Source: an optimization exercise on an open RTL-to-GDS flow (aim: small area). Production flows keep margins and buffers that such runs may drop. The RTL was checked by simulation tests, not by an equivalence proof against the original design. Not every run is shown, and edits may drop behaviour that the tests do not exercise. The flow treats the clock pin as an ideal source. Dropping or thinning the clock tree relies on that and would not hold on a real chip.

==> flow/design.v <==
module pintest 
(
	input wire			CLK100_P,
	input wire			rst,  
	output wire[8:0]	D2IO_n,
	output wire[8:0]	D2IO_p,
	output wire[4:0]	D2I_n,
	output wire[4:0]	D2I_p,
	output wire[5:0]	D3IO_n,
	input wire			TestClock,
	output wire			D3IO_n7,  
	output wire[7:0]	D3IO_p,
	output wire[7:0]	D3I_n,
	output wire[7:0]	D3I_p,
	output wire[7:0]	D6IO_n,
	output wire[7:0]	D6IO_p,
	output wire[7:0]	D6I_n,
	output wire[7:0]	D6I_p,
	output wire[3:0]	LED,
	output wire[7:0]	S0,
	output wire[11:0]	S1,
	output wire[6:0]	S8,
	output wire[0:0]	S6
);
localparam PINCOUNT = 128;
localparam PINMAX = PINCOUNT - 1;
localparam RESETBITS = 20;  
localparam LEDBITS = 19;    
reg [PINMAX:0] shiftreg;
reg [PINMAX:0] shiftreg_r;
wire clk;
reg [5:0] porcount;
wire por_reset;
wire reset;
reg last_testclk;
reg [2:0] sync_testclk;
always @(posedge CLK100_P)
begin
	if (rst)
	begin
		porcount <= 6'b0;
	end
	else if (~&porcount)
	begin
		porcount <= porcount + 1'b1;
	end
end
assign por_reset = ~&porcount;
assign clk = CLK100_P;
reg[RESETBITS-1:0] resetcount;
always @(posedge clk or posedge por_reset)
begin
	if (por_reset) begin
		resetcount <= 'b0;
		sync_testclk <= 'b0;
		shiftreg <= 'b0;
	end else begin
		shiftreg <= shiftreg_r;
		sync_testclk <= {TestClock, sync_testclk[2:1]};
		if (sync_testclk[0] == 1'b1 ) begin
			resetcount <= 'b0;
		end else begin
			if (~&resetcount) begin
				resetcount <= resetcount + 1'b1;
			end 
		end
	end
end
assign reset = por_reset | &resetcount;
reg[LEDBITS-1:0] ledCount;
always @(posedge clk or posedge por_reset)
begin
	if (por_reset) begin
		ledCount <= 'b0;
	end else begin
		ledCount <= ledCount + 1'b1;
	end
end
reg flip;
assign LED[0] = por_reset;
assign LED[1] = ledCount[LEDBITS-1];
assign LED[2] = ~reset;
assign LED[3] = flip;
always @(posedge clk)
begin
	if (~reset) begin
		last_testclk <= sync_testclk[0];
	end
end
always @(posedge clk or posedge reset)
begin
	if (reset) begin
		shiftreg_r[PINMAX:1] <= {PINMAX{1'b0}};
		shiftreg_r[0] <= 1'b1;
		flip <= 1'b0;
	end else begin
		if (sync_testclk[0] == 1'b1 && last_testclk == 1'b0) begin
			shiftreg_r <={shiftreg_r[PINMAX-1:0], shiftreg_r[PINMAX]};
			flip <= ~flip;
		end
	end
end
assign S0[5]    = shiftreg[0];  
assign S1[3]    = shiftreg[1];  
assign S8[6]    = shiftreg[2];  
assign D6I_n[0]    = shiftreg[3];  
assign S1[4]    = shiftreg[4];  
assign S8[4]    = shiftreg[5];  
assign S6[0]    = shiftreg[6];  
assign D6I_p[3]    = shiftreg[7];  
assign D6I_p[2]    = shiftreg[8];  
assign D6I_p[5]    = shiftreg[9];  
assign D6I_p[0]    = shiftreg[10];  
assign D6I_n[3]    = shiftreg[11];  
assign D6I_n[5]    = shiftreg[12];  
assign D6I_n[2]    = shiftreg[13];  
assign D6I_n[1]    = shiftreg[14];  
assign D6I_p[1]    = shiftreg[15];  
assign S8[3]    = shiftreg[16];  
assign S1[5]    = shiftreg[17];  
assign S1[9]    = shiftreg[18];  
assign S1[0]    = shiftreg[19];  
assign S1[11]    = shiftreg[20];  
assign S8[5]    = shiftreg[21];  
assign S8[1]    = shiftreg[22];  
assign S0[7]    = shiftreg[24];  
assign S0[2]    = shiftreg[25];  
assign S0[0]    = shiftreg[26];  
assign S1[7]    = shiftreg[27];  
assign S0[1]    = shiftreg[28];  
assign S0[4]    = shiftreg[29];  
assign S0[6]    = shiftreg[30];  
assign S0[3]    = shiftreg[31];  
assign D6IO_n[6]    = shiftreg[32];  
assign D6IO_p[7]    = shiftreg[33];  
assign D6IO_n[7]    = shiftreg[34];  
assign D6I_n[6]    = shiftreg[35];  
assign D6I_p[6]    = shiftreg[36];  
assign D6I_p[7]    = shiftreg[37];  
assign D6I_p[4]    = shiftreg[38];  
assign D6I_n[7]    = shiftreg[39];  
assign S1[1]    = shiftreg[40];  
assign S1[2]    = shiftreg[41];  
assign D6I_n[4]    = shiftreg[42];  
assign S1[8]    = shiftreg[43];  
assign S8[0]    = shiftreg[44];  
assign S1[6]    = shiftreg[45];  
assign S1[10]    = shiftreg[46];  
assign S8[2]    = shiftreg[47];  
assign D6IO_n[3]    = shiftreg[50];  
assign D6IO_p[3]    = shiftreg[51];  
assign D6IO_p[0]    = shiftreg[52];  
assign D6IO_n[0]    = shiftreg[53];  
assign D6IO_p[1]    = shiftreg[54];  
assign D6IO_n[1]    = shiftreg[55];  
assign D6IO_p[4]    = shiftreg[56];  
assign D6IO_n[5]    = shiftreg[57];  
assign D6IO_p[5]    = shiftreg[58];  
assign D6IO_n[4]    = shiftreg[60];  
assign D6IO_p[2]    = shiftreg[61];  
assign D6IO_n[2]    = shiftreg[62];  
assign D6IO_p[6]    = shiftreg[63];  
assign D3IO_n[0]    = shiftreg[64];  
assign D3IO_p[0]    = shiftreg[65];  
assign D3I_n[3]    = shiftreg[66];  
assign D3I_p[3]    = shiftreg[67];  
assign D3I_n[4]    = shiftreg[68];  
assign D3I_p[4]    = shiftreg[69];  
assign D2IO_p[7]    = shiftreg[70];  
assign D2IO_n[7]    = shiftreg[71];  
assign D2IO_n[6]    = shiftreg[72];  
assign D2IO_p[6]    = shiftreg[73];  
assign D2IO_n[4]    = shiftreg[74];  
assign D2IO_p[4]    = shiftreg[75];  
assign D2I_n[1]    = shiftreg[76];  
assign D2I_p[1]    = shiftreg[77];  
assign D2I_n[0]    = shiftreg[78];  
assign D2I_p[0]    = shiftreg[79];  
assign D3IO_p[6]    = shiftreg[80];  
assign D3IO_n7    = shiftreg[81];  
assign D3IO_n[2]    = shiftreg[82];  
assign D3IO_p[2]    = shiftreg[83];  
assign D2IO_n[8]    = shiftreg[84];  
assign D2IO_p[8]    = shiftreg[85];  
assign D2IO_n[1]    = shiftreg[86];  
assign D2IO_n[2]    = shiftreg[87];  
assign D2IO_p[2]    = shiftreg[88];  
assign D2IO_n[0]    = shiftreg[89];  
assign D2IO_p[1]    = shiftreg[90];  
assign D3IO_n[4]    = shiftreg[91];  
assign D2IO_p[0]    = shiftreg[92];  
assign D3IO_p[4]    = shiftreg[93];  
assign D3IO_p[5]    = shiftreg[98];  
assign D3IO_n[5]    = shiftreg[99];  
assign D2IO_p[3]    = shiftreg[100];  
assign D2IO_n[3]    = shiftreg[101];  
assign D2IO_p[5]    = shiftreg[102];  
assign D3IO_p[1]    = shiftreg[104];  
assign D2IO_n[5]    = shiftreg[105];  
assign D3IO_n[1]    = shiftreg[106];  
assign D3IO_p[3]    = shiftreg[107];  
assign D3I_p[7]    = shiftreg[108];  
assign D3IO_p[7]    = shiftreg[109];  
assign D3IO_n[3]    = shiftreg[110];  
assign D3I_n[7]    = shiftreg[111];  
assign D2I_p[2]    = shiftreg[112];  
assign D2I_p[3]    = shiftreg[113];  
assign D3I_p[1]    = shiftreg[114];  
assign D2I_p[4]    = shiftreg[115];  
assign D2I_n[2]    = shiftreg[116];  
assign D2I_n[3]    = shiftreg[117];  
assign D3I_n[1]    = shiftreg[118];  
assign D2I_n[4]    = shiftreg[119];  
assign D3I_p[0]    = shiftreg[120];  
assign D3I_p[2]    = shiftreg[121];  
assign D3I_p[5]    = shiftreg[122];  
assign D3I_p[6]    = shiftreg[123];  
assign D3I_n[6]    = shiftreg[124];  
assign D3I_n[5]    = shiftreg[125];  
assign D3I_n[2]    = shiftreg[126];  
assign D3I_n[0]    = shiftreg[127];  
endmodule
==> flow/run.sh <==
#!/bin/bash
# synth_recipe.tcl (not shown) runs the flow's synth.tcl, then flattens the netlist and writes it again
# the make line also repeats each setting of config.mk as NAME=value (left out here)
make -C /OpenROAD-flow-scripts/flow DESIGN_CONFIG=/design/flow/config.mk WORK_HOME=/design/flow/orfs CLKGATE_MAP_FILE= SYNTH_SCRIPT=/design/flow/synth_recipe.tcl finish
==> flow/config.mk <==
export PLATFORM = sky130hd
export DESIGN_NAME = pintest
export DESIGN_NICKNAME = pintest
export VERILOG_FILES = /design/flow/design.v
export SDC_FILE = /design/flow/constraint.sdc
export NUM_CORES = 4
export LEC_CHECK = 0
export CAP_MARGIN = 20
export CORE_MARGIN = 2
export CORE_UTILIZATION = 40
export SLEW_MARGIN = 20
==> flow/constraint.sdc <==
create_clock -name core_clock -period 10.0 [get_ports {CLK100_P}]
set_input_delay 2.0000 -clock core_clock [delete_from_list [all_inputs] [get_ports {CLK100_P}]]
set_output_delay 2.0000 -clock core_clock [all_outputs]
set_load 0.01 [all_outputs]
Figure 1. M1 wires (run 1).
Scale: 3 px per um.
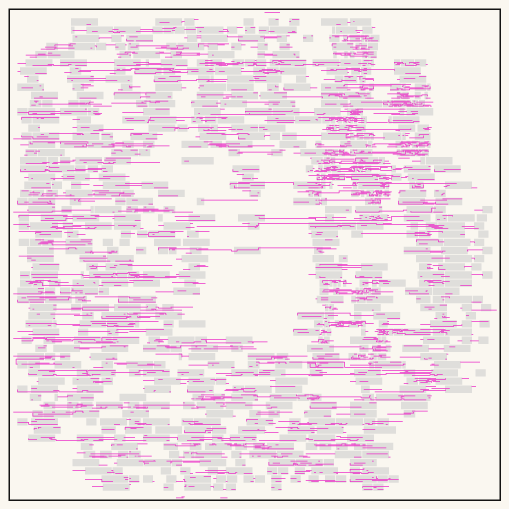
main direction: horizontal
longest straight run: 39.3 um

Figure 2. Sequential cells grouped by signal name (run 1).
Scale: 4 px per um. Other sequential cells in the stronger gray, the rest of the logic in the fainter gray.
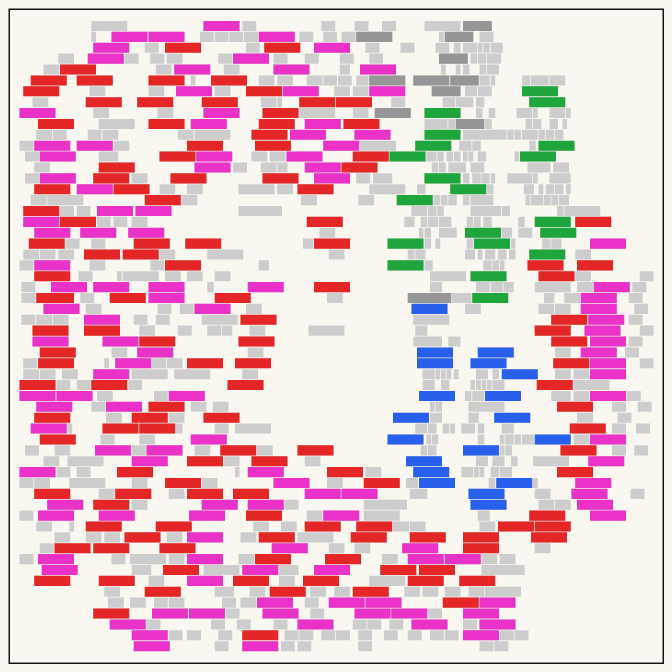
| color | name in the netlist | flops |
|---|---|---|
| green | resetcount | 20 |
| magenta | shiftreg | 119 |
| red | shiftreg_r | 128 |
| blue | ledCount | 19 |
not colored: 11

Figure 3. The clock tree on the layout (run 1).
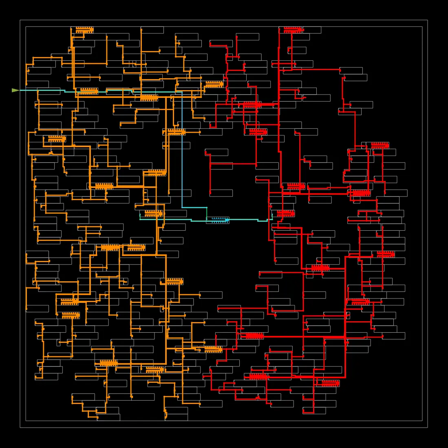
num sequential: 297
H-tree lvl count: 1
# clock sinks: 297

Figure 4. Selected gate families (run 1).
Scale: 2 px per um.
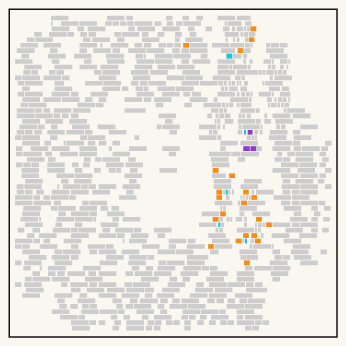
| color | family | cells |
|---|---|---|
| purple | non-inverting ao/oa cells | 3 |
| cyan | inv cells | 5 |
| orange | xor and xnor cells | 21 |

==> run notes, run 1 <==
Non-Filler Instances about 1.1k; post-placement setup slack just under 6 ns; antenna-violating nets left 0; Buf/Inv on CP 1; DR top layer met4; PortBufs 125; Worst slew margin 0.360; total setup buffers inserted after CTS 0; final period utilization 0.467; top post-synthesis cells by area dfrtp_1 (71%), mux2_2 (14%), dfxtp_1 (1.2%), nand3_1 (1.0%), xnor2_1 (0.95%); largest family of logic cells by synthesized area multiplexers; # Taps between 300 and 400; Final clock-cell share 0.0842; Vias/cell around 4.8; RSZ-0062 raised after global routing no; max reg flops 128; setup ws final ~5.3 ns; post_cts resized 0; EDFF count, synth 1; Post-synth top cells dfrtp_1 (289), mux2_2 (128), nand3_1 (21); Reg2Reg Launch Point sync_testclk[0]$_DFF_PN0_; Metal-1 WL between 7000 and 8000 um; clock skew slightly above 0.009 ns; Max FO, Critical Path 14; CTS tree yes; Max Clk Rate 214 MHz; metal2 WL approximately 8600 um; Max Cap Viol 0; Worst path depth 5; Critical Path RT 8.00 ns; CP Cell Sequence ha_1, nand3_2, nor3_4, a21oi_1, clkdlybuf4s50_1; share of layout cells above drive strength 1 0.255; ant diodes 0; Initial Utilization 0.405; invs w/o clock 5; die height 163 um; core area between 20000 and 30000 um2; Synth Area in XOR/XNOR 0.0182; routability congestion estimate from global placement 0.728; antenna violations before repair 0; most used flip-flop cell after synthesis dfrtp_1; ys async rst share 0.976; clk_buf instances 46; outcome finished clean; synth warn 1; Setup crit end LED[2]; Non-clk bufs 130; Compound-Gate Fraction of Synth Area 0.0217; Gate Count Post-Synth around 620; critical path's top delay family simple AND/OR/NAND/NOR gates; DRC 0; Synth Area in Simple Gates 0.0600; sequential portion of the cell area 0.578; area occupied by multi-input gates 2590 um2; Hold Startpoint sync_testclk[1]$_DFF_PN0_; Worst Path Arrival 2.67 ns; global-route wire length before repair around 30000 um; FF/Latch Area ~7400 um2; crit end category primary output; # nets final ~770; post-layout util 0.512; CTS clock-pin slew for the worst setup and hold paths 0.06 ns; Hold Path End sync_testclk[0]$_DFF_PN0_; mux cell area share after synthesis 0.150; Post-Place Cells approximately 1.1k; GRT Util Overall 0.138; GR peak layer met2; Final Slew Violations 0; Final Critical Period 4.67 ns; buffering overhead 0.101; largest registers shiftreg_r: 128 flops, shiftreg: 119 flops, resetcount: 20 flops; post-route cell area 12800 um2; met2 GRT Util 0.227; multi-input combinational area share 0.202; worst skew pair latency around 0.56 ns; Worst-Margin Slew slightly below 1 ns; dpl cell area roughly 12000 um2; WL/cell ~16 um; Critical Path Start Type flip-flop; most frequent cells in the layout dfrtp_1 (289), mux2_2 (128), clkdlybuf4s50_1 (125), clkbuf_16 (31), nand3_1 (21); area delta synth->final 26.4%; commonest non-fill, non-tap cell in the layout dfrtp_1; Hold Buf Count CTS 0; vias in the first global route roughly 6k; synthesized area about 10000 um2; wire length on met3 1390 um; GR Util met1 0.174; Reg2Reg Setup Slack slightly above 7 ns; io pins 126; hold_ws ~0.36 ns; total CTS buffers 31; fillers approximately 2.1k; multi-input combinational cell count 297; DIE AREA 26600 um2; top cell type's share of synthesized area 0.714; Final Hold Viols 0; Min-Delay Path Class flip-flop to flip-flop; Vias roughly 5.3k; Bufs on Longest Clock Path 3; grt ovf 0; cell row count 58; Netlist cell types 50; Crit Path Class flip-flop to primary output; number of cells on the worst hold path 0; met3 GRT Util 0.0513; setup TNS 0 ns; adder-cell area share of the yosys netlist 0.00371; drt total wl ~18000 um; Root Driver clkbuf_16; Crit. Startpoint resetcount[0]$_DFFE_PN0P_; Max stage delay on crit path around 0.55 ns; Synth area leader dfrtp_1; Crit-path slowest cell nor3_4; sequential fraction of the synthesis area 0.731
==> run 2: a larger rewrite; changed files in full <==
removed: flow/run.sh
==> flow/design.v <==
module pintest 
(
	input wire			CLK100_P,
	input wire			rst,  
	output wire[8:0]	D2IO_n,
	output wire[8:0]	D2IO_p,
	output wire[4:0]	D2I_n,
	output wire[4:0]	D2I_p,
	output wire[5:0]	D3IO_n,
	input wire			TestClock,
	output wire			D3IO_n7,  
	output wire[7:0]	D3IO_p,
	output wire[7:0]	D3I_n,
	output wire[7:0]	D3I_p,
	output wire[7:0]	D6IO_n,
	output wire[7:0]	D6IO_p,
	output wire[7:0]	D6I_n,
	output wire[7:0]	D6I_p,
	output wire[3:0]	LED,
	output wire[7:0]	S0,
	output wire[11:0]	S1,
	output wire[6:0]	S8,
	output wire[0:0]	S6
);
localparam GND = 7'd23;  
reg [6:0]  pos_out;      
reg        inc;          
reg [2:0]  sync_testclk;
reg        last_testclk;
reg        por;          
reg [19:0] tmo;          
reg [17:0] blink;        
reg        led1;
wire tmo_mid  = &tmo[18:1];
wire tmo_ones = tmo_mid & tmo[0];
wire timeout  = tmo_ones & tmo[19];
wire reset    = por | timeout;
wire clr      = rst | por;             
wire edge_tc  = sync_testclk[0] & ~last_testclk;
wire por_end  = tmo_mid & tmo[19] & ~tmo[0] & ~last_testclk;
wire [6:0] pos = (reset | por_end) ? 7'd0 : pos_out + {6'd0, inc};
always @(posedge CLK100_P)
begin
	por <= rst | (por & ~tmo_ones);
	if (rst)
		tmo <= 20'hDB6FF;              
	else if (sync_testclk[0])
		tmo <= 20'hFFFFE;              
	else
		tmo <= {tmo[18:0], ~(tmo[19] ^ tmo[2]) | (tmo_ones & ~por)};
	sync_testclk <= clr ? 3'b0 : {TestClock, sync_testclk[2:1]};
	last_testclk <= sync_testclk[0] & ~timeout;
	inc     <= edge_tc & ~reset;
	pos_out <= clr ? GND : pos;
	if (clr) begin
		blink <= 18'h3FFFE;
		led1  <= 1'b0;
	end else begin
		blink <= {blink[16:0], ~(blink[17] ^ blink[10]) ^ (&blink[16:0])};
		led1  <= led1 ^ (&blink);
	end
end
assign LED[0] = por;
assign LED[1] = led1;
assign LED[2] = ~reset;
assign LED[3] = pos[0];
wire [127:0] pins = 128'd1 << pos_out;
assign S0[5]    = pins[0];  
assign S1[3]    = pins[1];  
assign S8[6]    = pins[2];  
assign D6I_n[0]    = pins[3];  
assign S1[4]    = pins[4];  
assign S8[4]    = pins[5];  
assign S6[0]    = pins[6];  
assign D6I_p[3]    = pins[7];  
assign D6I_p[2]    = pins[8];  
assign D6I_p[5]    = pins[9];  
assign D6I_p[0]    = pins[10];  
assign D6I_n[3]    = pins[11];  
assign D6I_n[5]    = pins[12];  
assign D6I_n[2]    = pins[13];  
assign D6I_n[1]    = pins[14];  
assign D6I_p[1]    = pins[15];  
assign S8[3]    = pins[16];  
assign S1[5]    = pins[17];  
assign S1[9]    = pins[18];  
assign S1[0]    = pins[19];  
assign S1[11]    = pins[20];  
assign S8[5]    = pins[21];  
assign S8[1]    = pins[22];  
assign S0[7]    = pins[24];  
assign S0[2]    = pins[25];  
assign S0[0]    = pins[26];  
assign S1[7]    = pins[27];  
assign S0[1]    = pins[28];  
assign S0[4]    = pins[29];  
assign S0[6]    = pins[30];  
assign S0[3]    = pins[31];  
assign D6IO_n[6]    = pins[32];  
assign D6IO_p[7]    = pins[33];  
assign D6IO_n[7]    = pins[34];  
assign D6I_n[6]    = pins[35];  
assign D6I_p[6]    = pins[36];  
assign D6I_p[7]    = pins[37];  
assign D6I_p[4]    = pins[38];  
assign D6I_n[7]    = pins[39];  
assign S1[1]    = pins[40];  
assign S1[2]    = pins[41];  
assign D6I_n[4]    = pins[42];  
assign S1[8]    = pins[43];  
assign S8[0]    = pins[44];  
assign S1[6]    = pins[45];  
assign S1[10]    = pins[46];  
assign S8[2]    = pins[47];  
assign D6IO_n[3]    = pins[50];  
assign D6IO_p[3]    = pins[51];  
assign D6IO_p[0]    = pins[52];  
assign D6IO_n[0]    = pins[53];  
assign D6IO_p[1]    = pins[54];  
assign D6IO_n[1]    = pins[55];  
assign D6IO_p[4]    = pins[56];  
assign D6IO_n[5]    = pins[57];  
assign D6IO_p[5]    = pins[58];  
assign D6IO_n[4]    = pins[60];  
assign D6IO_p[2]    = pins[61];  
assign D6IO_n[2]    = pins[62];  
assign D6IO_p[6]    = pins[63];  
assign D3IO_n[0]    = pins[64];  
assign D3IO_p[0]    = pins[65];  
assign D3I_n[3]    = pins[66];  
assign D3I_p[3]    = pins[67];  
assign D3I_n[4]    = pins[68];  
assign D3I_p[4]    = pins[69];  
assign D2IO_p[7]    = pins[70];  
assign D2IO_n[7]    = pins[71];  
assign D2IO_n[6]    = pins[72];  
assign D2IO_p[6]    = pins[73];  
assign D2IO_n[4]    = pins[74];  
assign D2IO_p[4]    = pins[75];  
assign D2I_n[1]    = pins[76];  
assign D2I_p[1]    = pins[77];  
assign D2I_n[0]    = pins[78];  
assign D2I_p[0]    = pins[79];  
assign D3IO_p[6]    = pins[80];  
assign D3IO_n7    = pins[81];  
assign D3IO_n[2]    = pins[82];  
assign D3IO_p[2]    = pins[83];  
assign D2IO_n[8]    = pins[84];  
assign D2IO_p[8]    = pins[85];  
assign D2IO_n[1]    = pins[86];  
assign D2IO_n[2]    = pins[87];  
assign D2IO_p[2]    = pins[88];  
assign D2IO_n[0]    = pins[89];  
assign D2IO_p[1]    = pins[90];  
assign D3IO_n[4]    = pins[91];  
assign D2IO_p[0]    = pins[92];  
assign D3IO_p[4]    = pins[93];  
assign D3IO_p[5]    = pins[98];  
assign D3IO_n[5]    = pins[99];  
assign D2IO_p[3]    = pins[100];  
assign D2IO_n[3]    = pins[101];  
assign D2IO_p[5]    = pins[102];  
assign D3IO_p[1]    = pins[104];  
assign D2IO_n[5]    = pins[105];  
assign D3IO_n[1]    = pins[106];  
assign D3IO_p[3]    = pins[107];  
assign D3I_p[7]    = pins[108];  
assign D3IO_p[7]    = pins[109];  
assign D3IO_n[3]    = pins[110];  
assign D3I_n[7]    = pins[111];  
assign D2I_p[2]    = pins[112];  
assign D2I_p[3]    = pins[113];  
assign D3I_p[1]    = pins[114];  
assign D2I_p[4]    = pins[115];  
assign D2I_n[2]    = pins[116];  
assign D2I_n[3]    = pins[117];  
assign D3I_n[1]    = pins[118];  
assign D2I_n[4]    = pins[119];  
assign D3I_p[0]    = pins[120];  
assign D3I_p[2]    = pins[121];  
assign D3I_p[5]    = pins[122];  
assign D3I_p[6]    = pins[123];  
assign D3I_n[6]    = pins[124];  
assign D3I_n[5]    = pins[125];  
assign D3I_n[2]    = pins[126];  
assign D3I_n[0]    = pins[127];  
endmodule
==> flow/flow/run.sh <==
#!/bin/bash
set -euo pipefail
export BUFFER_PORTS_ARGS="-buffer_cell sky130_fd_sc_hd__buf_1"
export CTS_ARGS="-sink_clustering_enable -repair_clock_nets -dont_use_dummy_load -buf_list {sky130_fd_sc_hd__clkbuf_4 sky130_fd_sc_hd__clkbuf_8} -root_buf sky130_fd_sc_hd__clkbuf_8 -sink_clustering_size 30"
bash standard.sh > flow.log 2>&1
==> flow/standard.sh <==
#!/bin/bash
# synth_recipe.tcl (not shown) runs the flow's synth.tcl, then flattens the netlist and writes it again
# the make line also repeats each setting of config.mk as NAME=value (left out here)
make -C /OpenROAD-flow-scripts/flow DESIGN_CONFIG=/design/flow/config.mk WORK_HOME=/design/flow/orfs CLKGATE_MAP_FILE= SYNTH_SCRIPT=/design/flow/synth_recipe.tcl "${@:-finish}"
Figure 5. Selected gate families (run 2).
Scale: 4 px per um.
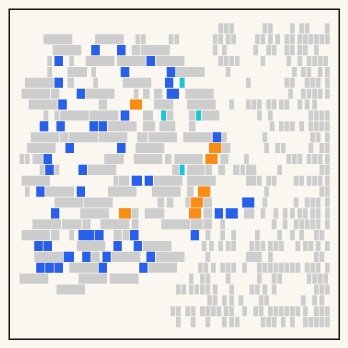
| color | family | cells | most used |
|---|---|---|---|
| cyan | inv cells | 4 | inv_1 |
| orange | xor and xnor cells | 7 | xor2_1 |
| blue | and/or cells | 47 | or3_1 |

Figure 6. Floorplan with the power grid (run 2).
Scale: 6 px per um. Pins as bars on the die edge. Tap cells in gray.
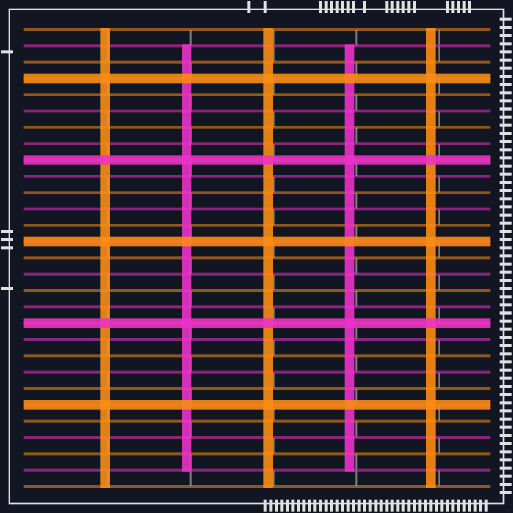
| color | net |
|---|---|
| magenta | VDD |
| orange | VSS |
met4 straps: 5
tap cells: 75
met5 straps: 5
signal pins: 126

==> run 2 against run 1 <==
Net effect: still clean; global-route usage is 4.8 points higher; via count is 52% lower; hold slack better by 0.059 ns; utilization is 0.92 points lower; flip-flop and latch count is 245 lower; largest cell class is now multi-input combinational cells.
==> run notes, run 2 <==
Buf/Inv on CP 1; die height between 80 and 90 um; Critical Path RT 8.00 ns; mux cell area share after synthesis 0; metal2 WL ~3200 um; Hold Buf Count CTS 0; total CTS buffers 5; post-placement setup slack around 6.4 ns; Hold Path End sync_testclk[0]$_SDFF_PP0_; Crit. Startpoint pos_out[1]$_SDFF_PP1_; buffering overhead 0.164; num sequential 52; setup TNS 0 ns; Post-Place Cells between 500 and 600; Critical Path Start Type flip-flop; largest registers tmo: 20 flops, blink: 18 flops, pos_out: 7 flops; ant diodes 0; GR peak layer met2; antenna violations before repair 0; io pins around 130; Non-clk bufs roughly 130; ys async rst share 0; Reg2Reg Setup Slack 8.37 ns; sequential portion of the cell area 0.350; max reg flops 20; FF/Latch Area 1040 um2; global-route wire length before repair between 9000 and 10000 um; # Taps 75; number of cells on the worst hold path 1; total setup buffers inserted after CTS 0; invs w/o clock 4; most frequent cells in the layout nor2_1 (131), buf_1 (125), dfxtp_1 (52), nand2_1 (37), or3_1 (32); post-route cell area 2970 um2; Final Slew Violations 0; vias in the first global route 1991; area delta synth->final 21.8%; Final Hold Viols 0; CTS tree yes; Worst Path Arrival 1.87 ns; Setup crit end S0[0]; H-tree lvl count 2; dpl cell area between 2000 and 3000 um2; final period utilization 0.387; DR top layer met4; top post-synthesis cells by area dfxtp_1 (43%), nor2_1 (20%), or3_1 (8.2%), nand2_1 (5.7%), clkbuf_1 (3.5%); Root Driver clkbuf_8; clock skew 0.0188 ns; Vias/cell slightly below 5; outcome finished clean; Reg2Reg Launch Point blink[10]$_SDFF_PP1_; fillers between 600 and 700; routability congestion estimate from global placement around 0.73; largest family of logic cells by synthesized area simple AND/OR/NAND/NOR gates; sequential fraction of the synthesis area 0.426; synthesized area around 2400 um2; Synth Area in XOR/XNOR 0.0251; multi-input combinational cell count about 260; share of layout cells above drive strength 1 0.0266; Min-Delay Path Class flip-flop to flip-flop; Max FO, Critical Path 11; Hold Startpoint sync_testclk[1]$_SDFF_PP0_; GRT Util Overall 0.186; Worst slew margin 0.380; post_cts resized 0; Bufs on Longest Clock Path 2; EDFF count, synth 0; critical path's top delay family simple AND/OR/NAND/NOR gates; WL/cell approximately 13 um; wire length on met3 423 um; setup ws final between 6 and 7 ns; RSZ-0062 raised after global routing no; Synth Area in Simple Gates 0.453; multi-input combinational area share 0.426
Figure 7. M1 wires (run 2).
Scale: 6 px per um.
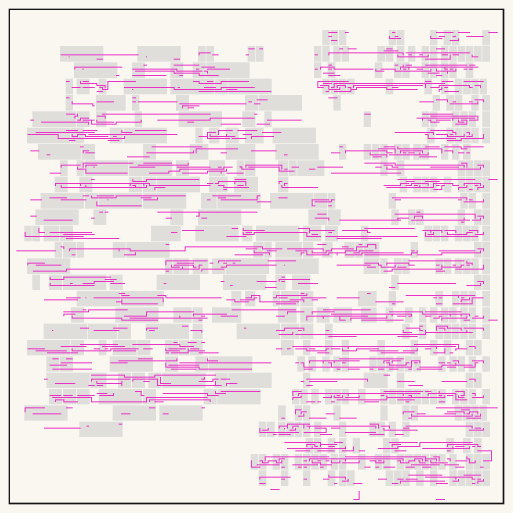
longest straight run: 27.1 um
share of all routed wire: 44%
main direction: horizontal
drt total wl: 6600 um
Vias: 2552
GR Util met1: 0.224

Figure 8. Sequential cells grouped by signal name (run 2).
Scale: 8 px per um. Other sequential cells in the stronger gray, the rest of the logic in the fainter gray.
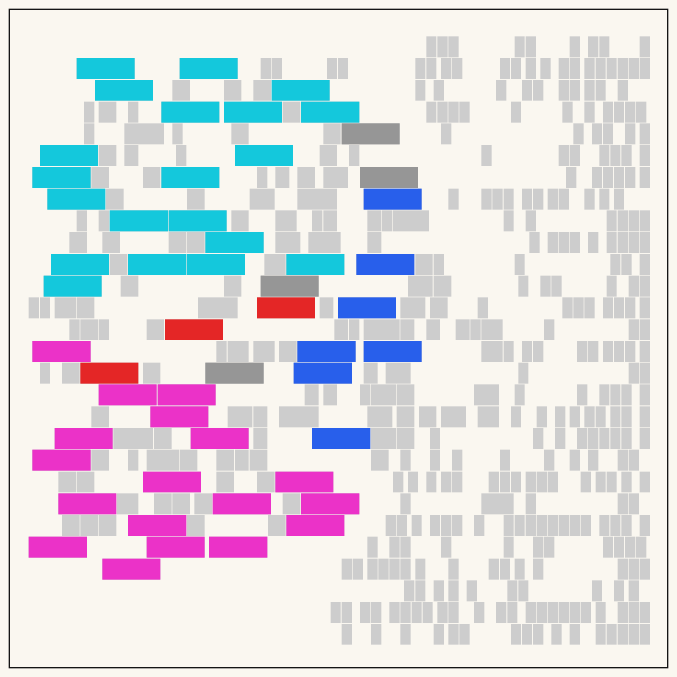
| color | name in the netlist | flops |
|---|---|---|
| red | sync_testclk | 3 |
| cyan | tmo | 20 |
| magenta | blink | 18 |
| blue | pos_out | 7 |

==> run 2 -> run 3 <==
==> flow/run.sh (new file) <==
#!/bin/bash
# synth_recipe.tcl (not shown) runs the flow's synth.tcl, then flattens the netlist and writes it again
# the make line also repeats each setting of config.mk as NAME=value (left out here)
make -C /OpenROAD-flow-scripts/flow DESIGN_CONFIG=/design/flow/config.mk WORK_HOME=/design/flow/orfs CLKGATE_MAP_FILE= SYNTH_SCRIPT=/design/flow/synth_recipe.tcl finish
removed: flow/flow/run.sh
removed: flow/standard.sh
Figure 9. M1 wires (run 3).
Scale: 6 px per um.
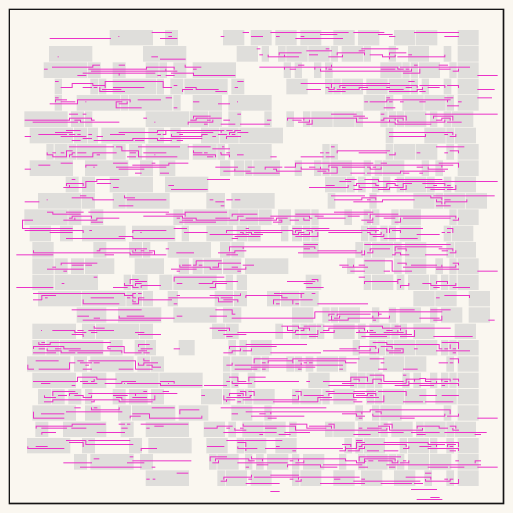
share of all routed wire: 43%
longest straight run: 23.0 um
nets with wire on the layer: 397

Figure 10. Sequential cells grouped by signal name (run 3).
Scale: 8 px per um. Other sequential cells in the stronger gray, the rest of the logic in the fainter gray.
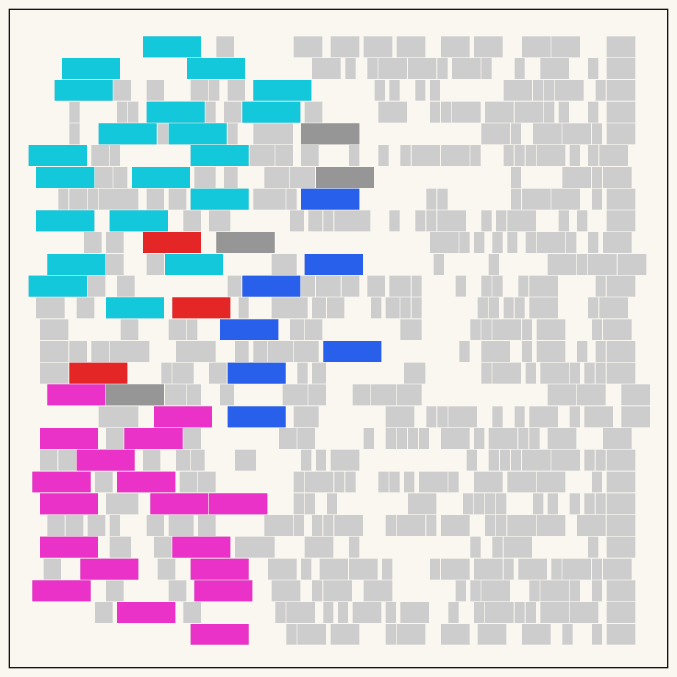
| color | name in the netlist | flops |
|---|---|---|
| red | sync_testclk | 3 |
| cyan | tmo | 20 |
| magenta | blink | 18 |
| blue | pos_out | 7 |

==> run 3 against run 2 <==
Net effect: still clean; hold slack better by 0.026 ns; synthesized cell count unchanged; first-iteration DRC count shrank 0.97%; global-route usage grew 3.4 points; critical endpoint is now D6I_n[7]; largest cell class unchanged; highest routed layer unchanged.
==> run notes, run 3 <==
number of cells on the worst hold path 1; core area ~5900 um2; Max Cap Viol 0; DR top layer met4; dpl cell area approximately 3700 um2; Worst-Margin Slew between 1 and 1.5 ns; post-route cell area about 3800 um2; most used flip-flop cell after synthesis dfxtp_1; Reg2Reg Launch Point blink[10]$_SDFF_PP1_; die height 82.1 um; DIE AREA 6740 um2; Non-clk bufs 125; drt total wl 7460 um; Leading cell kind multi-input combinational cells; top post-synthesis cells by area dfxtp_1 (43%), nor2_1 (20%), or3_1 (8.2%), nand2_1 (5.7%), clkbuf_1 (3.5%); Worst path depth 3; Synth Area in XOR/XNOR 0.0251; met2 GRT Util 0.374; hpwl dp ~5600 um; io pins 126; total CTS buffers 5; Reg2Reg Setup Slack 8.37 ns; PortBufs roughly 130; post_cts resized 0; Synth Area in Simple Gates 0.453; Worst Path Arrival between 2 and 2.5 ns; post-layout util 0.635; sequential fraction of the synthesis area 0.426; Crit Path Class flip-flop to primary output; Max stage delay on crit path 0.87 ns; Final Slew Violations 0; met3 GRT Util 0.0554; Mapped Nets about 350; invs w/o clock 4; Compound-Gate Fraction of Synth Area 0.0297; Hold Buf Count CTS 0; Vias/cell ~4.9; global-route wire length before repair 11500 um; Worst slew margin 0.265; largest family of logic cells by synthesized area simple AND/OR/NAND/NOR gates; top cell type's share of synthesized area 0.426; buffering overhead 0.333; Bufs on Longest Clock Path 2; Hold Startpoint tmo[6]$_SDFF_PP1_; Vias roughly 2.6k; Synth area leader dfxtp_1; Gate Count Post-Synth around 350; Final clock-cell share 0.0249; Largest Register tmo; GR Util met1 0.272; FF/Latch Area approximately 1000 um2; Setup crit end D6I_n[7]; multi-input combinational cell count around 260; wire length on met3 around 570 um; Final Critical Period approximately 4.2 ns; most numerous cell in the Yosys netlist nor2_1; synth warn 1; clk_buf instances 7; DR iter-0 viols approximately 100; area occupied by multi-input gates about 1300 um2; metal2 WL around 3600 um; # Taps 75; RSZ-0062 raised after global routing no; Max FO, Critical Path 29; Min-Delay Path Class flip-flop to flip-flop; Final Hold Viols 0; first drt pass iteration count 4; WL/cell around 14 um; # nets final between 400 and 500; Netlist cell types 32; ant diodes 0; worst skew pair latency 0.30 ns; Max Clk Rate between 200 and 250 MHz; post-placement setup slack slightly below 6 ns; Buf/Inv on CP 1; largest net degree at the start of global routing 41; EDFF count, synth 0; synthesized area 2440 um2; routability congestion estimate from global placement between 0.8 and 0.9; area delta synth->final 54.1%; final period utilization 0.425; mux cell area share after synthesis 0; CTS clock-pin slew for the worst setup and hold paths around 0.080 ns; share of layout cells above drive strength 1 0.0265; Initial Utilization 0.412; antenna violations before repair 0; H-tree lvl count 2; Post-synth top cells nor2_1 (131), dfxtp_1 (52), nand2_1 (37); CTS tree yes; hold_ws 0.445 ns; GR peak layer met2; total setup buffers inserted after CTS 0; fillers around 570; Crit-path slowest cell nand2b_1; crit end category primary output; critical path's top delay family simple AND/OR/NAND/NOR gates; Crit. Startpoint pos_out[6]$_SDFF_PP0_; max reg flops 20; grt ovf 0; RR Endpoint led1$_SDFF_PP0_; DRC 0; Critical Path RT 8.00 ns; num sequential 52; Critical Path Start Type flip-flop; most frequent cells in the layout nor2_1 (131), clkdlybuf4s50_1 (125), dfxtp_1 (52), nand2_1 (37), or3_1 (32); GRT Util Overall 0.220; antenna-violating nets left 0; Post-Place Cells around 520; sequential portion of the cell area 0.277; largest registers tmo: 20 flops, blink: 18 flops, pos_out: 7 flops; ys async rst share 0; vias in the first global route 2208; Die Wd 82.1 um; clock skew 0.00338 ns; R2R cell count 4; setup TNS 0 ns; Yosys reg bits 52; adder-cell area share of the yosys netlist 0.0103; Metal-1 WL 3210 um; cell row count 28; outcome finished clean; setup ws final 5.75 ns; CP Cell Sequence nand2b_1, nor2_1, clkdlybuf4s50_1; Hold Path End tmo[7]$_SDFF_PP1_
Figure 11. The clock tree on the layout (run 3).
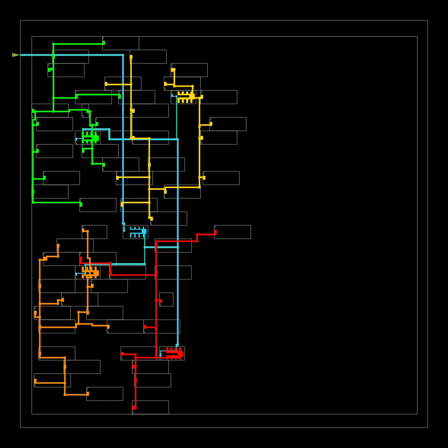
# clock sinks: 52
Root Driver: clkbuf_8

Figure 12. Selected gate families (run 3).
Scale: 4 px per um.
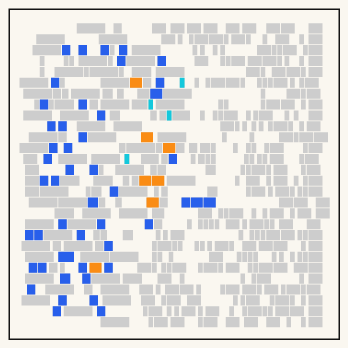
| color | family | cells | most used |
|---|---|---|---|
| cyan | inv cells | 4 | inv_1 |
| orange | xor and xnor cells | 7 | xor2_1 |
| blue | and/or cells | 47 | or3_1 |
multi-input combinational area share: 0.337
commonest non-fill, non-tap cell in the layout: nor2_1
Non-Filler Instances: 527

==> run 3 -> run 4 <==
--- a/flow/design.v
+++ b/flow/design.v
@@ -24,12 +24,18 @@
 );
 localparam GND = 7'd23;  
+localparam [19:0] TMO_INV   = 20'h55555;
+localparam [17:0] BLINK_INV = 18'h15555;
+localparam [2:0]  SYNC_INV  = 3'b010;
 reg [6:0]  pos_out;      
 reg        inc;          
-reg [2:0]  sync_testclk;
+reg [2:0]  sync_q;
 reg        last_testclk;
 reg        por;          
-reg [19:0] tmo;          
-reg [17:0] blink;        
+reg [19:0] tmo_q;        
+reg [17:0] blink_q;      
 reg        led1;
+wire [2:0]  sync_testclk = sync_q ^ SYNC_INV;
+wire [19:0] tmo   = tmo_q ^ TMO_INV;
+wire [17:0] blink = blink_q ^ BLINK_INV;
 wire tmo_mid  = &tmo[18:1];
 wire tmo_ones = tmo_mid & tmo[0];
@@ -40,24 +46,24 @@
 wire por_end  = tmo_mid & tmo[19] & ~tmo[0] & ~last_testclk;
 wire [6:0] pos = (reset | por_end) ? 7'd0 : pos_out + {6'd0, inc};
+reg [19:0] tmo_next;
+always @*
+begin
+	if (rst)
+		tmo_next = 20'hDB6FF;          
+	else if (sync_testclk[0])
+		tmo_next = 20'hFFFFE;          
+	else
+		tmo_next = {tmo[18:0], ~(tmo[19] ^ tmo[2]) | (tmo_ones & ~por)};
+end
 always @(posedge CLK100_P)
 begin
 	por <= rst | (por & ~tmo_ones);
-	if (rst)
-		tmo <= 20'hDB6FF;              
-	else if (sync_testclk[0])
-		tmo <= 20'hFFFFE;              
-	else
-		tmo <= {tmo[18:0], ~(tmo[19] ^ tmo[2]) | (tmo_ones & ~por)};
-	sync_testclk <= clr ? 3'b0 : {TestClock, sync_testclk[2:1]};
+	tmo_q <= tmo_next ^ TMO_INV;
+	sync_q <= (clr ? 3'b0 : {TestClock, sync_testclk[2:1]}) ^ SYNC_INV;
 	last_testclk <= sync_testclk[0] & ~timeout;
 	inc     <= edge_tc & ~reset;
 	pos_out <= clr ? GND : pos;
-	if (clr) begin
-		blink <= 18'h3FFFE;
-		led1  <= 1'b0;
-	end else begin
-		blink <= {blink[16:0], ~(blink[17] ^ blink[10]) ^ (&blink[16:0])};
-		led1  <= led1 ^ (&blink);
-	end
+	blink_q <= (clr ? 18'h3FFFE : {blink[16:0], ~(blink[17] ^ blink[10]) ^ (&blink[16:0])}) ^ BLINK_INV;
+	led1    <= ~clr & (led1 ^ (&blink));
 end
 assign LED[0] = por;
==> flow/flow/run.sh (new file) <==
#!/bin/bash
set -euo pipefail
export BUFFER_PORTS_ARGS="-buffer_cell sky130_fd_sc_hd__buf_1"
export CTS_ARGS="-sink_clustering_enable -repair_clock_nets -dont_use_dummy_load -buf_list {sky130_fd_sc_hd__clkbuf_4 sky130_fd_sc_hd__clkbuf_8} -root_buf sky130_fd_sc_hd__clkbuf_8 -sink_clustering_size 30"
bash standard.sh > flow.log 2>&1
==> flow/standard.sh (new file) <==
#!/bin/bash
# synth_recipe.tcl (not shown) runs the flow's synth.tcl, then flattens the netlist and writes it again
# the make line also repeats each setting of config.mk as NAME=value (left out here)
make -C /OpenROAD-flow-scripts/flow DESIGN_CONFIG=/design/flow/config.mk WORK_HOME=/design/flow/orfs CLKGATE_MAP_FILE= SYNTH_SCRIPT=/design/flow/synth_recipe.tcl "${@:-finish}"
removed: flow/run.sh
Figure 13. Selected gate families (run 4).
Scale: 4 px per um.
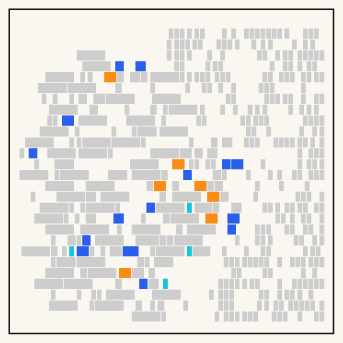
| color | family | cells | most used |
|---|---|---|---|
| blue | and/or cells | 15 | or2_2 |
| orange | xor and xnor cells | 7 | xnor2_1 |
| cyan | inv cells | 4 | inv_1 |

Figure 14. M1 wires (run 4).
Scale: 6 px per um.
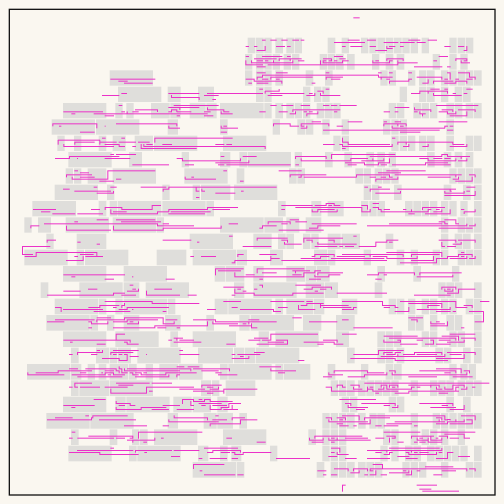
share of all routed wire: 43%
nets with wire on the layer: 377
longest straight run: 21.6 um
main direction: horizontal
wire length on this layer: 2830 um
drt total wl: 6510 um
GR Util met1: 0.231
Vias: 2492

==> run 4 against run 3 <==
Net effect: clock skew up 0.0056 ns; synthesized area down 3.6%; maximum frequency shrank 1.1%; flip-flop and latch count did not move; register-to-register slack worse by 0.36 ns; critical path depth is 2 higher; sequential share of layout area rose by 8.5 points; final cell count is 1.3% lower; critical endpoint is now LED[2]; highest routed layer unchanged.
==> run notes, run 4 <==
top post-synthesis cells by area dfxtp_1 (44%), nor2_1 (22%), nand2_1 (8.9%), clkbuf_1 (2.9%), a21oi_1 (1.5%); setup TNS 0 ns; routability congestion estimate from global placement roughly 0.76; synthesized area ~2400 um2; DIE AREA ~6500 um2; post_cts resized 0; # Taps just over 70; Leading cell kind multi-input combinational cells; met3 GRT Util 0.0393; most frequent cells in the layout nor2_1 (141), buf_1 (125), nand2_1 (56), dfxtp_1 (52), a21oi_1 (7); Mapped Nets around 350; wire length on met3 ~450 um; Critical Path RT 8.00 ns; Metal-1 WL between 2000 and 3000 um; antenna violations before repair 0; ant diodes 0; Non-Filler Instances 520; core area 5610 um2; Crit-path slowest cell or4_4; most numerous cell in the Yosys netlist nor2_1; most used flip-flop cell after synthesis dfxtp_1; Max Clk Rate between 200 and 250 MHz; Critical Path Start Type flip-flop; antenna-violating nets left 0; R2R cell count 4; largest family of logic cells by synthesized area simple AND/OR/NAND/NOR gates; WL/cell roughly 13 um; Max Cap Viol 0; synth warn 1; Crit Path Class flip-flop to primary output; io pins about 130; Die Wd 80.7 um; largest registers tmo_q: 20 flops, blink_q: 18 flops, pos_out: 7 flops; DR iter-0 viols 85; invs w/o clock 4; Worst slew margin 0.274; mux cell area share after synthesis 0; share of layout cells above drive strength 1 0.0268; Netlist cell types 34; worst skew pair latency 0.30 ns; Synth Area in Simple Gates 0.428; clk_buf instances 5; hpwl dp a little under 5000 um; buffering overhead 0.163; fillers slightly below 600; Compound-Gate Fraction of Synth Area 0.0420; Yosys reg bits 52; Buf/Inv on CP 1; Vias/cell about 4.8; vias in the first global route between 2k and 2.5k; post-layout util 0.513; Max stage delay on crit path around 0.53 ns; Gate Count Post-Synth 343; Reg2Reg Setup Slack about 8.0 ns; setup ws final 5.71 ns; Worst Path Arrival 2.29 ns; # clock sinks 52; # nets final approximately 460; Synth Area in XOR/XNOR 0.0260; largest net degree at the start of global routing 32; Reg2Reg Launch Point tmo_q[8]$_DFF_P_; Final Hold Viols 0; PortBufs approximately 130; CTS tree yes; Post-synth top cells nor2_1 (141), nand2_1 (56), dfxtp_1 (52); crit end category primary output; multi-input combinational area share 0.415; area delta synth->final 22.3%; GRT Util Overall 0.189; CTS clock-pin slew for the worst setup and hold paths about 0.09 ns; Final Critical Period roughly 4.3 ns; EDFF count, synth 0; Hold Buf Count CTS 0; DR top layer met4; DRC 0; critical path's top delay family simple AND/OR/NAND/NOR gates; grt ovf 0; clock skew 0.00895 ns; hold_ws around 0.38 ns; CP Cell Sequence or4_1, or4_4, nor3_1, a21oi_1, buf_1; commonest non-fill, non-tap cell in the layout nor2_1; Min-Delay Path Class flip-flop to flip-flop; Final Slew Violations 0; outcome finished clean; sequential portion of the cell area 0.362; Hold Path End sync_q[1]$_DFF_P_; multi-input combinational cell count approximately 260; sequential fraction of the synthesis area 0.442; area occupied by multi-input gates 1190 um2; RSZ-0062 raised after global routing no; Post-Place Cells 515; top cell type's share of synthesized area 0.442; global-route wire length before repair about 10000 um; Bufs on Longest Clock Path 2; max reg flops 20; Max FO, Critical Path 4; post-route cell area 2880 um2
Figure 15. The clock tree on the layout (run 4).
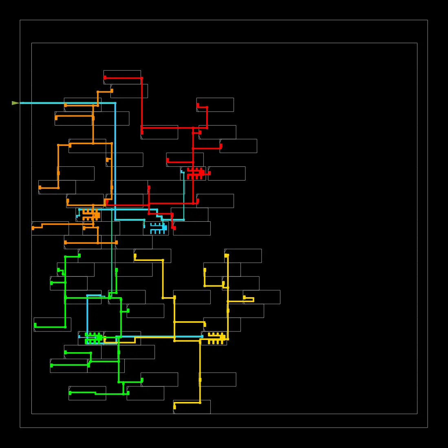
total CTS buffers: 5
num sequential: 52
H-tree lvl count: 2

Figure 16. Sequential cells grouped by signal name (run 4).
Scale: 8 px per um. Other sequential cells in the stronger gray, the rest of the logic in the fainter gray.
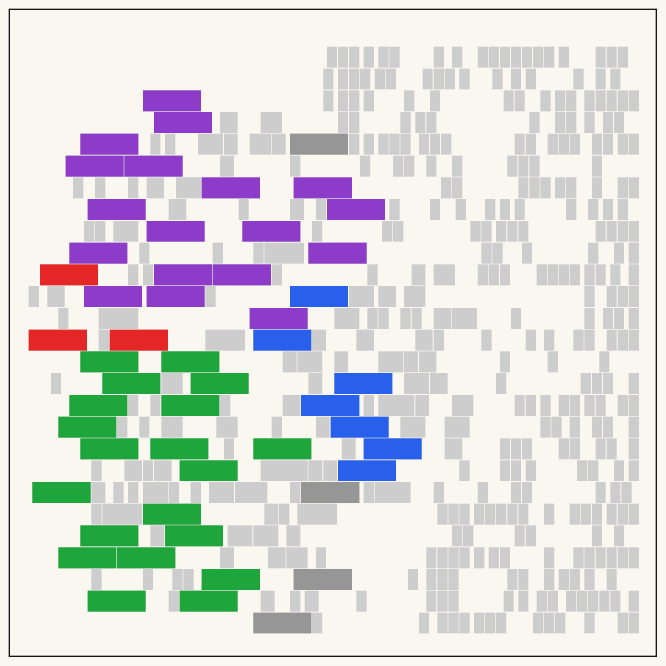
| color | name in the netlist | flops |
|---|---|---|
| blue | pos_out | 7 |
| red | sync_q | 3 |
| purple | blink_q | 18 |
| green | tmo_q | 20 |

==> run 4 -> run 5 <==
==> flow/flow/run.sh (replaced) <==
#!/bin/bash
set -euo pipefail
here=$(pwd)
export BUFFER_PORTS_ARGS="-buffer_cell sky130_fd_sc_hd__buf_1"
export CTS_ARGS="-sink_clustering_enable -repair_clock_nets -dont_use_dummy_load -buf_list {sky130_fd_sc_hd__clkbuf_4} -root_buf sky130_fd_sc_hd__clkbuf_4"
export POST_CTS_TCL="$here/flow/post_cts.tcl"
bash standard.sh > flow.log 2>&1
==> flow/flow/post_cts.tcl (new file) <==
set block [ord::get_db_block]
set root [$block findInst clkbuf_0_CLK100_P]
set innet [[$root findITerm A] getNet]
set rootnet [[$root findITerm X] getNet]
set loads {}
foreach it [$rootnet getITerms] {
  if { [$it getInst] != $root } { lappend loads $it }
}
if { [llength $loads] <= 4 } {
  foreach it $loads { $it disconnect; $it connect $innet }
  [$root findITerm A] disconnect
  [$root findITerm X] disconnect
  odb::dbInst_destroy $root
  odb::dbNet_destroy $rootnet
  puts "post_cts: removed root clock buffer, port drives [llength $loads] buffers"
} else {
  puts "post_cts: root clock buffer kept, it drives [llength $loads] pins"
}
--- a/flow/config.mk
+++ b/flow/config.mk
@@ -8,4 +8,4 @@
 export CAP_MARGIN = 20
 export CORE_MARGIN = 2
-export CORE_UTILIZATION = 40
+export CORE_UTILIZATION = 75
 export SLEW_MARGIN = 20
==> run 5 against run 4 <==
Net effect: the flow now stops in global placement (3_3_place_gp); synthesized cell count did not move; synthesized area unchanged.
==> run notes, run 5 <==
Synth Area in Simple Gates 0.428; Netlist cell types 34; sequential fraction of the synthesis area 0.442; top cell type's share of synthesized area 0.442; Yosys reg bits 52; Synth Area in XOR/XNOR 0.0260; Synth area leader dfxtp_1; Gate Count Post-Synth between 300 and 400; synthesized area 2350 um2; Mapped Nets ~350; synth warn 1; mux cell area share after synthesis 0; Post-synth top cells nor2_1 (141), nand2_1 (56), dfxtp_1 (52); io pins roughly 130; Compound-Gate Fraction of Synth Area 0.0420; PortBufs about 130; adder-cell area share of the yosys netlist 0.0106; largest family of logic cells by synthesized area simple AND/OR/NAND/NOR gates; die height 60.0 um; EDFF count, synth 0; outcome did not finish; first error [ERROR GPL-0301] Utilization 101.823 % exceeds 100%.; Initial Utilization 0.777; most used flip-flop cell after synthesis dfxtp_1; Die Wd roughly 60 um; ys async rst share 0; top post-synthesis cells by area dfxtp_1 (44%), nor2_1 (22%), nand2_1 (8.9%), clkbuf_1 (2.9%), a21oi_1 (1.5%); cell row count 20; syn_area_per_cell about 7 um2; Failed at global placement (3_3_place_gp); most numerous cell in the Yosys netlist nor2_1
==> run 5 -> run 6 <==
--- a/flow/flow/run.sh
+++ b/flow/flow/run.sh
@@ -5,3 +5,4 @@
 export CTS_ARGS="-sink_clustering_enable -repair_clock_nets -dont_use_dummy_load -buf_list {sky130_fd_sc_hd__clkbuf_4} -root_buf sky130_fd_sc_hd__clkbuf_4"
 export POST_CTS_TCL="$here/flow/post_cts.tcl"
+export POST_CTS_SLEW=0.100
 bash standard.sh > flow.log 2>&1
--- a/flow/flow/post_cts.tcl
+++ b/flow/flow/post_cts.tcl
@@ -17,2 +17,23 @@
   puts "post_cts: root clock buffer kept, it drives [llength $loads] pins"
 }
+
+estimate_parasitics -placement
+foreach it [$innet getITerms] {
+  set inst [$it getInst]
+  if { ![string match "sky130_fd_sc_hd__clkbuf_*" [[$inst getMaster] getName]] } { continue }
+  set leafnet [[$inst findITerm X] getNet]
+  set worst 0
+  foreach sink [$leafnet getITerms] {
+    if { [$sink getInst] == $inst } { continue }
+    set pin [get_pins [[$sink getInst] getName]/[[$sink getMTerm] getName]]
+    foreach rf {rise fall} {
+      set s [get_property $pin slew_max_$rf]
+      if { $s > $worst } { set worst $s }
+    }
+  }
+  puts "post_cts: [$inst getName] [[$inst getMaster] getName] worst sink slew $worst"
+  if { $worst > $::env(POST_CTS_SLEW) } {
+    $inst swapMaster [[ord::get_db] findMaster sky130_fd_sc_hd__clkbuf_8]
+    puts "post_cts: [$inst getName] upsized to clkbuf_8"
+  }
+}
--- a/flow/config.mk
+++ b/flow/config.mk
@@ -8,4 +8,4 @@
 export CAP_MARGIN = 20
 export CORE_MARGIN = 2
-export CORE_UTILIZATION = 75
+export CORE_UTILIZATION = 65
 export SLEW_MARGIN = 20
Figure 17. M1 wires (run 6).
Scale: 8 px per um.
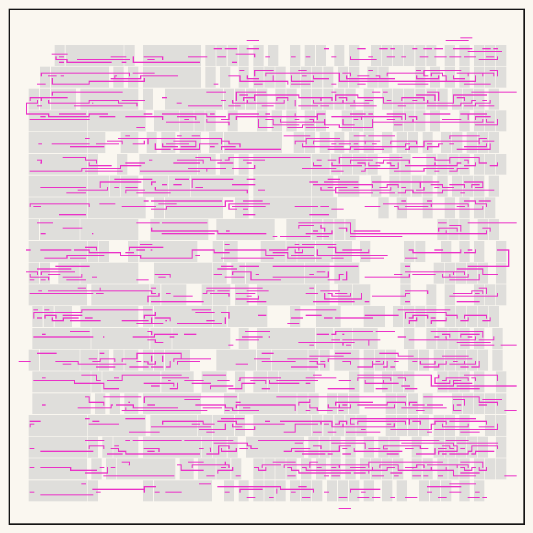
wire length on this layer: 2520 um
share of all routed wire: 40%
nets with wire on the layer: 379
longest straight run: 22.5 um
main direction: horizontal

Figure 18. Floorplan with the power grid (run 6).
Scale: 8 px per um. Pins as bars on the die edge. Tap cells in gray.
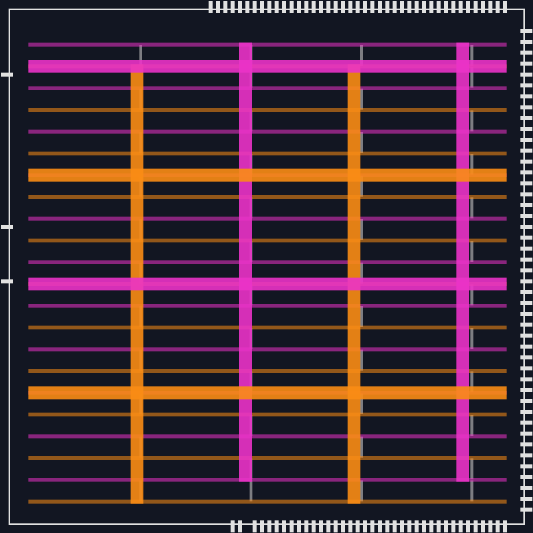
| color | net |
|---|---|
| orange | VSS |
| magenta | VDD |
met1 rails: 22
rows: 21
met5 straps: 4
tap cells: 46
core area: 3420 um2
die height: 64.2 um
Die Wd: 64.2 um

==> run 6 against run 5 <==
Net effect: the run now finishes clean; synthesized area unchanged; synthesized cell count stayed put.
==> run notes, run 6 <==
top post-synthesis cells by area dfxtp_1 (44%), nor2_1 (22%), nand2_1 (8.9%), clkbuf_1 (2.9%), a21oi_1 (1.5%); RSZ-0062 raised after global routing no; outcome finished clean; synthesized area about 2400 um2; Max FO, Critical Path 4; Worst slew margin 0.276; Crit-path slowest cell or4_4; sequential fraction of the synthesis area 0.442; ant diodes 0; hold_ws roughly 0.39 ns; grt ovf 0; Post-Place Cells between 400 and 500; Final Critical Period 4.08 ns; hpwl dp 4650 um; EDFF count, synth 0; Worst path depth 5; antenna-violating nets left 0; Max stage delay on crit path around 0.52 ns; met2 GRT Util 0.544; largest family of logic cells by synthesized area simple AND/OR/NAND/NOR gates; CP Cell Sequence or4_1, or4_4, nor3_1, a21oi_1, buf_1; area delta synth->final 20.4%; DR top layer met4; RR Endpoint pos_out[2]$_SDFF_PN1_; Synth area leader dfxtp_1; clock skew 0.00852 ns; DRC 0; Yosys reg bits between 50 and 60; cell row count 21; Initial Utilization 0.689; PortBufs 125; global-route wire length before repair roughly 9500 um; Buf/Inv on CP 1; Hold Startpoint blink_q[14]$_DFF_P_; multi-input combinational cell count roughly 260; # nets final between 400 and 500; GRT Util Overall 0.289; ys async rst share 0; GR peak layer met2; setup TNS 0 ns; Setup crit end LED[2]; Final Hold Viols 0; Critical Path Start Type flip-flop; Synth Area in Simple Gates 0.428; Vias/cell just over 5; max reg flops 20; adder-cell area share of the yosys netlist 0.0106; R2R cell count 4; Final Slew Violations 0; wire length on met3 359 um; Gate Count Post-Synth 343; final period utilization 0.408; post-route cell area 2830 um2; WL/cell between 10 and 15 um; antenna violations before repair 0; Critical Path RT about 8 ns; synth warn 1; mux cell area share after synthesis 0; Synth Area in XOR/XNOR 0.0260; top cell type's share of synthesized area 0.442; Mapped Nets about 350; clk_buf instances 4; Leading cell kind multi-input combinational cells; worst skew pair latency 0.14 ns; CTS clock-pin slew for the worst setup and hold paths approximately 0.080 ns; invs w/o clock 4; Compound-Gate Fraction of Synth Area 0.0420; Hold Path End blink_q[15]$_SDFF_PN1_; Worst-Margin Slew roughly 1.1 ns; # Taps 46; largest net degree at the start of global routing 32; buffering overhead 0.166; first drt pass iteration count 4; most frequent cells in the layout nor2_1 (141), buf_1 (125), nand2_1 (56), dfxtp_1 (52), a21oi_1 (7); num sequential 52; post-placement setup slack a little over 6 ns; Max Clk Rate approximately 250 MHz; most numerous cell in the Yosys netlist nor2_1; drt total wl 6220 um; critical path's top delay family simple AND/OR/NAND/NOR gates; Min-Delay Path Class flip-flop to flip-flop; DIE AREA approximately 4000 um2; commonest non-fill, non-tap cell in the layout nor2_1; syn_area_per_cell roughly 6.9 um2; Largest Register tmo_q; final setup vio count 0; Non-clk bufs about 130; Max Cap Viol 0; routability congestion estimate from global placement 0.798; Reg2Reg Launch Point tmo_q[8]$_DFF_P_; Worst Path Arrival roughly 2.1 ns; met3 GRT Util 0.0546; Crit Path Class flip-flop to primary output; setup ws final slightly below 6 ns; GR Util met1 0.322; share of layout cells above drive strength 1 0.0246; Final clock-cell share 0.0194; number of cells on the worst hold path 1; Metal-1 WL 2520 um; Post-synth top cells nor2_1 (141), nand2_1 (56), dfxtp_1 (52); Vias approximately 2.6k; crit end category primary output; DR iter-0 viols ~200; dpl cell area between 2000 and 3000 um2; FF/Latch Area roughly 1000 um2; area occupied by multi-input gates ~1200 um2; io pins approximately 130; metal2 WL between 3000 and 4000 um; fillers about 240; Crit. Startpoint tmo_q[8]$_DFF_P_; vias in the first global route approximately 2.2k; Netlist cell types 34; most used flip-flop cell after synthesis dfxtp_1; # clock sinks 52; Reg2Reg Setup Slack 8.03 ns
Figure 19. Sequential cells grouped by signal name (run 6).
Scale: 10 px per um. Other sequential cells in the stronger gray, the rest of the logic in the fainter gray.
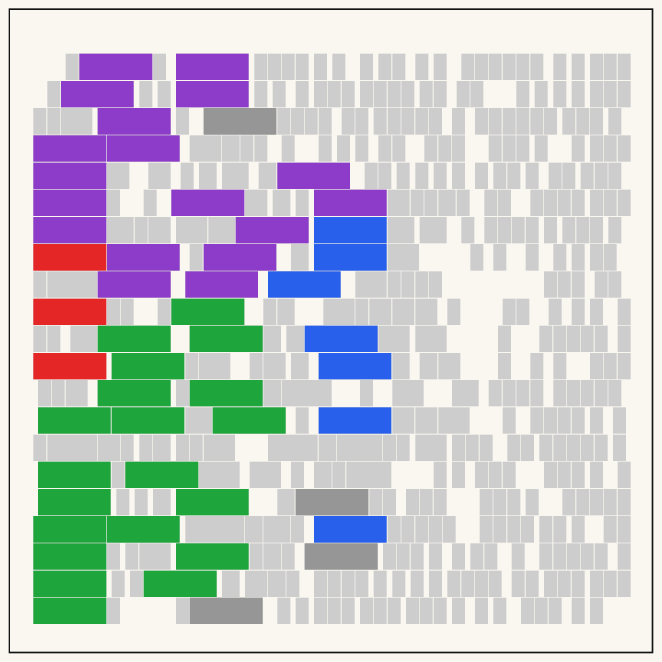
| color | name in the netlist | flops |
|---|---|---|
| blue | pos_out | 7 |
| red | sync_q | 3 |
| green | tmo_q | 20 |
| purple | blink_q | 18 |
not colored: 4
sequential portion of the cell area: 0.367
post-layout util: 0.829

Figure 20. Selected gate families (run 6).
Scale: 6 px per um.
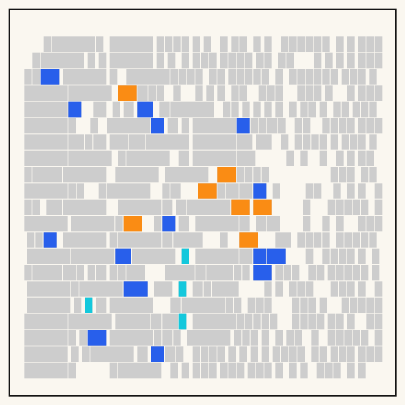
| color | family | cells | most used |
|---|---|---|---|
| blue | and/or cells | 15 | or2_2 |
| orange | xor and xnor cells | 7 | xnor2_1 |
| cyan | inv cells | 4 | inv_1 |
multi-input combinational area share: 0.422
Non-Filler Instances: 493

==> run 6 -> run 7 <==
==> flow/flow/run.sh (replaced) <==
#!/bin/bash
set -euo pipefail
here=$(pwd)
cat > "$here/flow_synth.tcl" <<EOF
proc abc {args} {
  set i [lsearch -exact \$args -script]
  if { \$i >= 0 } { set args [lreplace \$args [expr {\$i + 1}] [expr {\$i + 1}] $here/flow/abc_area.script] }
  yosys abc {*}\$args
}
source $here/synth_recipe.tcl
EOF
sed "s|SYNTH_SCRIPT=[^ ]*|SYNTH_SCRIPT=$here/flow_synth.tcl|" standard.sh > flow_standard.sh
export BUFFER_PORTS_ARGS="-buffer_cell sky130_fd_sc_hd__buf_1"
export CTS_ARGS="-sink_clustering_enable -repair_clock_nets -dont_use_dummy_load -buf_list {sky130_fd_sc_hd__clkbuf_4} -root_buf sky130_fd_sc_hd__clkbuf_4"
export POST_CTS_TCL="$here/flow/post_cts.tcl"
export POST_CTS_SLEW=0.100
bash flow_standard.sh > flow.log 2>&1
==> flow/flow/abc_area.script (new file) <==
&get -n
&deepsyn -I 4 -J 50
&put
map -a
topo
Figure 21. Sequential cells grouped by signal name (run 7).
Scale: 12 px per um. Other sequential cells in the stronger gray, the rest of the logic in the fainter gray.
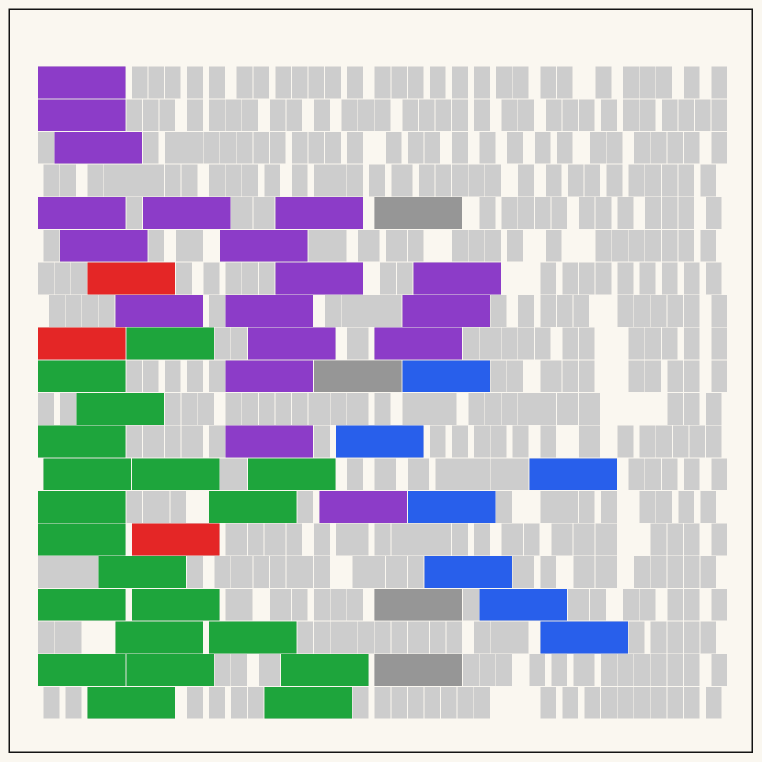
| color | name in the netlist | flops |
|---|---|---|
| purple | blink_q | 18 |
| red | sync_q | 3 |
| blue | pos_out | 7 |
| green | tmo_q | 20 |
not colored: 4

Figure 22. Selected gate families (run 7).
Scale: 6 px per um.
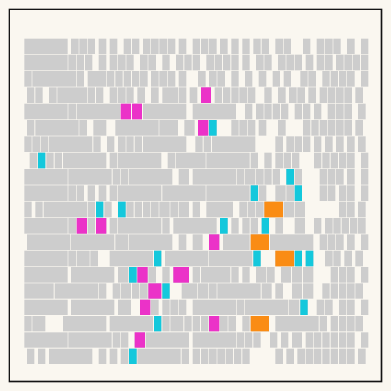
| color | family | cells | most used |
|---|---|---|---|
| magenta | aoi and oai cells | 13 | o21ai_0 |
| orange | xor and xnor cells | 4 | xor2_1 |
| cyan | inv cells | 18 | clkinv_1 |

==> run 7 against run 6 <==
Net effect: non-clock buffer count stayed put; cell area is 3.7% lower; final cell count is 0.81% lower; synthesized cell count is 7.0% lower; utilization is 4.3 points higher; die area is 7.2% lower.
==> run notes, run 7 <==
outcome finished clean; multi-input combinational cell count approximately 250; Die Wd between 60 and 70 um; ys async rst share 0; ant diodes 0; PortBufs between 100 and 150; Worst path depth 10; Non-Filler Instances between 400 and 500; Crit. Startpoint tmo_q[15]$_SDFF_PP1_; Synth area leader dfxtp_1; Worst slew margin 0.325; largest net degree at the start of global routing 17; sequential fraction of the synthesis area 0.479; Hold Startpoint sync_q[1]$_DFF_P_; most frequent cells in the layout nor2_1 (158), buf_1 (125), dfxtp_1 (52), nand2_1 (37), clkinv_1 (18); share of layout cells above drive strength 1 0.0157; # Taps 44; syn_area_per_cell between 6 and 7 um2; Max FO, Critical Path 4; met2 GRT Util 0.608; adder-cell area share of the yosys netlist 0.0115; most numerous cell in the Yosys netlist nor2_1; DR iter-0 viols between 200 and 300; largest family of logic cells by synthesized area simple AND/OR/NAND/NOR gates; Final Critical Period ~3.8 ns; grt ovf 0; antenna violations before repair 0; Reg2Reg Launch Point por$_DFF_P_; post-placement setup slack around 6 ns; Crit-path slowest cell dfxtp_1; top post-synthesis cells by area dfxtp_1 (48%), nor2_1 (27%), nand2_1 (6.4%), nand3_1 (3.9%), clkinv_1 (3.1%); setup TNS 0 ns; Mapped Nets ~320; wire length on met3 roughly 650 um; max reg flops 20; sequential portion of the cell area 0.381; hpwl dp 5400 um; vias in the first global route ~2k; multi-input combinational area share 0.381; FF/Latch Area 1040 um2; hold_ws ~0.4 ns; Max Cap Viol 0; Compound-Gate Fraction of Synth Area 0.0357; area occupied by multi-input gates 1040 um2; # clock sinks 52; number of cells on the worst hold path 1; top cell type's share of synthesized area 0.479; GR Util met1 0.440; Post-synth top cells nor2_1 (158), dfxtp_1 (52), nand2_1 (37); Yosys reg bits 52; Final clock-cell share 0.0202; DR top layer met4; GR peak layer met2; synthesized area approximately 2200 um2; CTS clock-pin slew for the worst setup and hold paths around 0.080 ns; invs w/o clock 18; Initial Utilization 0.694; clock skew between 0.002 and 0.003 ns; Vias 2684; Netlist cell types 19
Figure 23. Floorplan with the power grid (run 7).
Scale: 8 px per um. Pins as bars on the die edge. Tap cells in gray.
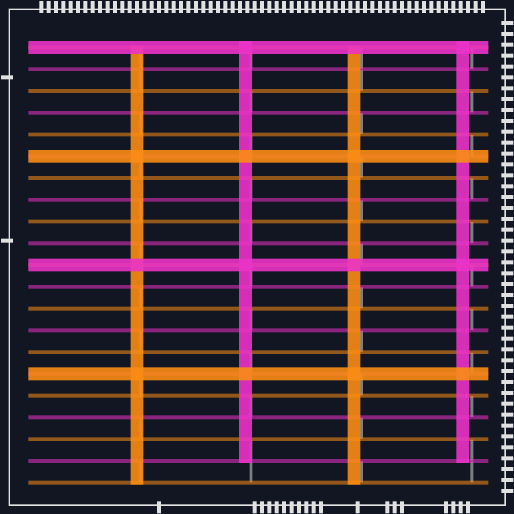
| color | net |
|---|---|
| magenta | VDD |
| orange | VSS |
tap cells: 44
met4 straps: 4
signal pins: 126
met1 rails: 21

Figure 24. M1 wires (run 7).
Scale: 8 px per um.
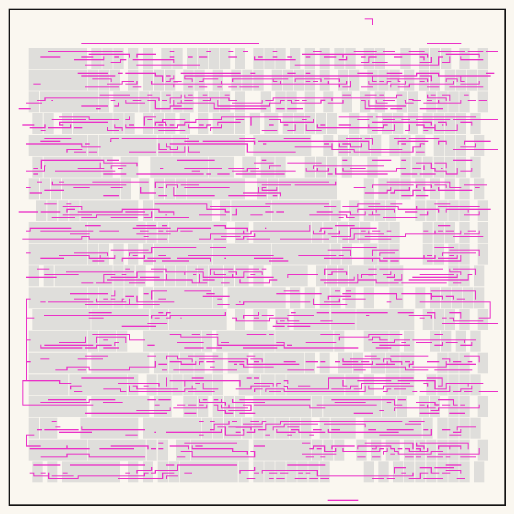
wire length on this layer: 2760 um
longest straight run: 29.0 um
share of all routed wire: 37%
nets with wire on the layer: 381

==> run 7 -> run 8 <==
--- a/flow/design.v
+++ b/flow/design.v
@@ -23,7 +23,7 @@
 	output wire[0:0]	S6
 );
-localparam GND = 7'd23;  
+localparam GND = 7'd96;  
 localparam [19:0] TMO_INV   = 20'h55555;
-localparam [17:0] BLINK_INV = 18'h15555;
+localparam [17:0] BLINK_INV = 18'h00000;
 localparam [2:0]  SYNC_INV  = 3'b010;
 reg [6:0]  pos_out;      
@@ -31,5 +31,4 @@
 reg [2:0]  sync_q;
 reg        last_testclk;
-reg        por;          
 reg [19:0] tmo_q;        
 reg [17:0] blink_q;      
@@ -38,4 +37,5 @@
 wire [19:0] tmo   = tmo_q ^ TMO_INV;
 wire [17:0] blink = blink_q ^ BLINK_INV;
+wire por      = inc & ~last_testclk;
 wire tmo_mid  = &tmo[18:1];
 wire tmo_ones = tmo_mid & tmo[0];
@@ -58,12 +58,11 @@
 always @(posedge CLK100_P)
 begin
-	por <= rst | (por & ~tmo_ones);
 	tmo_q <= tmo_next ^ TMO_INV;
 	sync_q <= (clr ? 3'b0 : {TestClock, sync_testclk[2:1]}) ^ SYNC_INV;
-	last_testclk <= sync_testclk[0] & ~timeout;
-	inc     <= edge_tc & ~reset;
+	last_testclk <= ~rst & sync_testclk[0] & ~timeout;
+	inc     <= rst | (por & ~tmo_ones) | (edge_tc & ~reset);
 	pos_out <= clr ? GND : pos;
-	blink_q <= (clr ? 18'h3FFFE : {blink[16:0], ~(blink[17] ^ blink[10]) ^ (&blink[16:0])}) ^ BLINK_INV;
-	led1    <= ~clr & (led1 ^ (&blink));
+	blink_q <= {blink[16:0], clr | (~(blink[17] ^ blink[10]) ^ (&blink[16:0]))} ^ BLINK_INV;
+	led1    <= ~clr & (led1 ^ (~blink[17] & (&blink[16:0])));
 end
 assign LED[0] = por;
Figure 25. Floorplan with the power grid (run 8).
Scale: 8 px per um. Pins as bars on the die edge. Tap cells in gray.
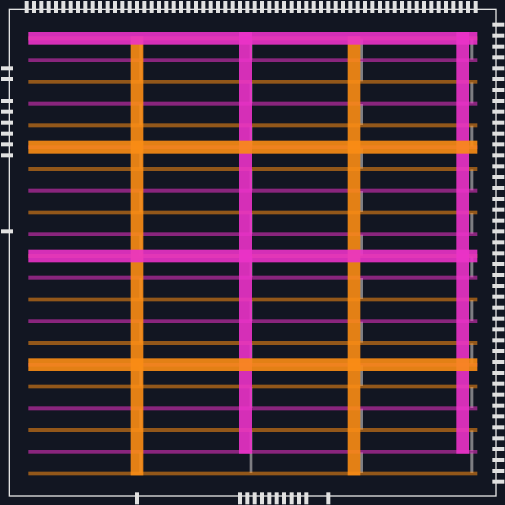
| color | net |
|---|---|
| magenta | VDD |
| orange | VSS |
met1 rails: 21
rows: 20
met5 straps: 4

Figure 26. M1 wires (run 8).
Scale: 8 px per um.
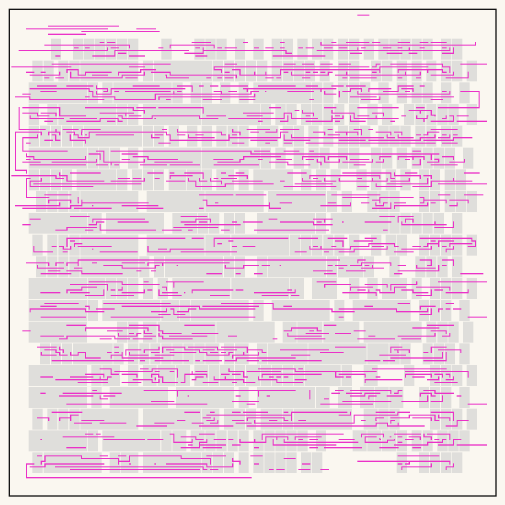
share of all routed wire: 34%
longest straight run: 32.7 um

==> run 8 against run 7 <==
Net effect: cell area decreased by 3.1%; die area shrank 3.7%; global-route usage is 4.8 points higher; register-to-register slack improved by 0.40 ns.
==> run notes, run 8 <==
setup ws final a little over 6 ns; Crit-path slowest cell or3_2; Crit. Startpoint tmo_q[8]$_DFF_P_; EDFF count, synth 0; largest family of logic cells by synthesized area simple AND/OR/NAND/NOR gates; cell row count 20; GRT Util Overall 0.400; final setup vio count 0; crit end category primary output; most used flip-flop cell after synthesis dfxtp_1; GR peak layer met2; Crit Path Class flip-flop to primary output; Metal-1 WL ~2800 um; share of layout cells above drive strength 1 0.0140; sequential portion of the cell area 0.386; # clock sinks slightly above 50; Mapped Nets just over 300; Worst slew margin 0.481; fillers about 200; Final clock-cell share 0.0208; Vias/cell roughly 5.8; top post-synthesis cells by area dfxtp_1 (49%), nor2_1 (28%), nand2_1 (5.8%), clkinv_1 (3.4%), nand3_1 (2.9%); Compound-Gate Fraction of Synth Area 0.0348; worst skew pair latency 0.15 ns; Synth area leader dfxtp_1; final period utilization 0.382; vias in the first global route approximately 2.2k; antenna-violating nets left 0; dpl cell area ~2600 um2; Gate Count Post-Synth around 300; buffering overhead 0.177; core area 3050 um2; # Taps 44; Buf/Inv on CP 1; ant diodes 0; CP Cell Sequence nor4_1, nand3_1, or3_2, nand2_1, nor2_1, buf_1; most numerous cell in the Yosys netlist nor2_1; Synth Area in Simple Gates 0.398; Critical Path RT 8.00 ns; sequential fraction of the synthesis area 0.489; Final Slew Violations 0; met3 GRT Util 0.130; top cell type's share of synthesized area 0.489; Setup crit end LED[3]; grt ovf 0; CTS clock-pin slew for the worst setup and hold paths about 0.09 ns; number of cells on the worst hold path 0; Post-Place Cells roughly 470; hpwl dp 4960 um; post-placement setup slack about 6.5 ns; first drt pass iteration count 10; Largest Register tmo_q; WL/cell 17.6 um; hold_ws approximately 0.36 ns; largest registers tmo_q: 20 flops, blink_q: 18 flops, pos_out: 7 flops; Worst path depth 6; Vias between 2k and 3k; io pins about 130; Worst-Margin Slew around 0.78 ns; DRC 0; R2R cell count 5; Max Cap Viol 0; # nets final about 440; Yosys reg bits 51; Critical Path Start Type flip-flop; ys async rst share 0; Synth Area in XOR/XNOR 0.0210; Reg2Reg Setup Slack between 8 and 9 ns; synth warn 1; clk_buf instances 4; Worst Path Arrival about 1.8 ns; invs w/o clock 19; wire length on met3 slightly below 1000 um; num sequential between 50 and 60; Max stage delay on crit path about 0.45 ns; DIE AREA 3680 um2; FF/Latch Area 1020 um2; mux cell area share after synthesis 0; Die Wd between 60 and 70 um; multi-input combinational cell count between 200 and 250; post-layout util 0.866; commonest non-fill, non-tap cell in the layout nor2_1; routability congestion estimate from global placement roughly 0.89; Reg2Reg Launch Point tmo_q[8]$_DFF_P_; antenna violations before repair 0; adder-cell area share of the yosys netlist 0.0120; DR top layer met4; Max FO, Critical Path 4; die height about 61 um; Leading cell kind sequential cells; largest net degree at the start of global routing 17; outcome finished clean; RSZ-0062 raised after global routing no; Hold Startpoint blink_q[8]$_DFF_P_; DR iter-0 viols approximately 370; Max Clk Rate 262 MHz; syn_area_per_cell between 6 and 7 um2; max reg flops 20; met2 GRT Util 0.639; Final Critical Period between 3 and 4 ns; most frequent cells in the layout nor2_1 (153), buf_1 (125), dfxtp_1 (51), nand2_1 (32), clkinv_1 (19); Non-clk bufs 125; setup TNS 0 ns; synthesized area 2090 um2; GR Util met1 0.466; Post-synth top cells nor2_1 (153), dfxtp_1 (51), nand2_1 (32); RR Endpoint pos_out[5]$_SDFF_PP1_; clock skew approximately 0.0077 ns; PortBufs between 100 and 150; metal2 WL ~3900 um
Figure 27. Sequential cells grouped by signal name (run 8).
Scale: 12 px per um. Other sequential cells in the stronger gray, the rest of the logic in the fainter gray.
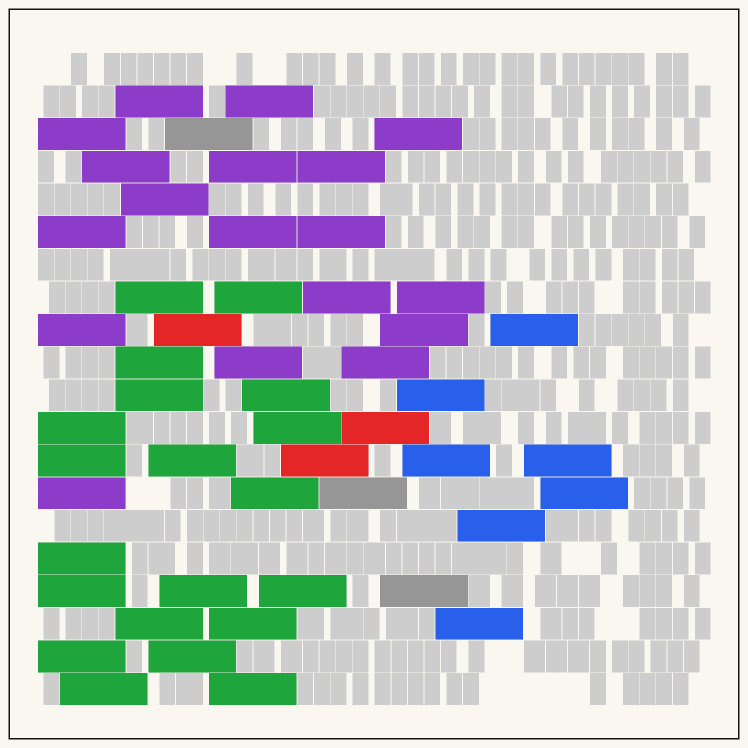
| color | name in the netlist | flops |
|---|---|---|
| red | sync_q | 3 |
| green | tmo_q | 20 |
| purple | blink_q | 18 |
| blue | pos_out | 7 |

Figure 28. Selected gate families (run 8).
Scale: 6 px per um.
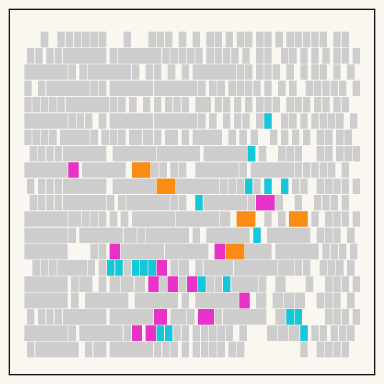
| color | family | cells |
|---|---|---|
| cyan | inv cells | 19 |
| orange | xor and xnor cells | 5 |
| magenta | aoi and oai cells | 13 |
Non-Filler Instances: 472
multi-input combinational area share: 0.368

==> run 8 -> run 9 <==
--- a/flow/flow/run.sh
+++ b/flow/flow/run.sh
@@ -14,4 +14,4 @@
 export CTS_ARGS="-sink_clustering_enable -repair_clock_nets -dont_use_dummy_load -buf_list {sky130_fd_sc_hd__clkbuf_4} -root_buf sky130_fd_sc_hd__clkbuf_4"
 export POST_CTS_TCL="$here/flow/post_cts.tcl"
-export POST_CTS_SLEW=0.100
+export POST_CTS_SLEW=0.105
 bash flow_standard.sh > flow.log 2>&1
--- a/flow/flow/post_cts.tcl
+++ b/flow/flow/post_cts.tcl
@@ -1,2 +1,3 @@
+# Runs at the end of ORFS's CTS step (POST_CTS_TCL).
 set block [ord::get_db_block]
 set root [$block findInst clkbuf_0_CLK100_P]
@@ -16,12 +17,10 @@
 } else {
   puts "post_cts: root clock buffer kept, it drives [llength $loads] pins"
+  return
 }
 
-estimate_parasitics -placement
-foreach it [$innet getITerms] {
-  set inst [$it getInst]
-  if { ![string match "sky130_fd_sc_hd__clkbuf_*" [[$inst getMaster] getName]] } { continue }
+proc leaf_worst_slew { inst } {
+  set worst 0
   set leafnet [[$inst findITerm X] getNet]
-  set worst 0
   foreach sink [$leafnet getITerms] {
     if { [$sink getInst] == $inst } { continue }
@@ -32,8 +31,23 @@
     }
   }
-  puts "post_cts: [$inst getName] [[$inst getMaster] getName] worst sink slew $worst"
-  if { $worst > $::env(POST_CTS_SLEW) } {
-    $inst swapMaster [[ord::get_db] findMaster sky130_fd_sc_hd__clkbuf_8]
-    puts "post_cts: [$inst getName] upsized to clkbuf_8"
+  return $worst
+}
+
+set leaves {}
+foreach it [$innet getITerms] {
+  set inst [$it getInst]
+  if { [string match "sky130_fd_sc_hd__*buf_*" [[$inst getMaster] getName]] } { lappend leaves $inst }
+}
+foreach inst $leaves { $inst swapMaster [[ord::get_db] findMaster sky130_fd_sc_hd__buf_4] }
+estimate_parasitics -placement
+foreach inst $leaves {
+  set w [leaf_worst_slew $inst]
+  if { $w > $::env(POST_CTS_SLEW) } {
+    $inst swapMaster [[ord::get_db] findMaster sky130_fd_sc_hd__buf_6]
   }
+  puts "post_cts: [$inst getName] estimated sink slew with buf_4 $w, now [[$inst getMaster] getName]"
 }
+estimate_parasitics -placement
+foreach inst $leaves {
+  puts "post_cts: [$inst getName] [[$inst getMaster] getName] estimated sink slew [leaf_worst_slew $inst]"
+}
Figure 29. Selected gate families (run 9).
Scale: 6 px per um.
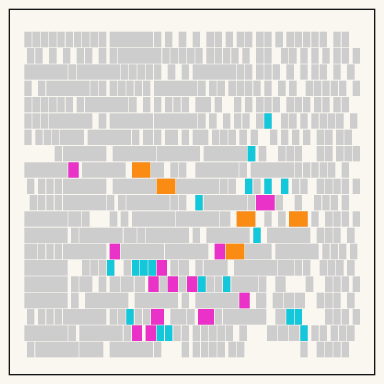
| color | family | cells |
|---|---|---|
| orange | xor and xnor cells | 5 |
| magenta | aoi and oai cells | 13 |
| cyan | inv cells | 19 |

Figure 30. Sequential cells grouped by signal name (run 9).
Scale: 12 px per um. Other sequential cells in the stronger gray, the rest of the logic in the fainter gray.
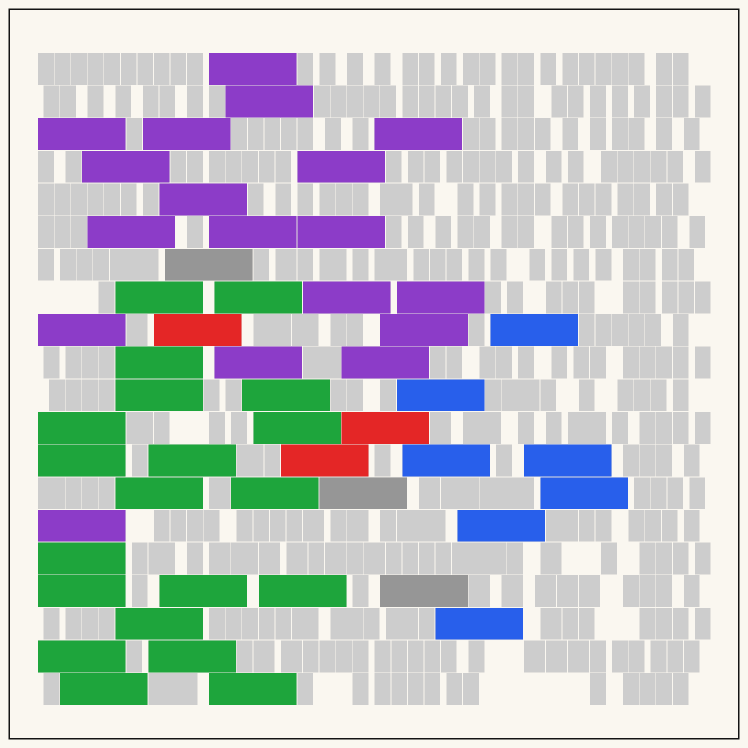
| color | name in the netlist | flops |
|---|---|---|
| green | tmo_q | 20 |
| red | sync_q | 3 |
| blue | pos_out | 7 |
| purple | blink_q | 18 |
not colored: 3
FF/Latch Area: 1020 um2

==> run 9 against run 8 <==
Net effect: maximum frequency up 1.1%; clock-buffer cell count unchanged; hold slack worse by 0.0072 ns; via count down 2.2%; first-iteration DRC count up 8.1%; synthesized area unchanged; utilization down 0.45 points; routed wire length down 5.0%; highest routed layer unchanged.
==> run notes, run 9 <==
first drt pass iteration count 6; largest family of logic cells by synthesized area simple AND/OR/NAND/NOR gates; crit end category primary output; Final Slew Violations 0; syn_area_per_cell ~7 um2; hold_ws roughly 0.35 ns; setup TNS 0 ns; # nets final roughly 440; final setup vio count 0; post-placement setup slack about 6.5 ns; commonest non-fill, non-tap cell in the layout nor2_1; CTS clock-pin slew for the worst setup and hold paths about 0.11 ns; ys async rst share 0; Buf/Inv on CP 1; Final Critical Period between 3 and 4 ns; Mapped Nets about 310; Min-Delay Path Class flip-flop to flip-flop; Leading cell kind sequential cells; synthesized area approximately 2100 um2; Metal-1 WL 2730 um; most numerous cell in the Yosys netlist nor2_1; Vias 2655; vias in the first global route about 2.2k; clock skew between 0.02 and 0.03 ns; multi-input combinational cell count between 200 and 250; Setup crit end S1[6]; # clock sinks 51; Reg2Reg Setup Slack 8.35 ns; Reg2Reg Launch Point tmo_q[8]$_DFF_P_; Synth Area in Simple Gates 0.398; WL/cell 16.8 um; wire length on met3 856 um; Largest Register tmo_q; largest net degree at the start of global routing 17; drt total wl about 7900 um; Netlist cell types 20; Synth Area in XOR/XNOR 0.0210; dpl cell area around 2600 um2; Compound-Gate Fraction of Synth Area 0.0348; Max FO, Critical Path 16; CP Cell Sequence nand3_1, nor2_1, buf_1; invs w/o clock 19; R2R cell count 5; Worst-Margin Slew ~0.76 ns; most frequent cells in the layout nor2_1 (153), buf_1 (125), dfxtp_1 (51), nand2_1 (32), clkinv_1 (19); grt ovf 0; Worst Path Arrival 1.78 ns; sequential portion of the cell area 0.388; Initial Utilization 0.684; PortBufs roughly 130; met3 GRT Util 0.130; DR iter-0 viols around 400; GR peak layer met2; Hold Path End blink_q[8]$_DFF_P_; Worst slew margin 0.492; buffering overhead 0.178; adder-cell area share of the yosys netlist 0.0120; worst skew pair latency 0.14 ns; outcome finished clean; number of cells on the worst hold path 0; Vias/cell 5.63; Max stage delay on crit path slightly below 0.6 ns; DRC 0; top cell type's share of synthesized area 0.489; final period utilization 0.378; most used flip-flop cell after synthesis dfxtp_1; post-route cell area around 2600 um2; Synth area leader dfxtp_1; sequential fraction of the synthesis area 0.489; clk_buf instances 4; Non-Filler Instances roughly 470; Worst path depth 3; largest registers tmo_q: 20 flops, blink_q: 18 flops, pos_out: 7 flops; Non-clk bufs 125; multi-input combinational area share 0.370; io pins 126; GR Util met1 0.466; Die Wd 60.7 um; Crit Path Class flip-flop to primary output; Critical Path Start Type flip-flop; RR Endpoint pos_out[5]$_SDFF_PP1_; die height between 60 and 70 um; ant diodes 0; GRT Util Overall 0.400; hpwl dp between 4000 and 5000 um; routability congestion estimate from global placement roughly 0.9; area delta synth->final 26.0%; EDFF count, synth 0
Figure 31. M1 wires (run 9).
Scale: 8 px per um.
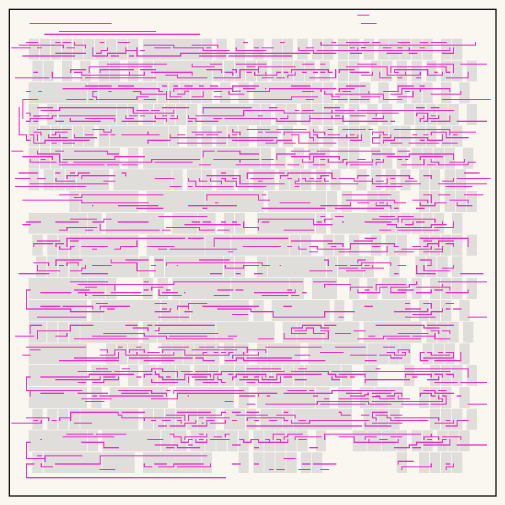
share of all routed wire: 35%
wire length on this layer: 2730 um
longest straight run: 24.8 um
nets with wire on the layer: 363
main direction: horizontal

==> run 9 -> run 10 <==
--- a/flow/design.v
+++ b/flow/design.v
@@ -26,13 +26,17 @@
 localparam [19:0] TMO_INV   = 20'h55555;
 localparam [17:0] BLINK_INV = 18'h00000;
-localparam [2:0]  SYNC_INV  = 3'b010;
+localparam [2:0]  SYNC_INV  = 3'b111;
+localparam        INC_INV   = 1'b0;
+localparam        LAST_INV  = 1'b0;
 reg [6:0]  pos_out;      
-reg        inc;          
+reg        inc_q;        
 reg [2:0]  sync_q;
-reg        last_testclk;
+reg        last_q;
 reg [19:0] tmo_q;        
 reg [17:0] blink_q;      
 reg        led1;
 wire [2:0]  sync_testclk = sync_q ^ SYNC_INV;
+wire        inc          = inc_q ^ INC_INV;
+wire        last_testclk = last_q ^ LAST_INV;
 wire [19:0] tmo   = tmo_q ^ TMO_INV;
 wire [17:0] blink = blink_q ^ BLINK_INV;
@@ -51,5 +55,5 @@
 	if (rst)
 		tmo_next = 20'hDB6FF;          
-	else if (sync_testclk[0])
+	else if (sync_testclk[0] & ~por)
 		tmo_next = 20'hFFFFE;          
 	else
@@ -59,7 +63,7 @@
 begin
 	tmo_q <= tmo_next ^ TMO_INV;
-	sync_q <= (clr ? 3'b0 : {TestClock, sync_testclk[2:1]}) ^ SYNC_INV;
-	last_testclk <= ~rst & sync_testclk[0] & ~timeout;
-	inc     <= rst | (por & ~tmo_ones) | (edge_tc & ~reset);
+	sync_q <= {~clr & TestClock, sync_testclk[2:1]} ^ SYNC_INV;
+	last_q <= (~clr & sync_testclk[0] & ~timeout) ^ LAST_INV;
+	inc_q  <= (rst | (por & ~tmo_ones) | (edge_tc & ~reset)) ^ INC_INV;
 	pos_out <= clr ? GND : pos;
 	blink_q <= {blink[16:0], clr | (~(blink[17] ^ blink[10]) ^ (&blink[16:0]))} ^ BLINK_INV;
--- a/flow/config.mk
+++ b/flow/config.mk
@@ -8,4 +8,4 @@
 export CAP_MARGIN = 20
 export CORE_MARGIN = 2
-export CORE_UTILIZATION = 65
+export CORE_UTILIZATION = 75
 export SLEW_MARGIN = 20
==> run 10 against run 9 <==
Net effect: the run now fails in global placement (3_3_place_gp); synthesized cell count down 1.3%; synthesized area shrank 0.54%.
==> run notes, run 10 <==
outcome did not finish; Failed at global placement (3_3_place_gp); first error [ERROR GPL-0301] Utilization 105.922 % exceeds 100%.; Synth Area in Simple Gates 0.403; Initial Utilization 0.773; top post-synthesis cells by area dfxtp_1 (49%), nor2_1 (27%), nand2_1 (6.1%), nand3_1 (2.9%), clkinv_1 (2.7%); Synth area leader dfxtp_1; Netlist cell types 20; die height roughly 57 um; io pins 126; Compound-Gate Fraction of Synth Area 0.0344; cell row count 19; top cell type's share of synthesized area 0.492; mux cell area share after synthesis 0; syn_area_per_cell roughly 7 um2; synthesized area between 2000 and 2500 um2; Die Wd around 57 um; sequential fraction of the synthesis area 0.492; largest family of logic cells by synthesized area simple AND/OR/NAND/NOR gates; most used flip-flop cell after synthesis dfxtp_1; EDFF count, synth 0; adder-cell area share of the yosys netlist 0.0121; PortBufs approximately 130; Gate Count Post-Synth 298; synth warn 1; Mapped Nets between 300 and 400; Synth Area in XOR/XNOR 0.0211; Yosys reg bits 51; ys async rst share 0; Post-synth top cells nor2_1 (149), dfxtp_1 (51), nand2_1 (34); most numerous cell in the Yosys netlist nor2_1
==> run 10 -> run 11 <==
--- a/flow/config.mk
+++ b/flow/config.mk
@@ -8,4 +8,4 @@
 export CAP_MARGIN = 20
 export CORE_MARGIN = 2
-export CORE_UTILIZATION = 75
+export CORE_UTILIZATION = 82
 export SLEW_MARGIN = 20
==> run 11 against run 10 <==
Net effect: the run again fails in global placement (3_3_place_gp); synthesized cell count unchanged; synthesized area unchanged.
==> run notes, run 11 <==
outcome did not finish; mux cell area share after synthesis 0; most numerous cell in the Yosys netlist nor2_1; Netlist cell types 20; Mapped Nets a little over 300; io pins between 100 and 150; ys async rst share 0; PortBufs around 130; Post-synth top cells nor2_1 (149), dfxtp_1 (51), nand2_1 (34); die height 54.3 um; synth warn 1; EDFF count, synth 0; Failed at global placement (3_3_place_gp); first error [ERROR GPL-0301] Utilization 117.101 % exceeds 100%.; adder-cell area share of the yosys netlist 0.0121; Yosys reg bits 51; largest family of logic cells by synthesized area simple AND/OR/NAND/NOR gates; Synth Area in XOR/XNOR 0.0211; Compound-Gate Fraction of Synth Area 0.0344; most used flip-flop cell after synthesis dfxtp_1; Die Wd about 54 um; Synth Area in Simple Gates 0.403; Synth area leader dfxtp_1; syn_area_per_cell approximately 7 um2; Initial Utilization 0.853; top post-synthesis cells by area dfxtp_1 (49%), nor2_1 (27%), nand2_1 (6.1%), nand3_1 (2.9%), clkinv_1 (2.7%); Gate Count Post-Synth about 300; sequential fraction of the synthesis area 0.492; cell row count 18; synthesized area ~2100 um2; top cell type's share of synthesized area 0.492
==> run 11 -> run 12 <==
--- a/flow/config.mk
+++ b/flow/config.mk
@@ -8,4 +8,4 @@
 export CAP_MARGIN = 20
 export CORE_MARGIN = 2
-export CORE_UTILIZATION = 82
+export CORE_UTILIZATION = 65
 export SLEW_MARGIN = 20
Figure 32. Floorplan with the power grid (run 12).
Scale: 8 px per um. Pins as bars on the die edge. Tap cells in gray.
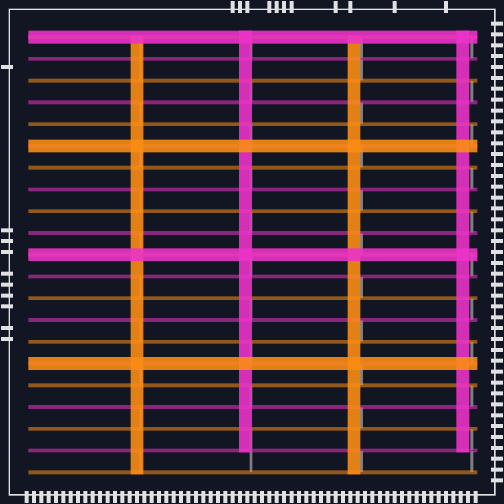
| color | net |
|---|---|
| orange | VSS |
| magenta | VDD |
signal pins: 126
met4 straps: 4

Figure 33. Selected gate families (run 12).
Scale: 6 px per um.
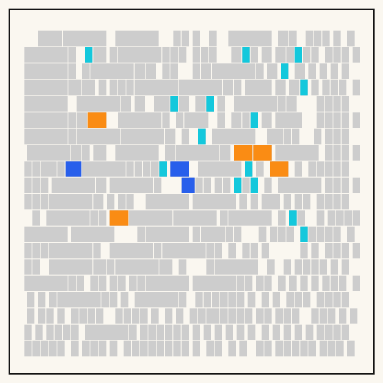
| color | family | cells |
|---|---|---|
| orange | xor and xnor cells | 5 |
| blue | and/or cells | 3 |
| cyan | inv cells | 15 |
multi-input combinational area share: 0.373
Non-Filler Instances: 468

==> run 12 against run 11 <==
Net effect: now clean on timing, DRC and antenna; synthesized area unchanged; synthesized cell count unchanged.
==> run notes, run 12 <==
outcome finished clean; Hold Path End sync_q[0]$_DFF_P_; Hold Startpoint sync_q[1]$_DFF_P_; sequential fraction of the synthesis area 0.492; post-placement setup slack between 6 and 7 ns; first drt pass iteration count 5; CP Cell Sequence nand4_1, nor4_1, nand3_1, or3b_2, nand2_1, nor2_1, buf_1; setup TNS 0 ns; Post-synth top cells nor2_1 (149), dfxtp_1 (51), nand2_1 (34); Synth area leader dfxtp_1; buffering overhead 0.179; Initial Utilization 0.680; top post-synthesis cells by area dfxtp_1 (49%), nor2_1 (27%), nand2_1 (6.1%), nand3_1 (2.9%), clkinv_1 (2.7%); Largest Register tmo_q; Reg2Reg Launch Point tmo_q[15]$_SDFF_PP1_; most used flip-flop cell after synthesis dfxtp_1; Worst slew margin 0.510; FF/Latch Area just over 1000 um2; DR iter-0 viols 250; # nets final 431; final period utilization 0.392; post-route cell area between 2000 and 3000 um2; invs w/o clock 15; commonest non-fill, non-tap cell in the layout nor2_1; Worst path depth 7; worst skew pair latency 0.14 ns; Buf/Inv on CP 1; Min-Delay Path Class flip-flop to flip-flop; met2 GRT Util 0.593; setup ws final just over 6 ns; synth warn 1; Gate Count Post-Synth 298; EDFF count, synth 0; DRC 0; Die Wd about 60 um; Critical Path RT 8.00 ns; top cell type's share of synthesized area 0.492; Mapped Nets ~300; fillers 218; core area a little over 3000 um2; adder-cell area share of the yosys netlist 0.0121; antenna violations before repair 0; CTS clock-pin slew for the worst setup and hold paths ~0.1 ns; die height between 60 and 70 um; Synth Area in Simple Gates 0.403; Max Cap Viol 0; Final Critical Period 3.92 ns; Post-Place Cells around 460; DIE AREA roughly 3700 um2; DR top layer met4; ant diodes 0; Final Hold Viols 0; Setup crit end LED[3]; drt total wl 6510 um; largest registers tmo_q: 20 flops, blink_q: 18 flops, pos_out: 7 flops; hpwl dp 4830 um; multi-input combinational cell count about 230; Worst Path Arrival 1.92 ns; GR peak layer met2; grt ovf 0; RR Endpoint pos_out[4]$_SDFF_PP0_; Max Clk Rate 255 MHz; Max FO, Critical Path 4; critical path's top delay family simple AND/OR/NAND/NOR gates; Crit. Startpoint tmo_q[15]$_SDFF_PP1_; metal2 WL ~3200 um; Crit-path slowest cell or3b_2; Reg2Reg Setup Slack roughly 8 ns; mux cell area share after synthesis 0
Figure 34. Sequential cells grouped by signal name (run 12).
Scale: 12 px per um. Other sequential cells in the stronger gray, the rest of the logic in the fainter gray.
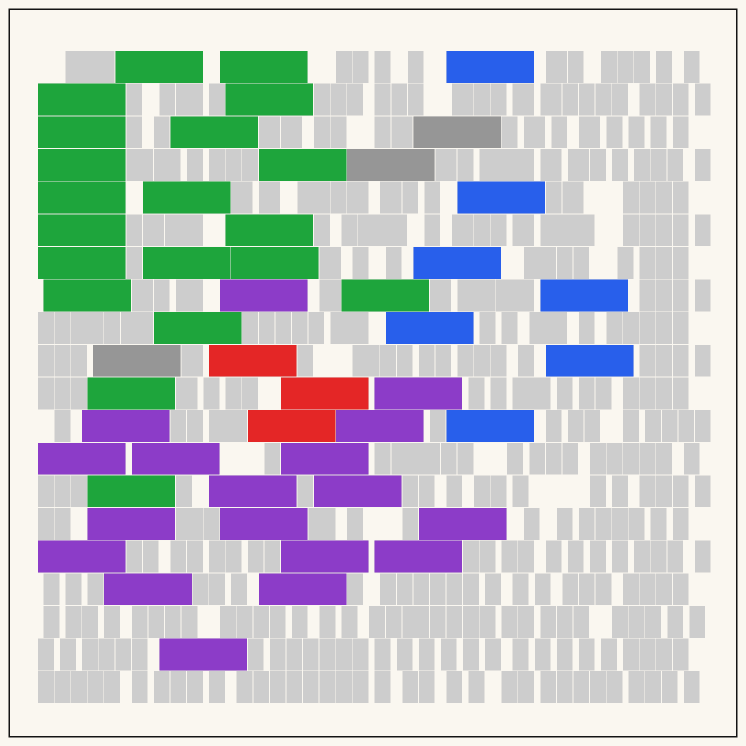
| color | name in the netlist | flops |
|---|---|---|
| blue | pos_out | 7 |
| purple | blink_q | 18 |
| red | sync_q | 3 |
| green | tmo_q | 20 |
not colored: 3
post-layout util: 0.858
sequential portion of the cell area: 0.390

Figure 35. M1 wires (run 12).
Scale: 8 px per um.
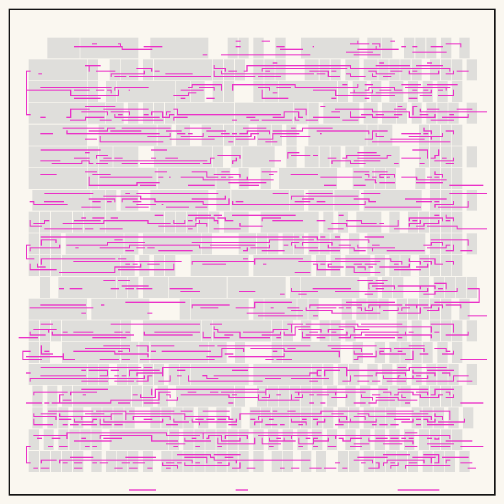
nets with wire on the layer: 369
wire length on this layer: 2560 um
longest straight run: 32.2 um
GR Util met1: 0.418
Vias: 2514

==> run 12 -> run 13 <==
--- a/flow/config.mk
+++ b/flow/config.mk
@@ -7,5 +7,8 @@
 export LEC_CHECK = 0
 export CAP_MARGIN = 20
+export CELL_PAD_IN_SITES_DETAIL_PLACEMENT = 0
+export CELL_PAD_IN_SITES_GLOBAL_PLACEMENT = 1
 export CORE_MARGIN = 2
 export CORE_UTILIZATION = 65
+export PLACE_DENSITY = 0.9
 export SLEW_MARGIN = 20
==> run 13 against run 12 <==
Net effect: synthesized cell count did not move; synthesized area is the same; the flow now stops in global placement without I/O (3_1_place_gp_skip_io).
==> run notes, run 13 <==
outcome did not finish; Failed at global placement without I/O (3_1_place_gp_skip_io); first error [ERROR GPL-0301] Utilization 111.166 % exceeds 100%.; Synth Area in Simple Gates 0.403; most numerous cell in the Yosys netlist nor2_1; cell row count 20; sequential fraction of the synthesis area 0.492; die height 60.5 um; Gate Count Post-Synth between 200 and 300; syn_area_per_cell 6.97 um2; ys async rst share 0; mux cell area share after synthesis 0; Die Wd 60.5 um; top cell type's share of synthesized area 0.492; most used flip-flop cell after synthesis dfxtp_1; Post-synth top cells nor2_1 (149), dfxtp_1 (51), nand2_1 (34); largest family of logic cells by synthesized area simple AND/OR/NAND/NOR gates; Initial Utilization 0.680; EDFF count, synth 0; Mapped Nets around 300; Netlist cell types 20; Synth Area in XOR/XNOR 0.0211; adder-cell area share of the yosys netlist 0.0121; Compound-Gate Fraction of Synth Area 0.0344; synthesized area just over 2000 um2; top post-synthesis cells by area dfxtp_1 (49%), nor2_1 (27%), nand2_1 (6.1%), nand3_1 (2.9%), clkinv_1 (2.7%); Yosys reg bits 51; synth warn 1; Synth area leader dfxtp_1
==> run 13 -> run 14 <==
--- a/flow/config.mk
+++ b/flow/config.mk
@@ -10,5 +10,4 @@
 export CELL_PAD_IN_SITES_GLOBAL_PLACEMENT = 1
 export CORE_MARGIN = 2
-export CORE_UTILIZATION = 65
-export PLACE_DENSITY = 0.9
+export CORE_UTILIZATION = 75
 export SLEW_MARGIN = 20
==> run 14 against run 13 <==
Net effect: the run again fails in global placement without I/O (3_1_place_gp_skip_io); synthesized cell count unchanged; synthesized area did not move.
==> run notes, run 14 <==
Yosys reg bits 51; Die Wd between 50 and 60 um; top post-synthesis cells by area dfxtp_1 (49%), nor2_1 (27%), nand2_1 (6.1%), nand3_1 (2.9%), clkinv_1 (2.7%); mux cell area share after synthesis 0; Compound-Gate Fraction of Synth Area 0.0344; synth warn 1; ys async rst share 0; outcome did not finish; synthesized area slightly above 2000 um2; Failed at global placement without I/O (3_1_place_gp_skip_io); Synth Area in Simple Gates 0.403; most used flip-flop cell after synthesis dfxtp_1; first error [ERROR GPL-0301] Utilization 125.876 % exceeds 100%.; sequential fraction of the synthesis area 0.492; Netlist cell types 20; die height between 50 and 60 um; top cell type's share of synthesized area 0.492; Initial Utilization 0.773; syn_area_per_cell 6.97 um2; cell row count 19; Mapped Nets 303; Post-synth top cells nor2_1 (149), dfxtp_1 (51), nand2_1 (34); Gate Count Post-Synth 298; EDFF count, synth 0; most numerous cell in the Yosys netlist nor2_1; adder-cell area share of the yosys netlist 0.0121; Synth Area in XOR/XNOR 0.0211; largest family of logic cells by synthesized area simple AND/OR/NAND/NOR gates; Synth area leader dfxtp_1
==> run 14 -> run 15 <==
--- a/flow/flow/run.sh
+++ b/flow/flow/run.sh
@@ -14,4 +14,4 @@
 export CTS_ARGS="-sink_clustering_enable -repair_clock_nets -dont_use_dummy_load -buf_list {sky130_fd_sc_hd__clkbuf_4} -root_buf sky130_fd_sc_hd__clkbuf_4"
 export POST_CTS_TCL="$here/flow/post_cts.tcl"
-export POST_CTS_SLEW=0.105
+export POST_CTS_SLEW=0.110
 bash flow_standard.sh > flow.log 2>&1
--- a/flow/config.mk
+++ b/flow/config.mk
@@ -7,7 +7,5 @@
 export LEC_CHECK = 0
 export CAP_MARGIN = 20
-export CELL_PAD_IN_SITES_DETAIL_PLACEMENT = 0
-export CELL_PAD_IN_SITES_GLOBAL_PLACEMENT = 1
 export CORE_MARGIN = 2
-export CORE_UTILIZATION = 75
+export CORE_UTILIZATION = 65
 export SLEW_MARGIN = 20
Figure 36. M1 wires (run 15).
Scale: 8 px per um.
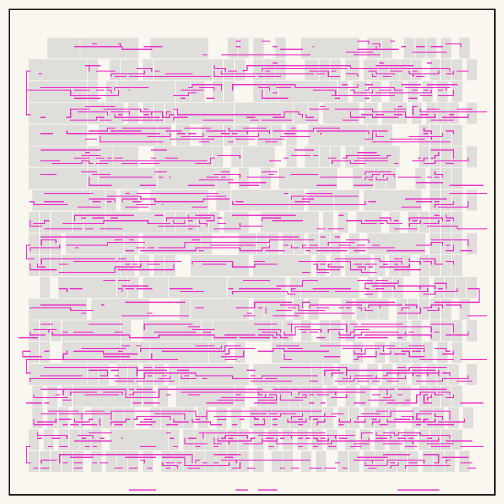
main direction: horizontal
wire length on this layer: 2490 um
Vias: 2527
drt total wl: 6500 um

Figure 37. Selected gate families (run 15).
Scale: 6 px per um.
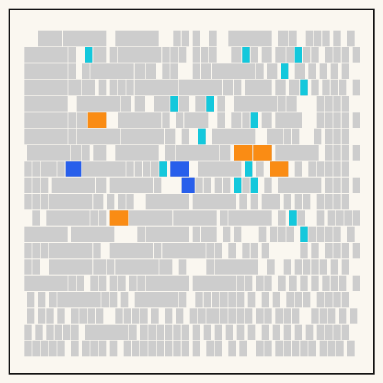
| color | family | cells |
|---|---|---|
| blue | and/or cells | 3 |
| orange | xor and xnor cells | 5 |
| cyan | inv cells | 15 |

==> run 15 against run 14 <==
Net effect: the run now finishes clean; synthesized area unchanged; synthesized cell count unchanged.
==> run notes, run 15 <==
setup ws final about 6 ns; cell row count 20; hold_ws about 0.32 ns; multi-input combinational area share 0.373; top cell type's share of synthesized area 0.492; largest family of logic cells by synthesized area simple AND/OR/NAND/NOR gates; Metal-1 WL approximately 2500 um; post-route cell area about 2600 um2; Final Critical Period between 3 and 4 ns; PortBufs approximately 130; Max stage delay on crit path roughly 0.50 ns; DIE AREA roughly 3700 um2; sequential fraction of the synthesis area 0.492; commonest non-fill, non-tap cell in the layout nor2_1; final period utilization 0.392; Hold Startpoint sync_q[2]$_DFF_P_; Crit. Startpoint tmo_q[15]$_SDFF_PP1_; Max Cap Viol 0; multi-input combinational cell count between 200 and 250; largest registers tmo_q: 20 flops, blink_q: 18 flops, pos_out: 7 flops; DRC 0; post-placement setup slack 6.28 ns; GRT Util Overall 0.334; Worst path depth 7; Synth Area in Simple Gates 0.403; io pins 126; number of cells on the worst hold path 0; num sequential 51; hpwl dp slightly below 5000 um; Max FO, Critical Path 4; fillers 220; Max Clk Rate about 250 MHz; clock skew 0.0328 ns; WL/cell around 14 um; dpl cell area around 2600 um2; most numerous cell in the Yosys netlist nor2_1; Critical Path Start Type flip-flop; share of layout cells above drive strength 1 0.0165; clk_buf instances 4; # nets final about 430; Critical Path RT 8.00 ns; outcome finished clean; final setup vio count 0; global-route wire length before repair 9140 um; first drt pass iteration count 5; RSZ-0062 raised after global routing no; antenna violations before repair 0; Die Wd slightly above 60 um; Worst-Margin Slew a little over 0.7 ns; Reg2Reg Launch Point tmo_q[15]$_SDFF_PP1_; Final clock-cell share 0.0144; R2R cell count 6; Leading cell kind sequential cells; antenna-violating nets left 0; Worst Path Arrival between 1.5 and 2 ns; Compound-Gate Fraction of Synth Area 0.0344; area delta synth->final 26.0%; mux cell area share after synthesis 0; buffering overhead 0.179; Netlist cell types 20; Largest Register tmo_q; crit end category primary output; FF/Latch Area roughly 1000 um2; routability congestion estimate from global placement between 0.9 and 1; largest net degree at the start of global routing 17; core area between 3000 and 4000 um2; Mapped Nets between 300 and 400; wire length on met3 574 um; Initial Utilization 0.680
Figure 38. Sequential cells grouped by signal name (run 15).
Scale: 12 px per um. Other sequential cells in the stronger gray, the rest of the logic in the fainter gray.
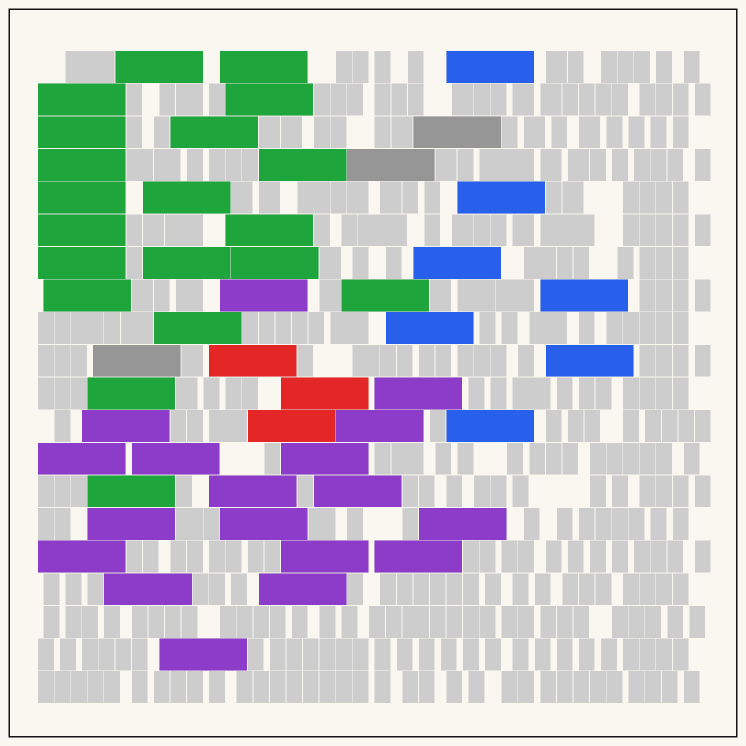
| color | name in the netlist | flops |
|---|---|---|
| purple | blink_q | 18 |
| blue | pos_out | 7 |
| red | sync_q | 3 |
| green | tmo_q | 20 |
sequential portion of the cell area: 0.390
post-layout util: 0.857

==> run 15 -> run 16 <==
--- a/flow/design.v
+++ b/flow/design.v
@@ -49,5 +49,7 @@
 wire edge_tc  = sync_testclk[0] & ~last_testclk;
 wire por_end  = tmo_mid & tmo[19] & ~tmo[0] & ~last_testclk;
-wire [6:0] pos = (reset | por_end) ? 7'd0 : pos_out + {6'd0, inc};
+wire [6:0] carry = {inc & (&pos_out[5:0]), inc & (&pos_out[4:0]), inc & (&pos_out[3:0]),
+                    inc & (&pos_out[2:0]), inc & (&pos_out[1:0]), inc & pos_out[0], inc};
+wire [6:0] pos = (reset | por_end) ? 7'd0 : pos_out ^ carry;
 reg [19:0] tmo_next;
 always @*
--- a/flow/flow/run.sh
+++ b/flow/flow/run.sh
@@ -10,5 +10,5 @@
 source $here/synth_recipe.tcl
 EOF
-sed "s|SYNTH_SCRIPT=[^ ]*|SYNTH_SCRIPT=$here/flow_synth.tcl|" standard.sh > flow_standard.sh
+sed "s|SYNTH_SCRIPT=[^ ]*|SYNTH_SCRIPT=$here/flow_synth.tcl ADDER_MAP_FILE=|" standard.sh > flow_standard.sh
 export BUFFER_PORTS_ARGS="-buffer_cell sky130_fd_sc_hd__buf_1"
 export CTS_ARGS="-sink_clustering_enable -repair_clock_nets -dont_use_dummy_load -buf_list {sky130_fd_sc_hd__clkbuf_4} -root_buf sky130_fd_sc_hd__clkbuf_4"
--- a/flow/config.mk
+++ b/flow/config.mk
@@ -8,4 +8,4 @@
 export CAP_MARGIN = 20
 export CORE_MARGIN = 2
-export CORE_UTILIZATION = 65
+export CORE_UTILIZATION = 70
 export SLEW_MARGIN = 20
==> run 16 against run 15 <==
Net effect: the flow now stops in global placement (3_3_place_gp); synthesized cell count rose by 1.7%; synthesized area down 0.18%.
==> run notes, run 16 <==
outcome did not finish; Failed at global placement (3_3_place_gp); first error [ERROR GPL-0301] Utilization 102.796 % exceeds 100%.; Initial Utilization 0.745; Yosys reg bits slightly above 50; top cell type's share of synthesized area 0.493; Synth Area in Simple Gates 0.415; synthesized area around 2100 um2; mux cell area share after synthesis 0; sequential fraction of the synthesis area 0.493; Mapped Nets ~310; Compound-Gate Fraction of Synth Area 0.0405; io pins around 130; top post-synthesis cells by area dfxtp_1 (49%), nor2_1 (27%), nand2_1 (5.6%), clkinv_1 (3.6%), nand3_1 (3.4%); PortBufs about 130; Post-synth top cells nor2_1 (149), dfxtp_1 (51), nand2_1 (31); Die Wd 58.4 um; most numerous cell in the Yosys netlist nor2_1; die height a little under 60 um; adder-cell area share of the yosys netlist 0; Gate Count Post-Synth between 300 and 400; ys async rst share 0; largest family of logic cells by synthesized area simple AND/OR/NAND/NOR gates; syn_area_per_cell 6.84 um2; most used flip-flop cell after synthesis dfxtp_1; Netlist cell types 20; cell row count 19; EDFF count, synth 0; Synth area leader dfxtp_1; synth warn 1; Synth Area in XOR/XNOR 0.00423

port drivers added, routing unchanged:
Ports are ideal in the flow. The routed layouts listed here were re-timed in OpenROAD. Step 1 assumes that a clkbuf_16 drives the clock port and a buf_2 every other input. Step 2 adds t to the input delays and takes it off the output delays; t is the mean of the earliest and latest rising clock arrival at the registers after step 1. Input paths then give back, and output paths get back, about the clock's delay inside the block. Three values: ideal ports, drivers, drivers and shift; two values: the first two.
run	shift t [ns]	setup WS [ns]	pins driven straight from the clock port
run 1	0.593	5.330 / 5.290 / 5.883	1
run 2	0.319	6.130 / 6.105 / 6.424	1
run 3	0.329	5.755 / 5.729 / 5.789	1
run 4	0.322	5.707 / 5.683 / 6.005	1
run 6	0.183	5.923 / 5.876 / 6.059	4
run 7	0.191	6.165 / 6.112 / 6.084	4
run 8	0.194	6.176 / 6.125 / 6.319	4
run 9	0.182	6.218 / 6.164 / 6.346	4
run 12	0.172	6.081 / 6.033 / 6.205	4
run 15	0.174	6.078 / 6.033 / 6.207	4
After both steps setup and hold are still met in every run listed. For run 7, which loses most, drivers alone change the setup slack by -0.053 ns; drivers and shift together by -0.081 ns.
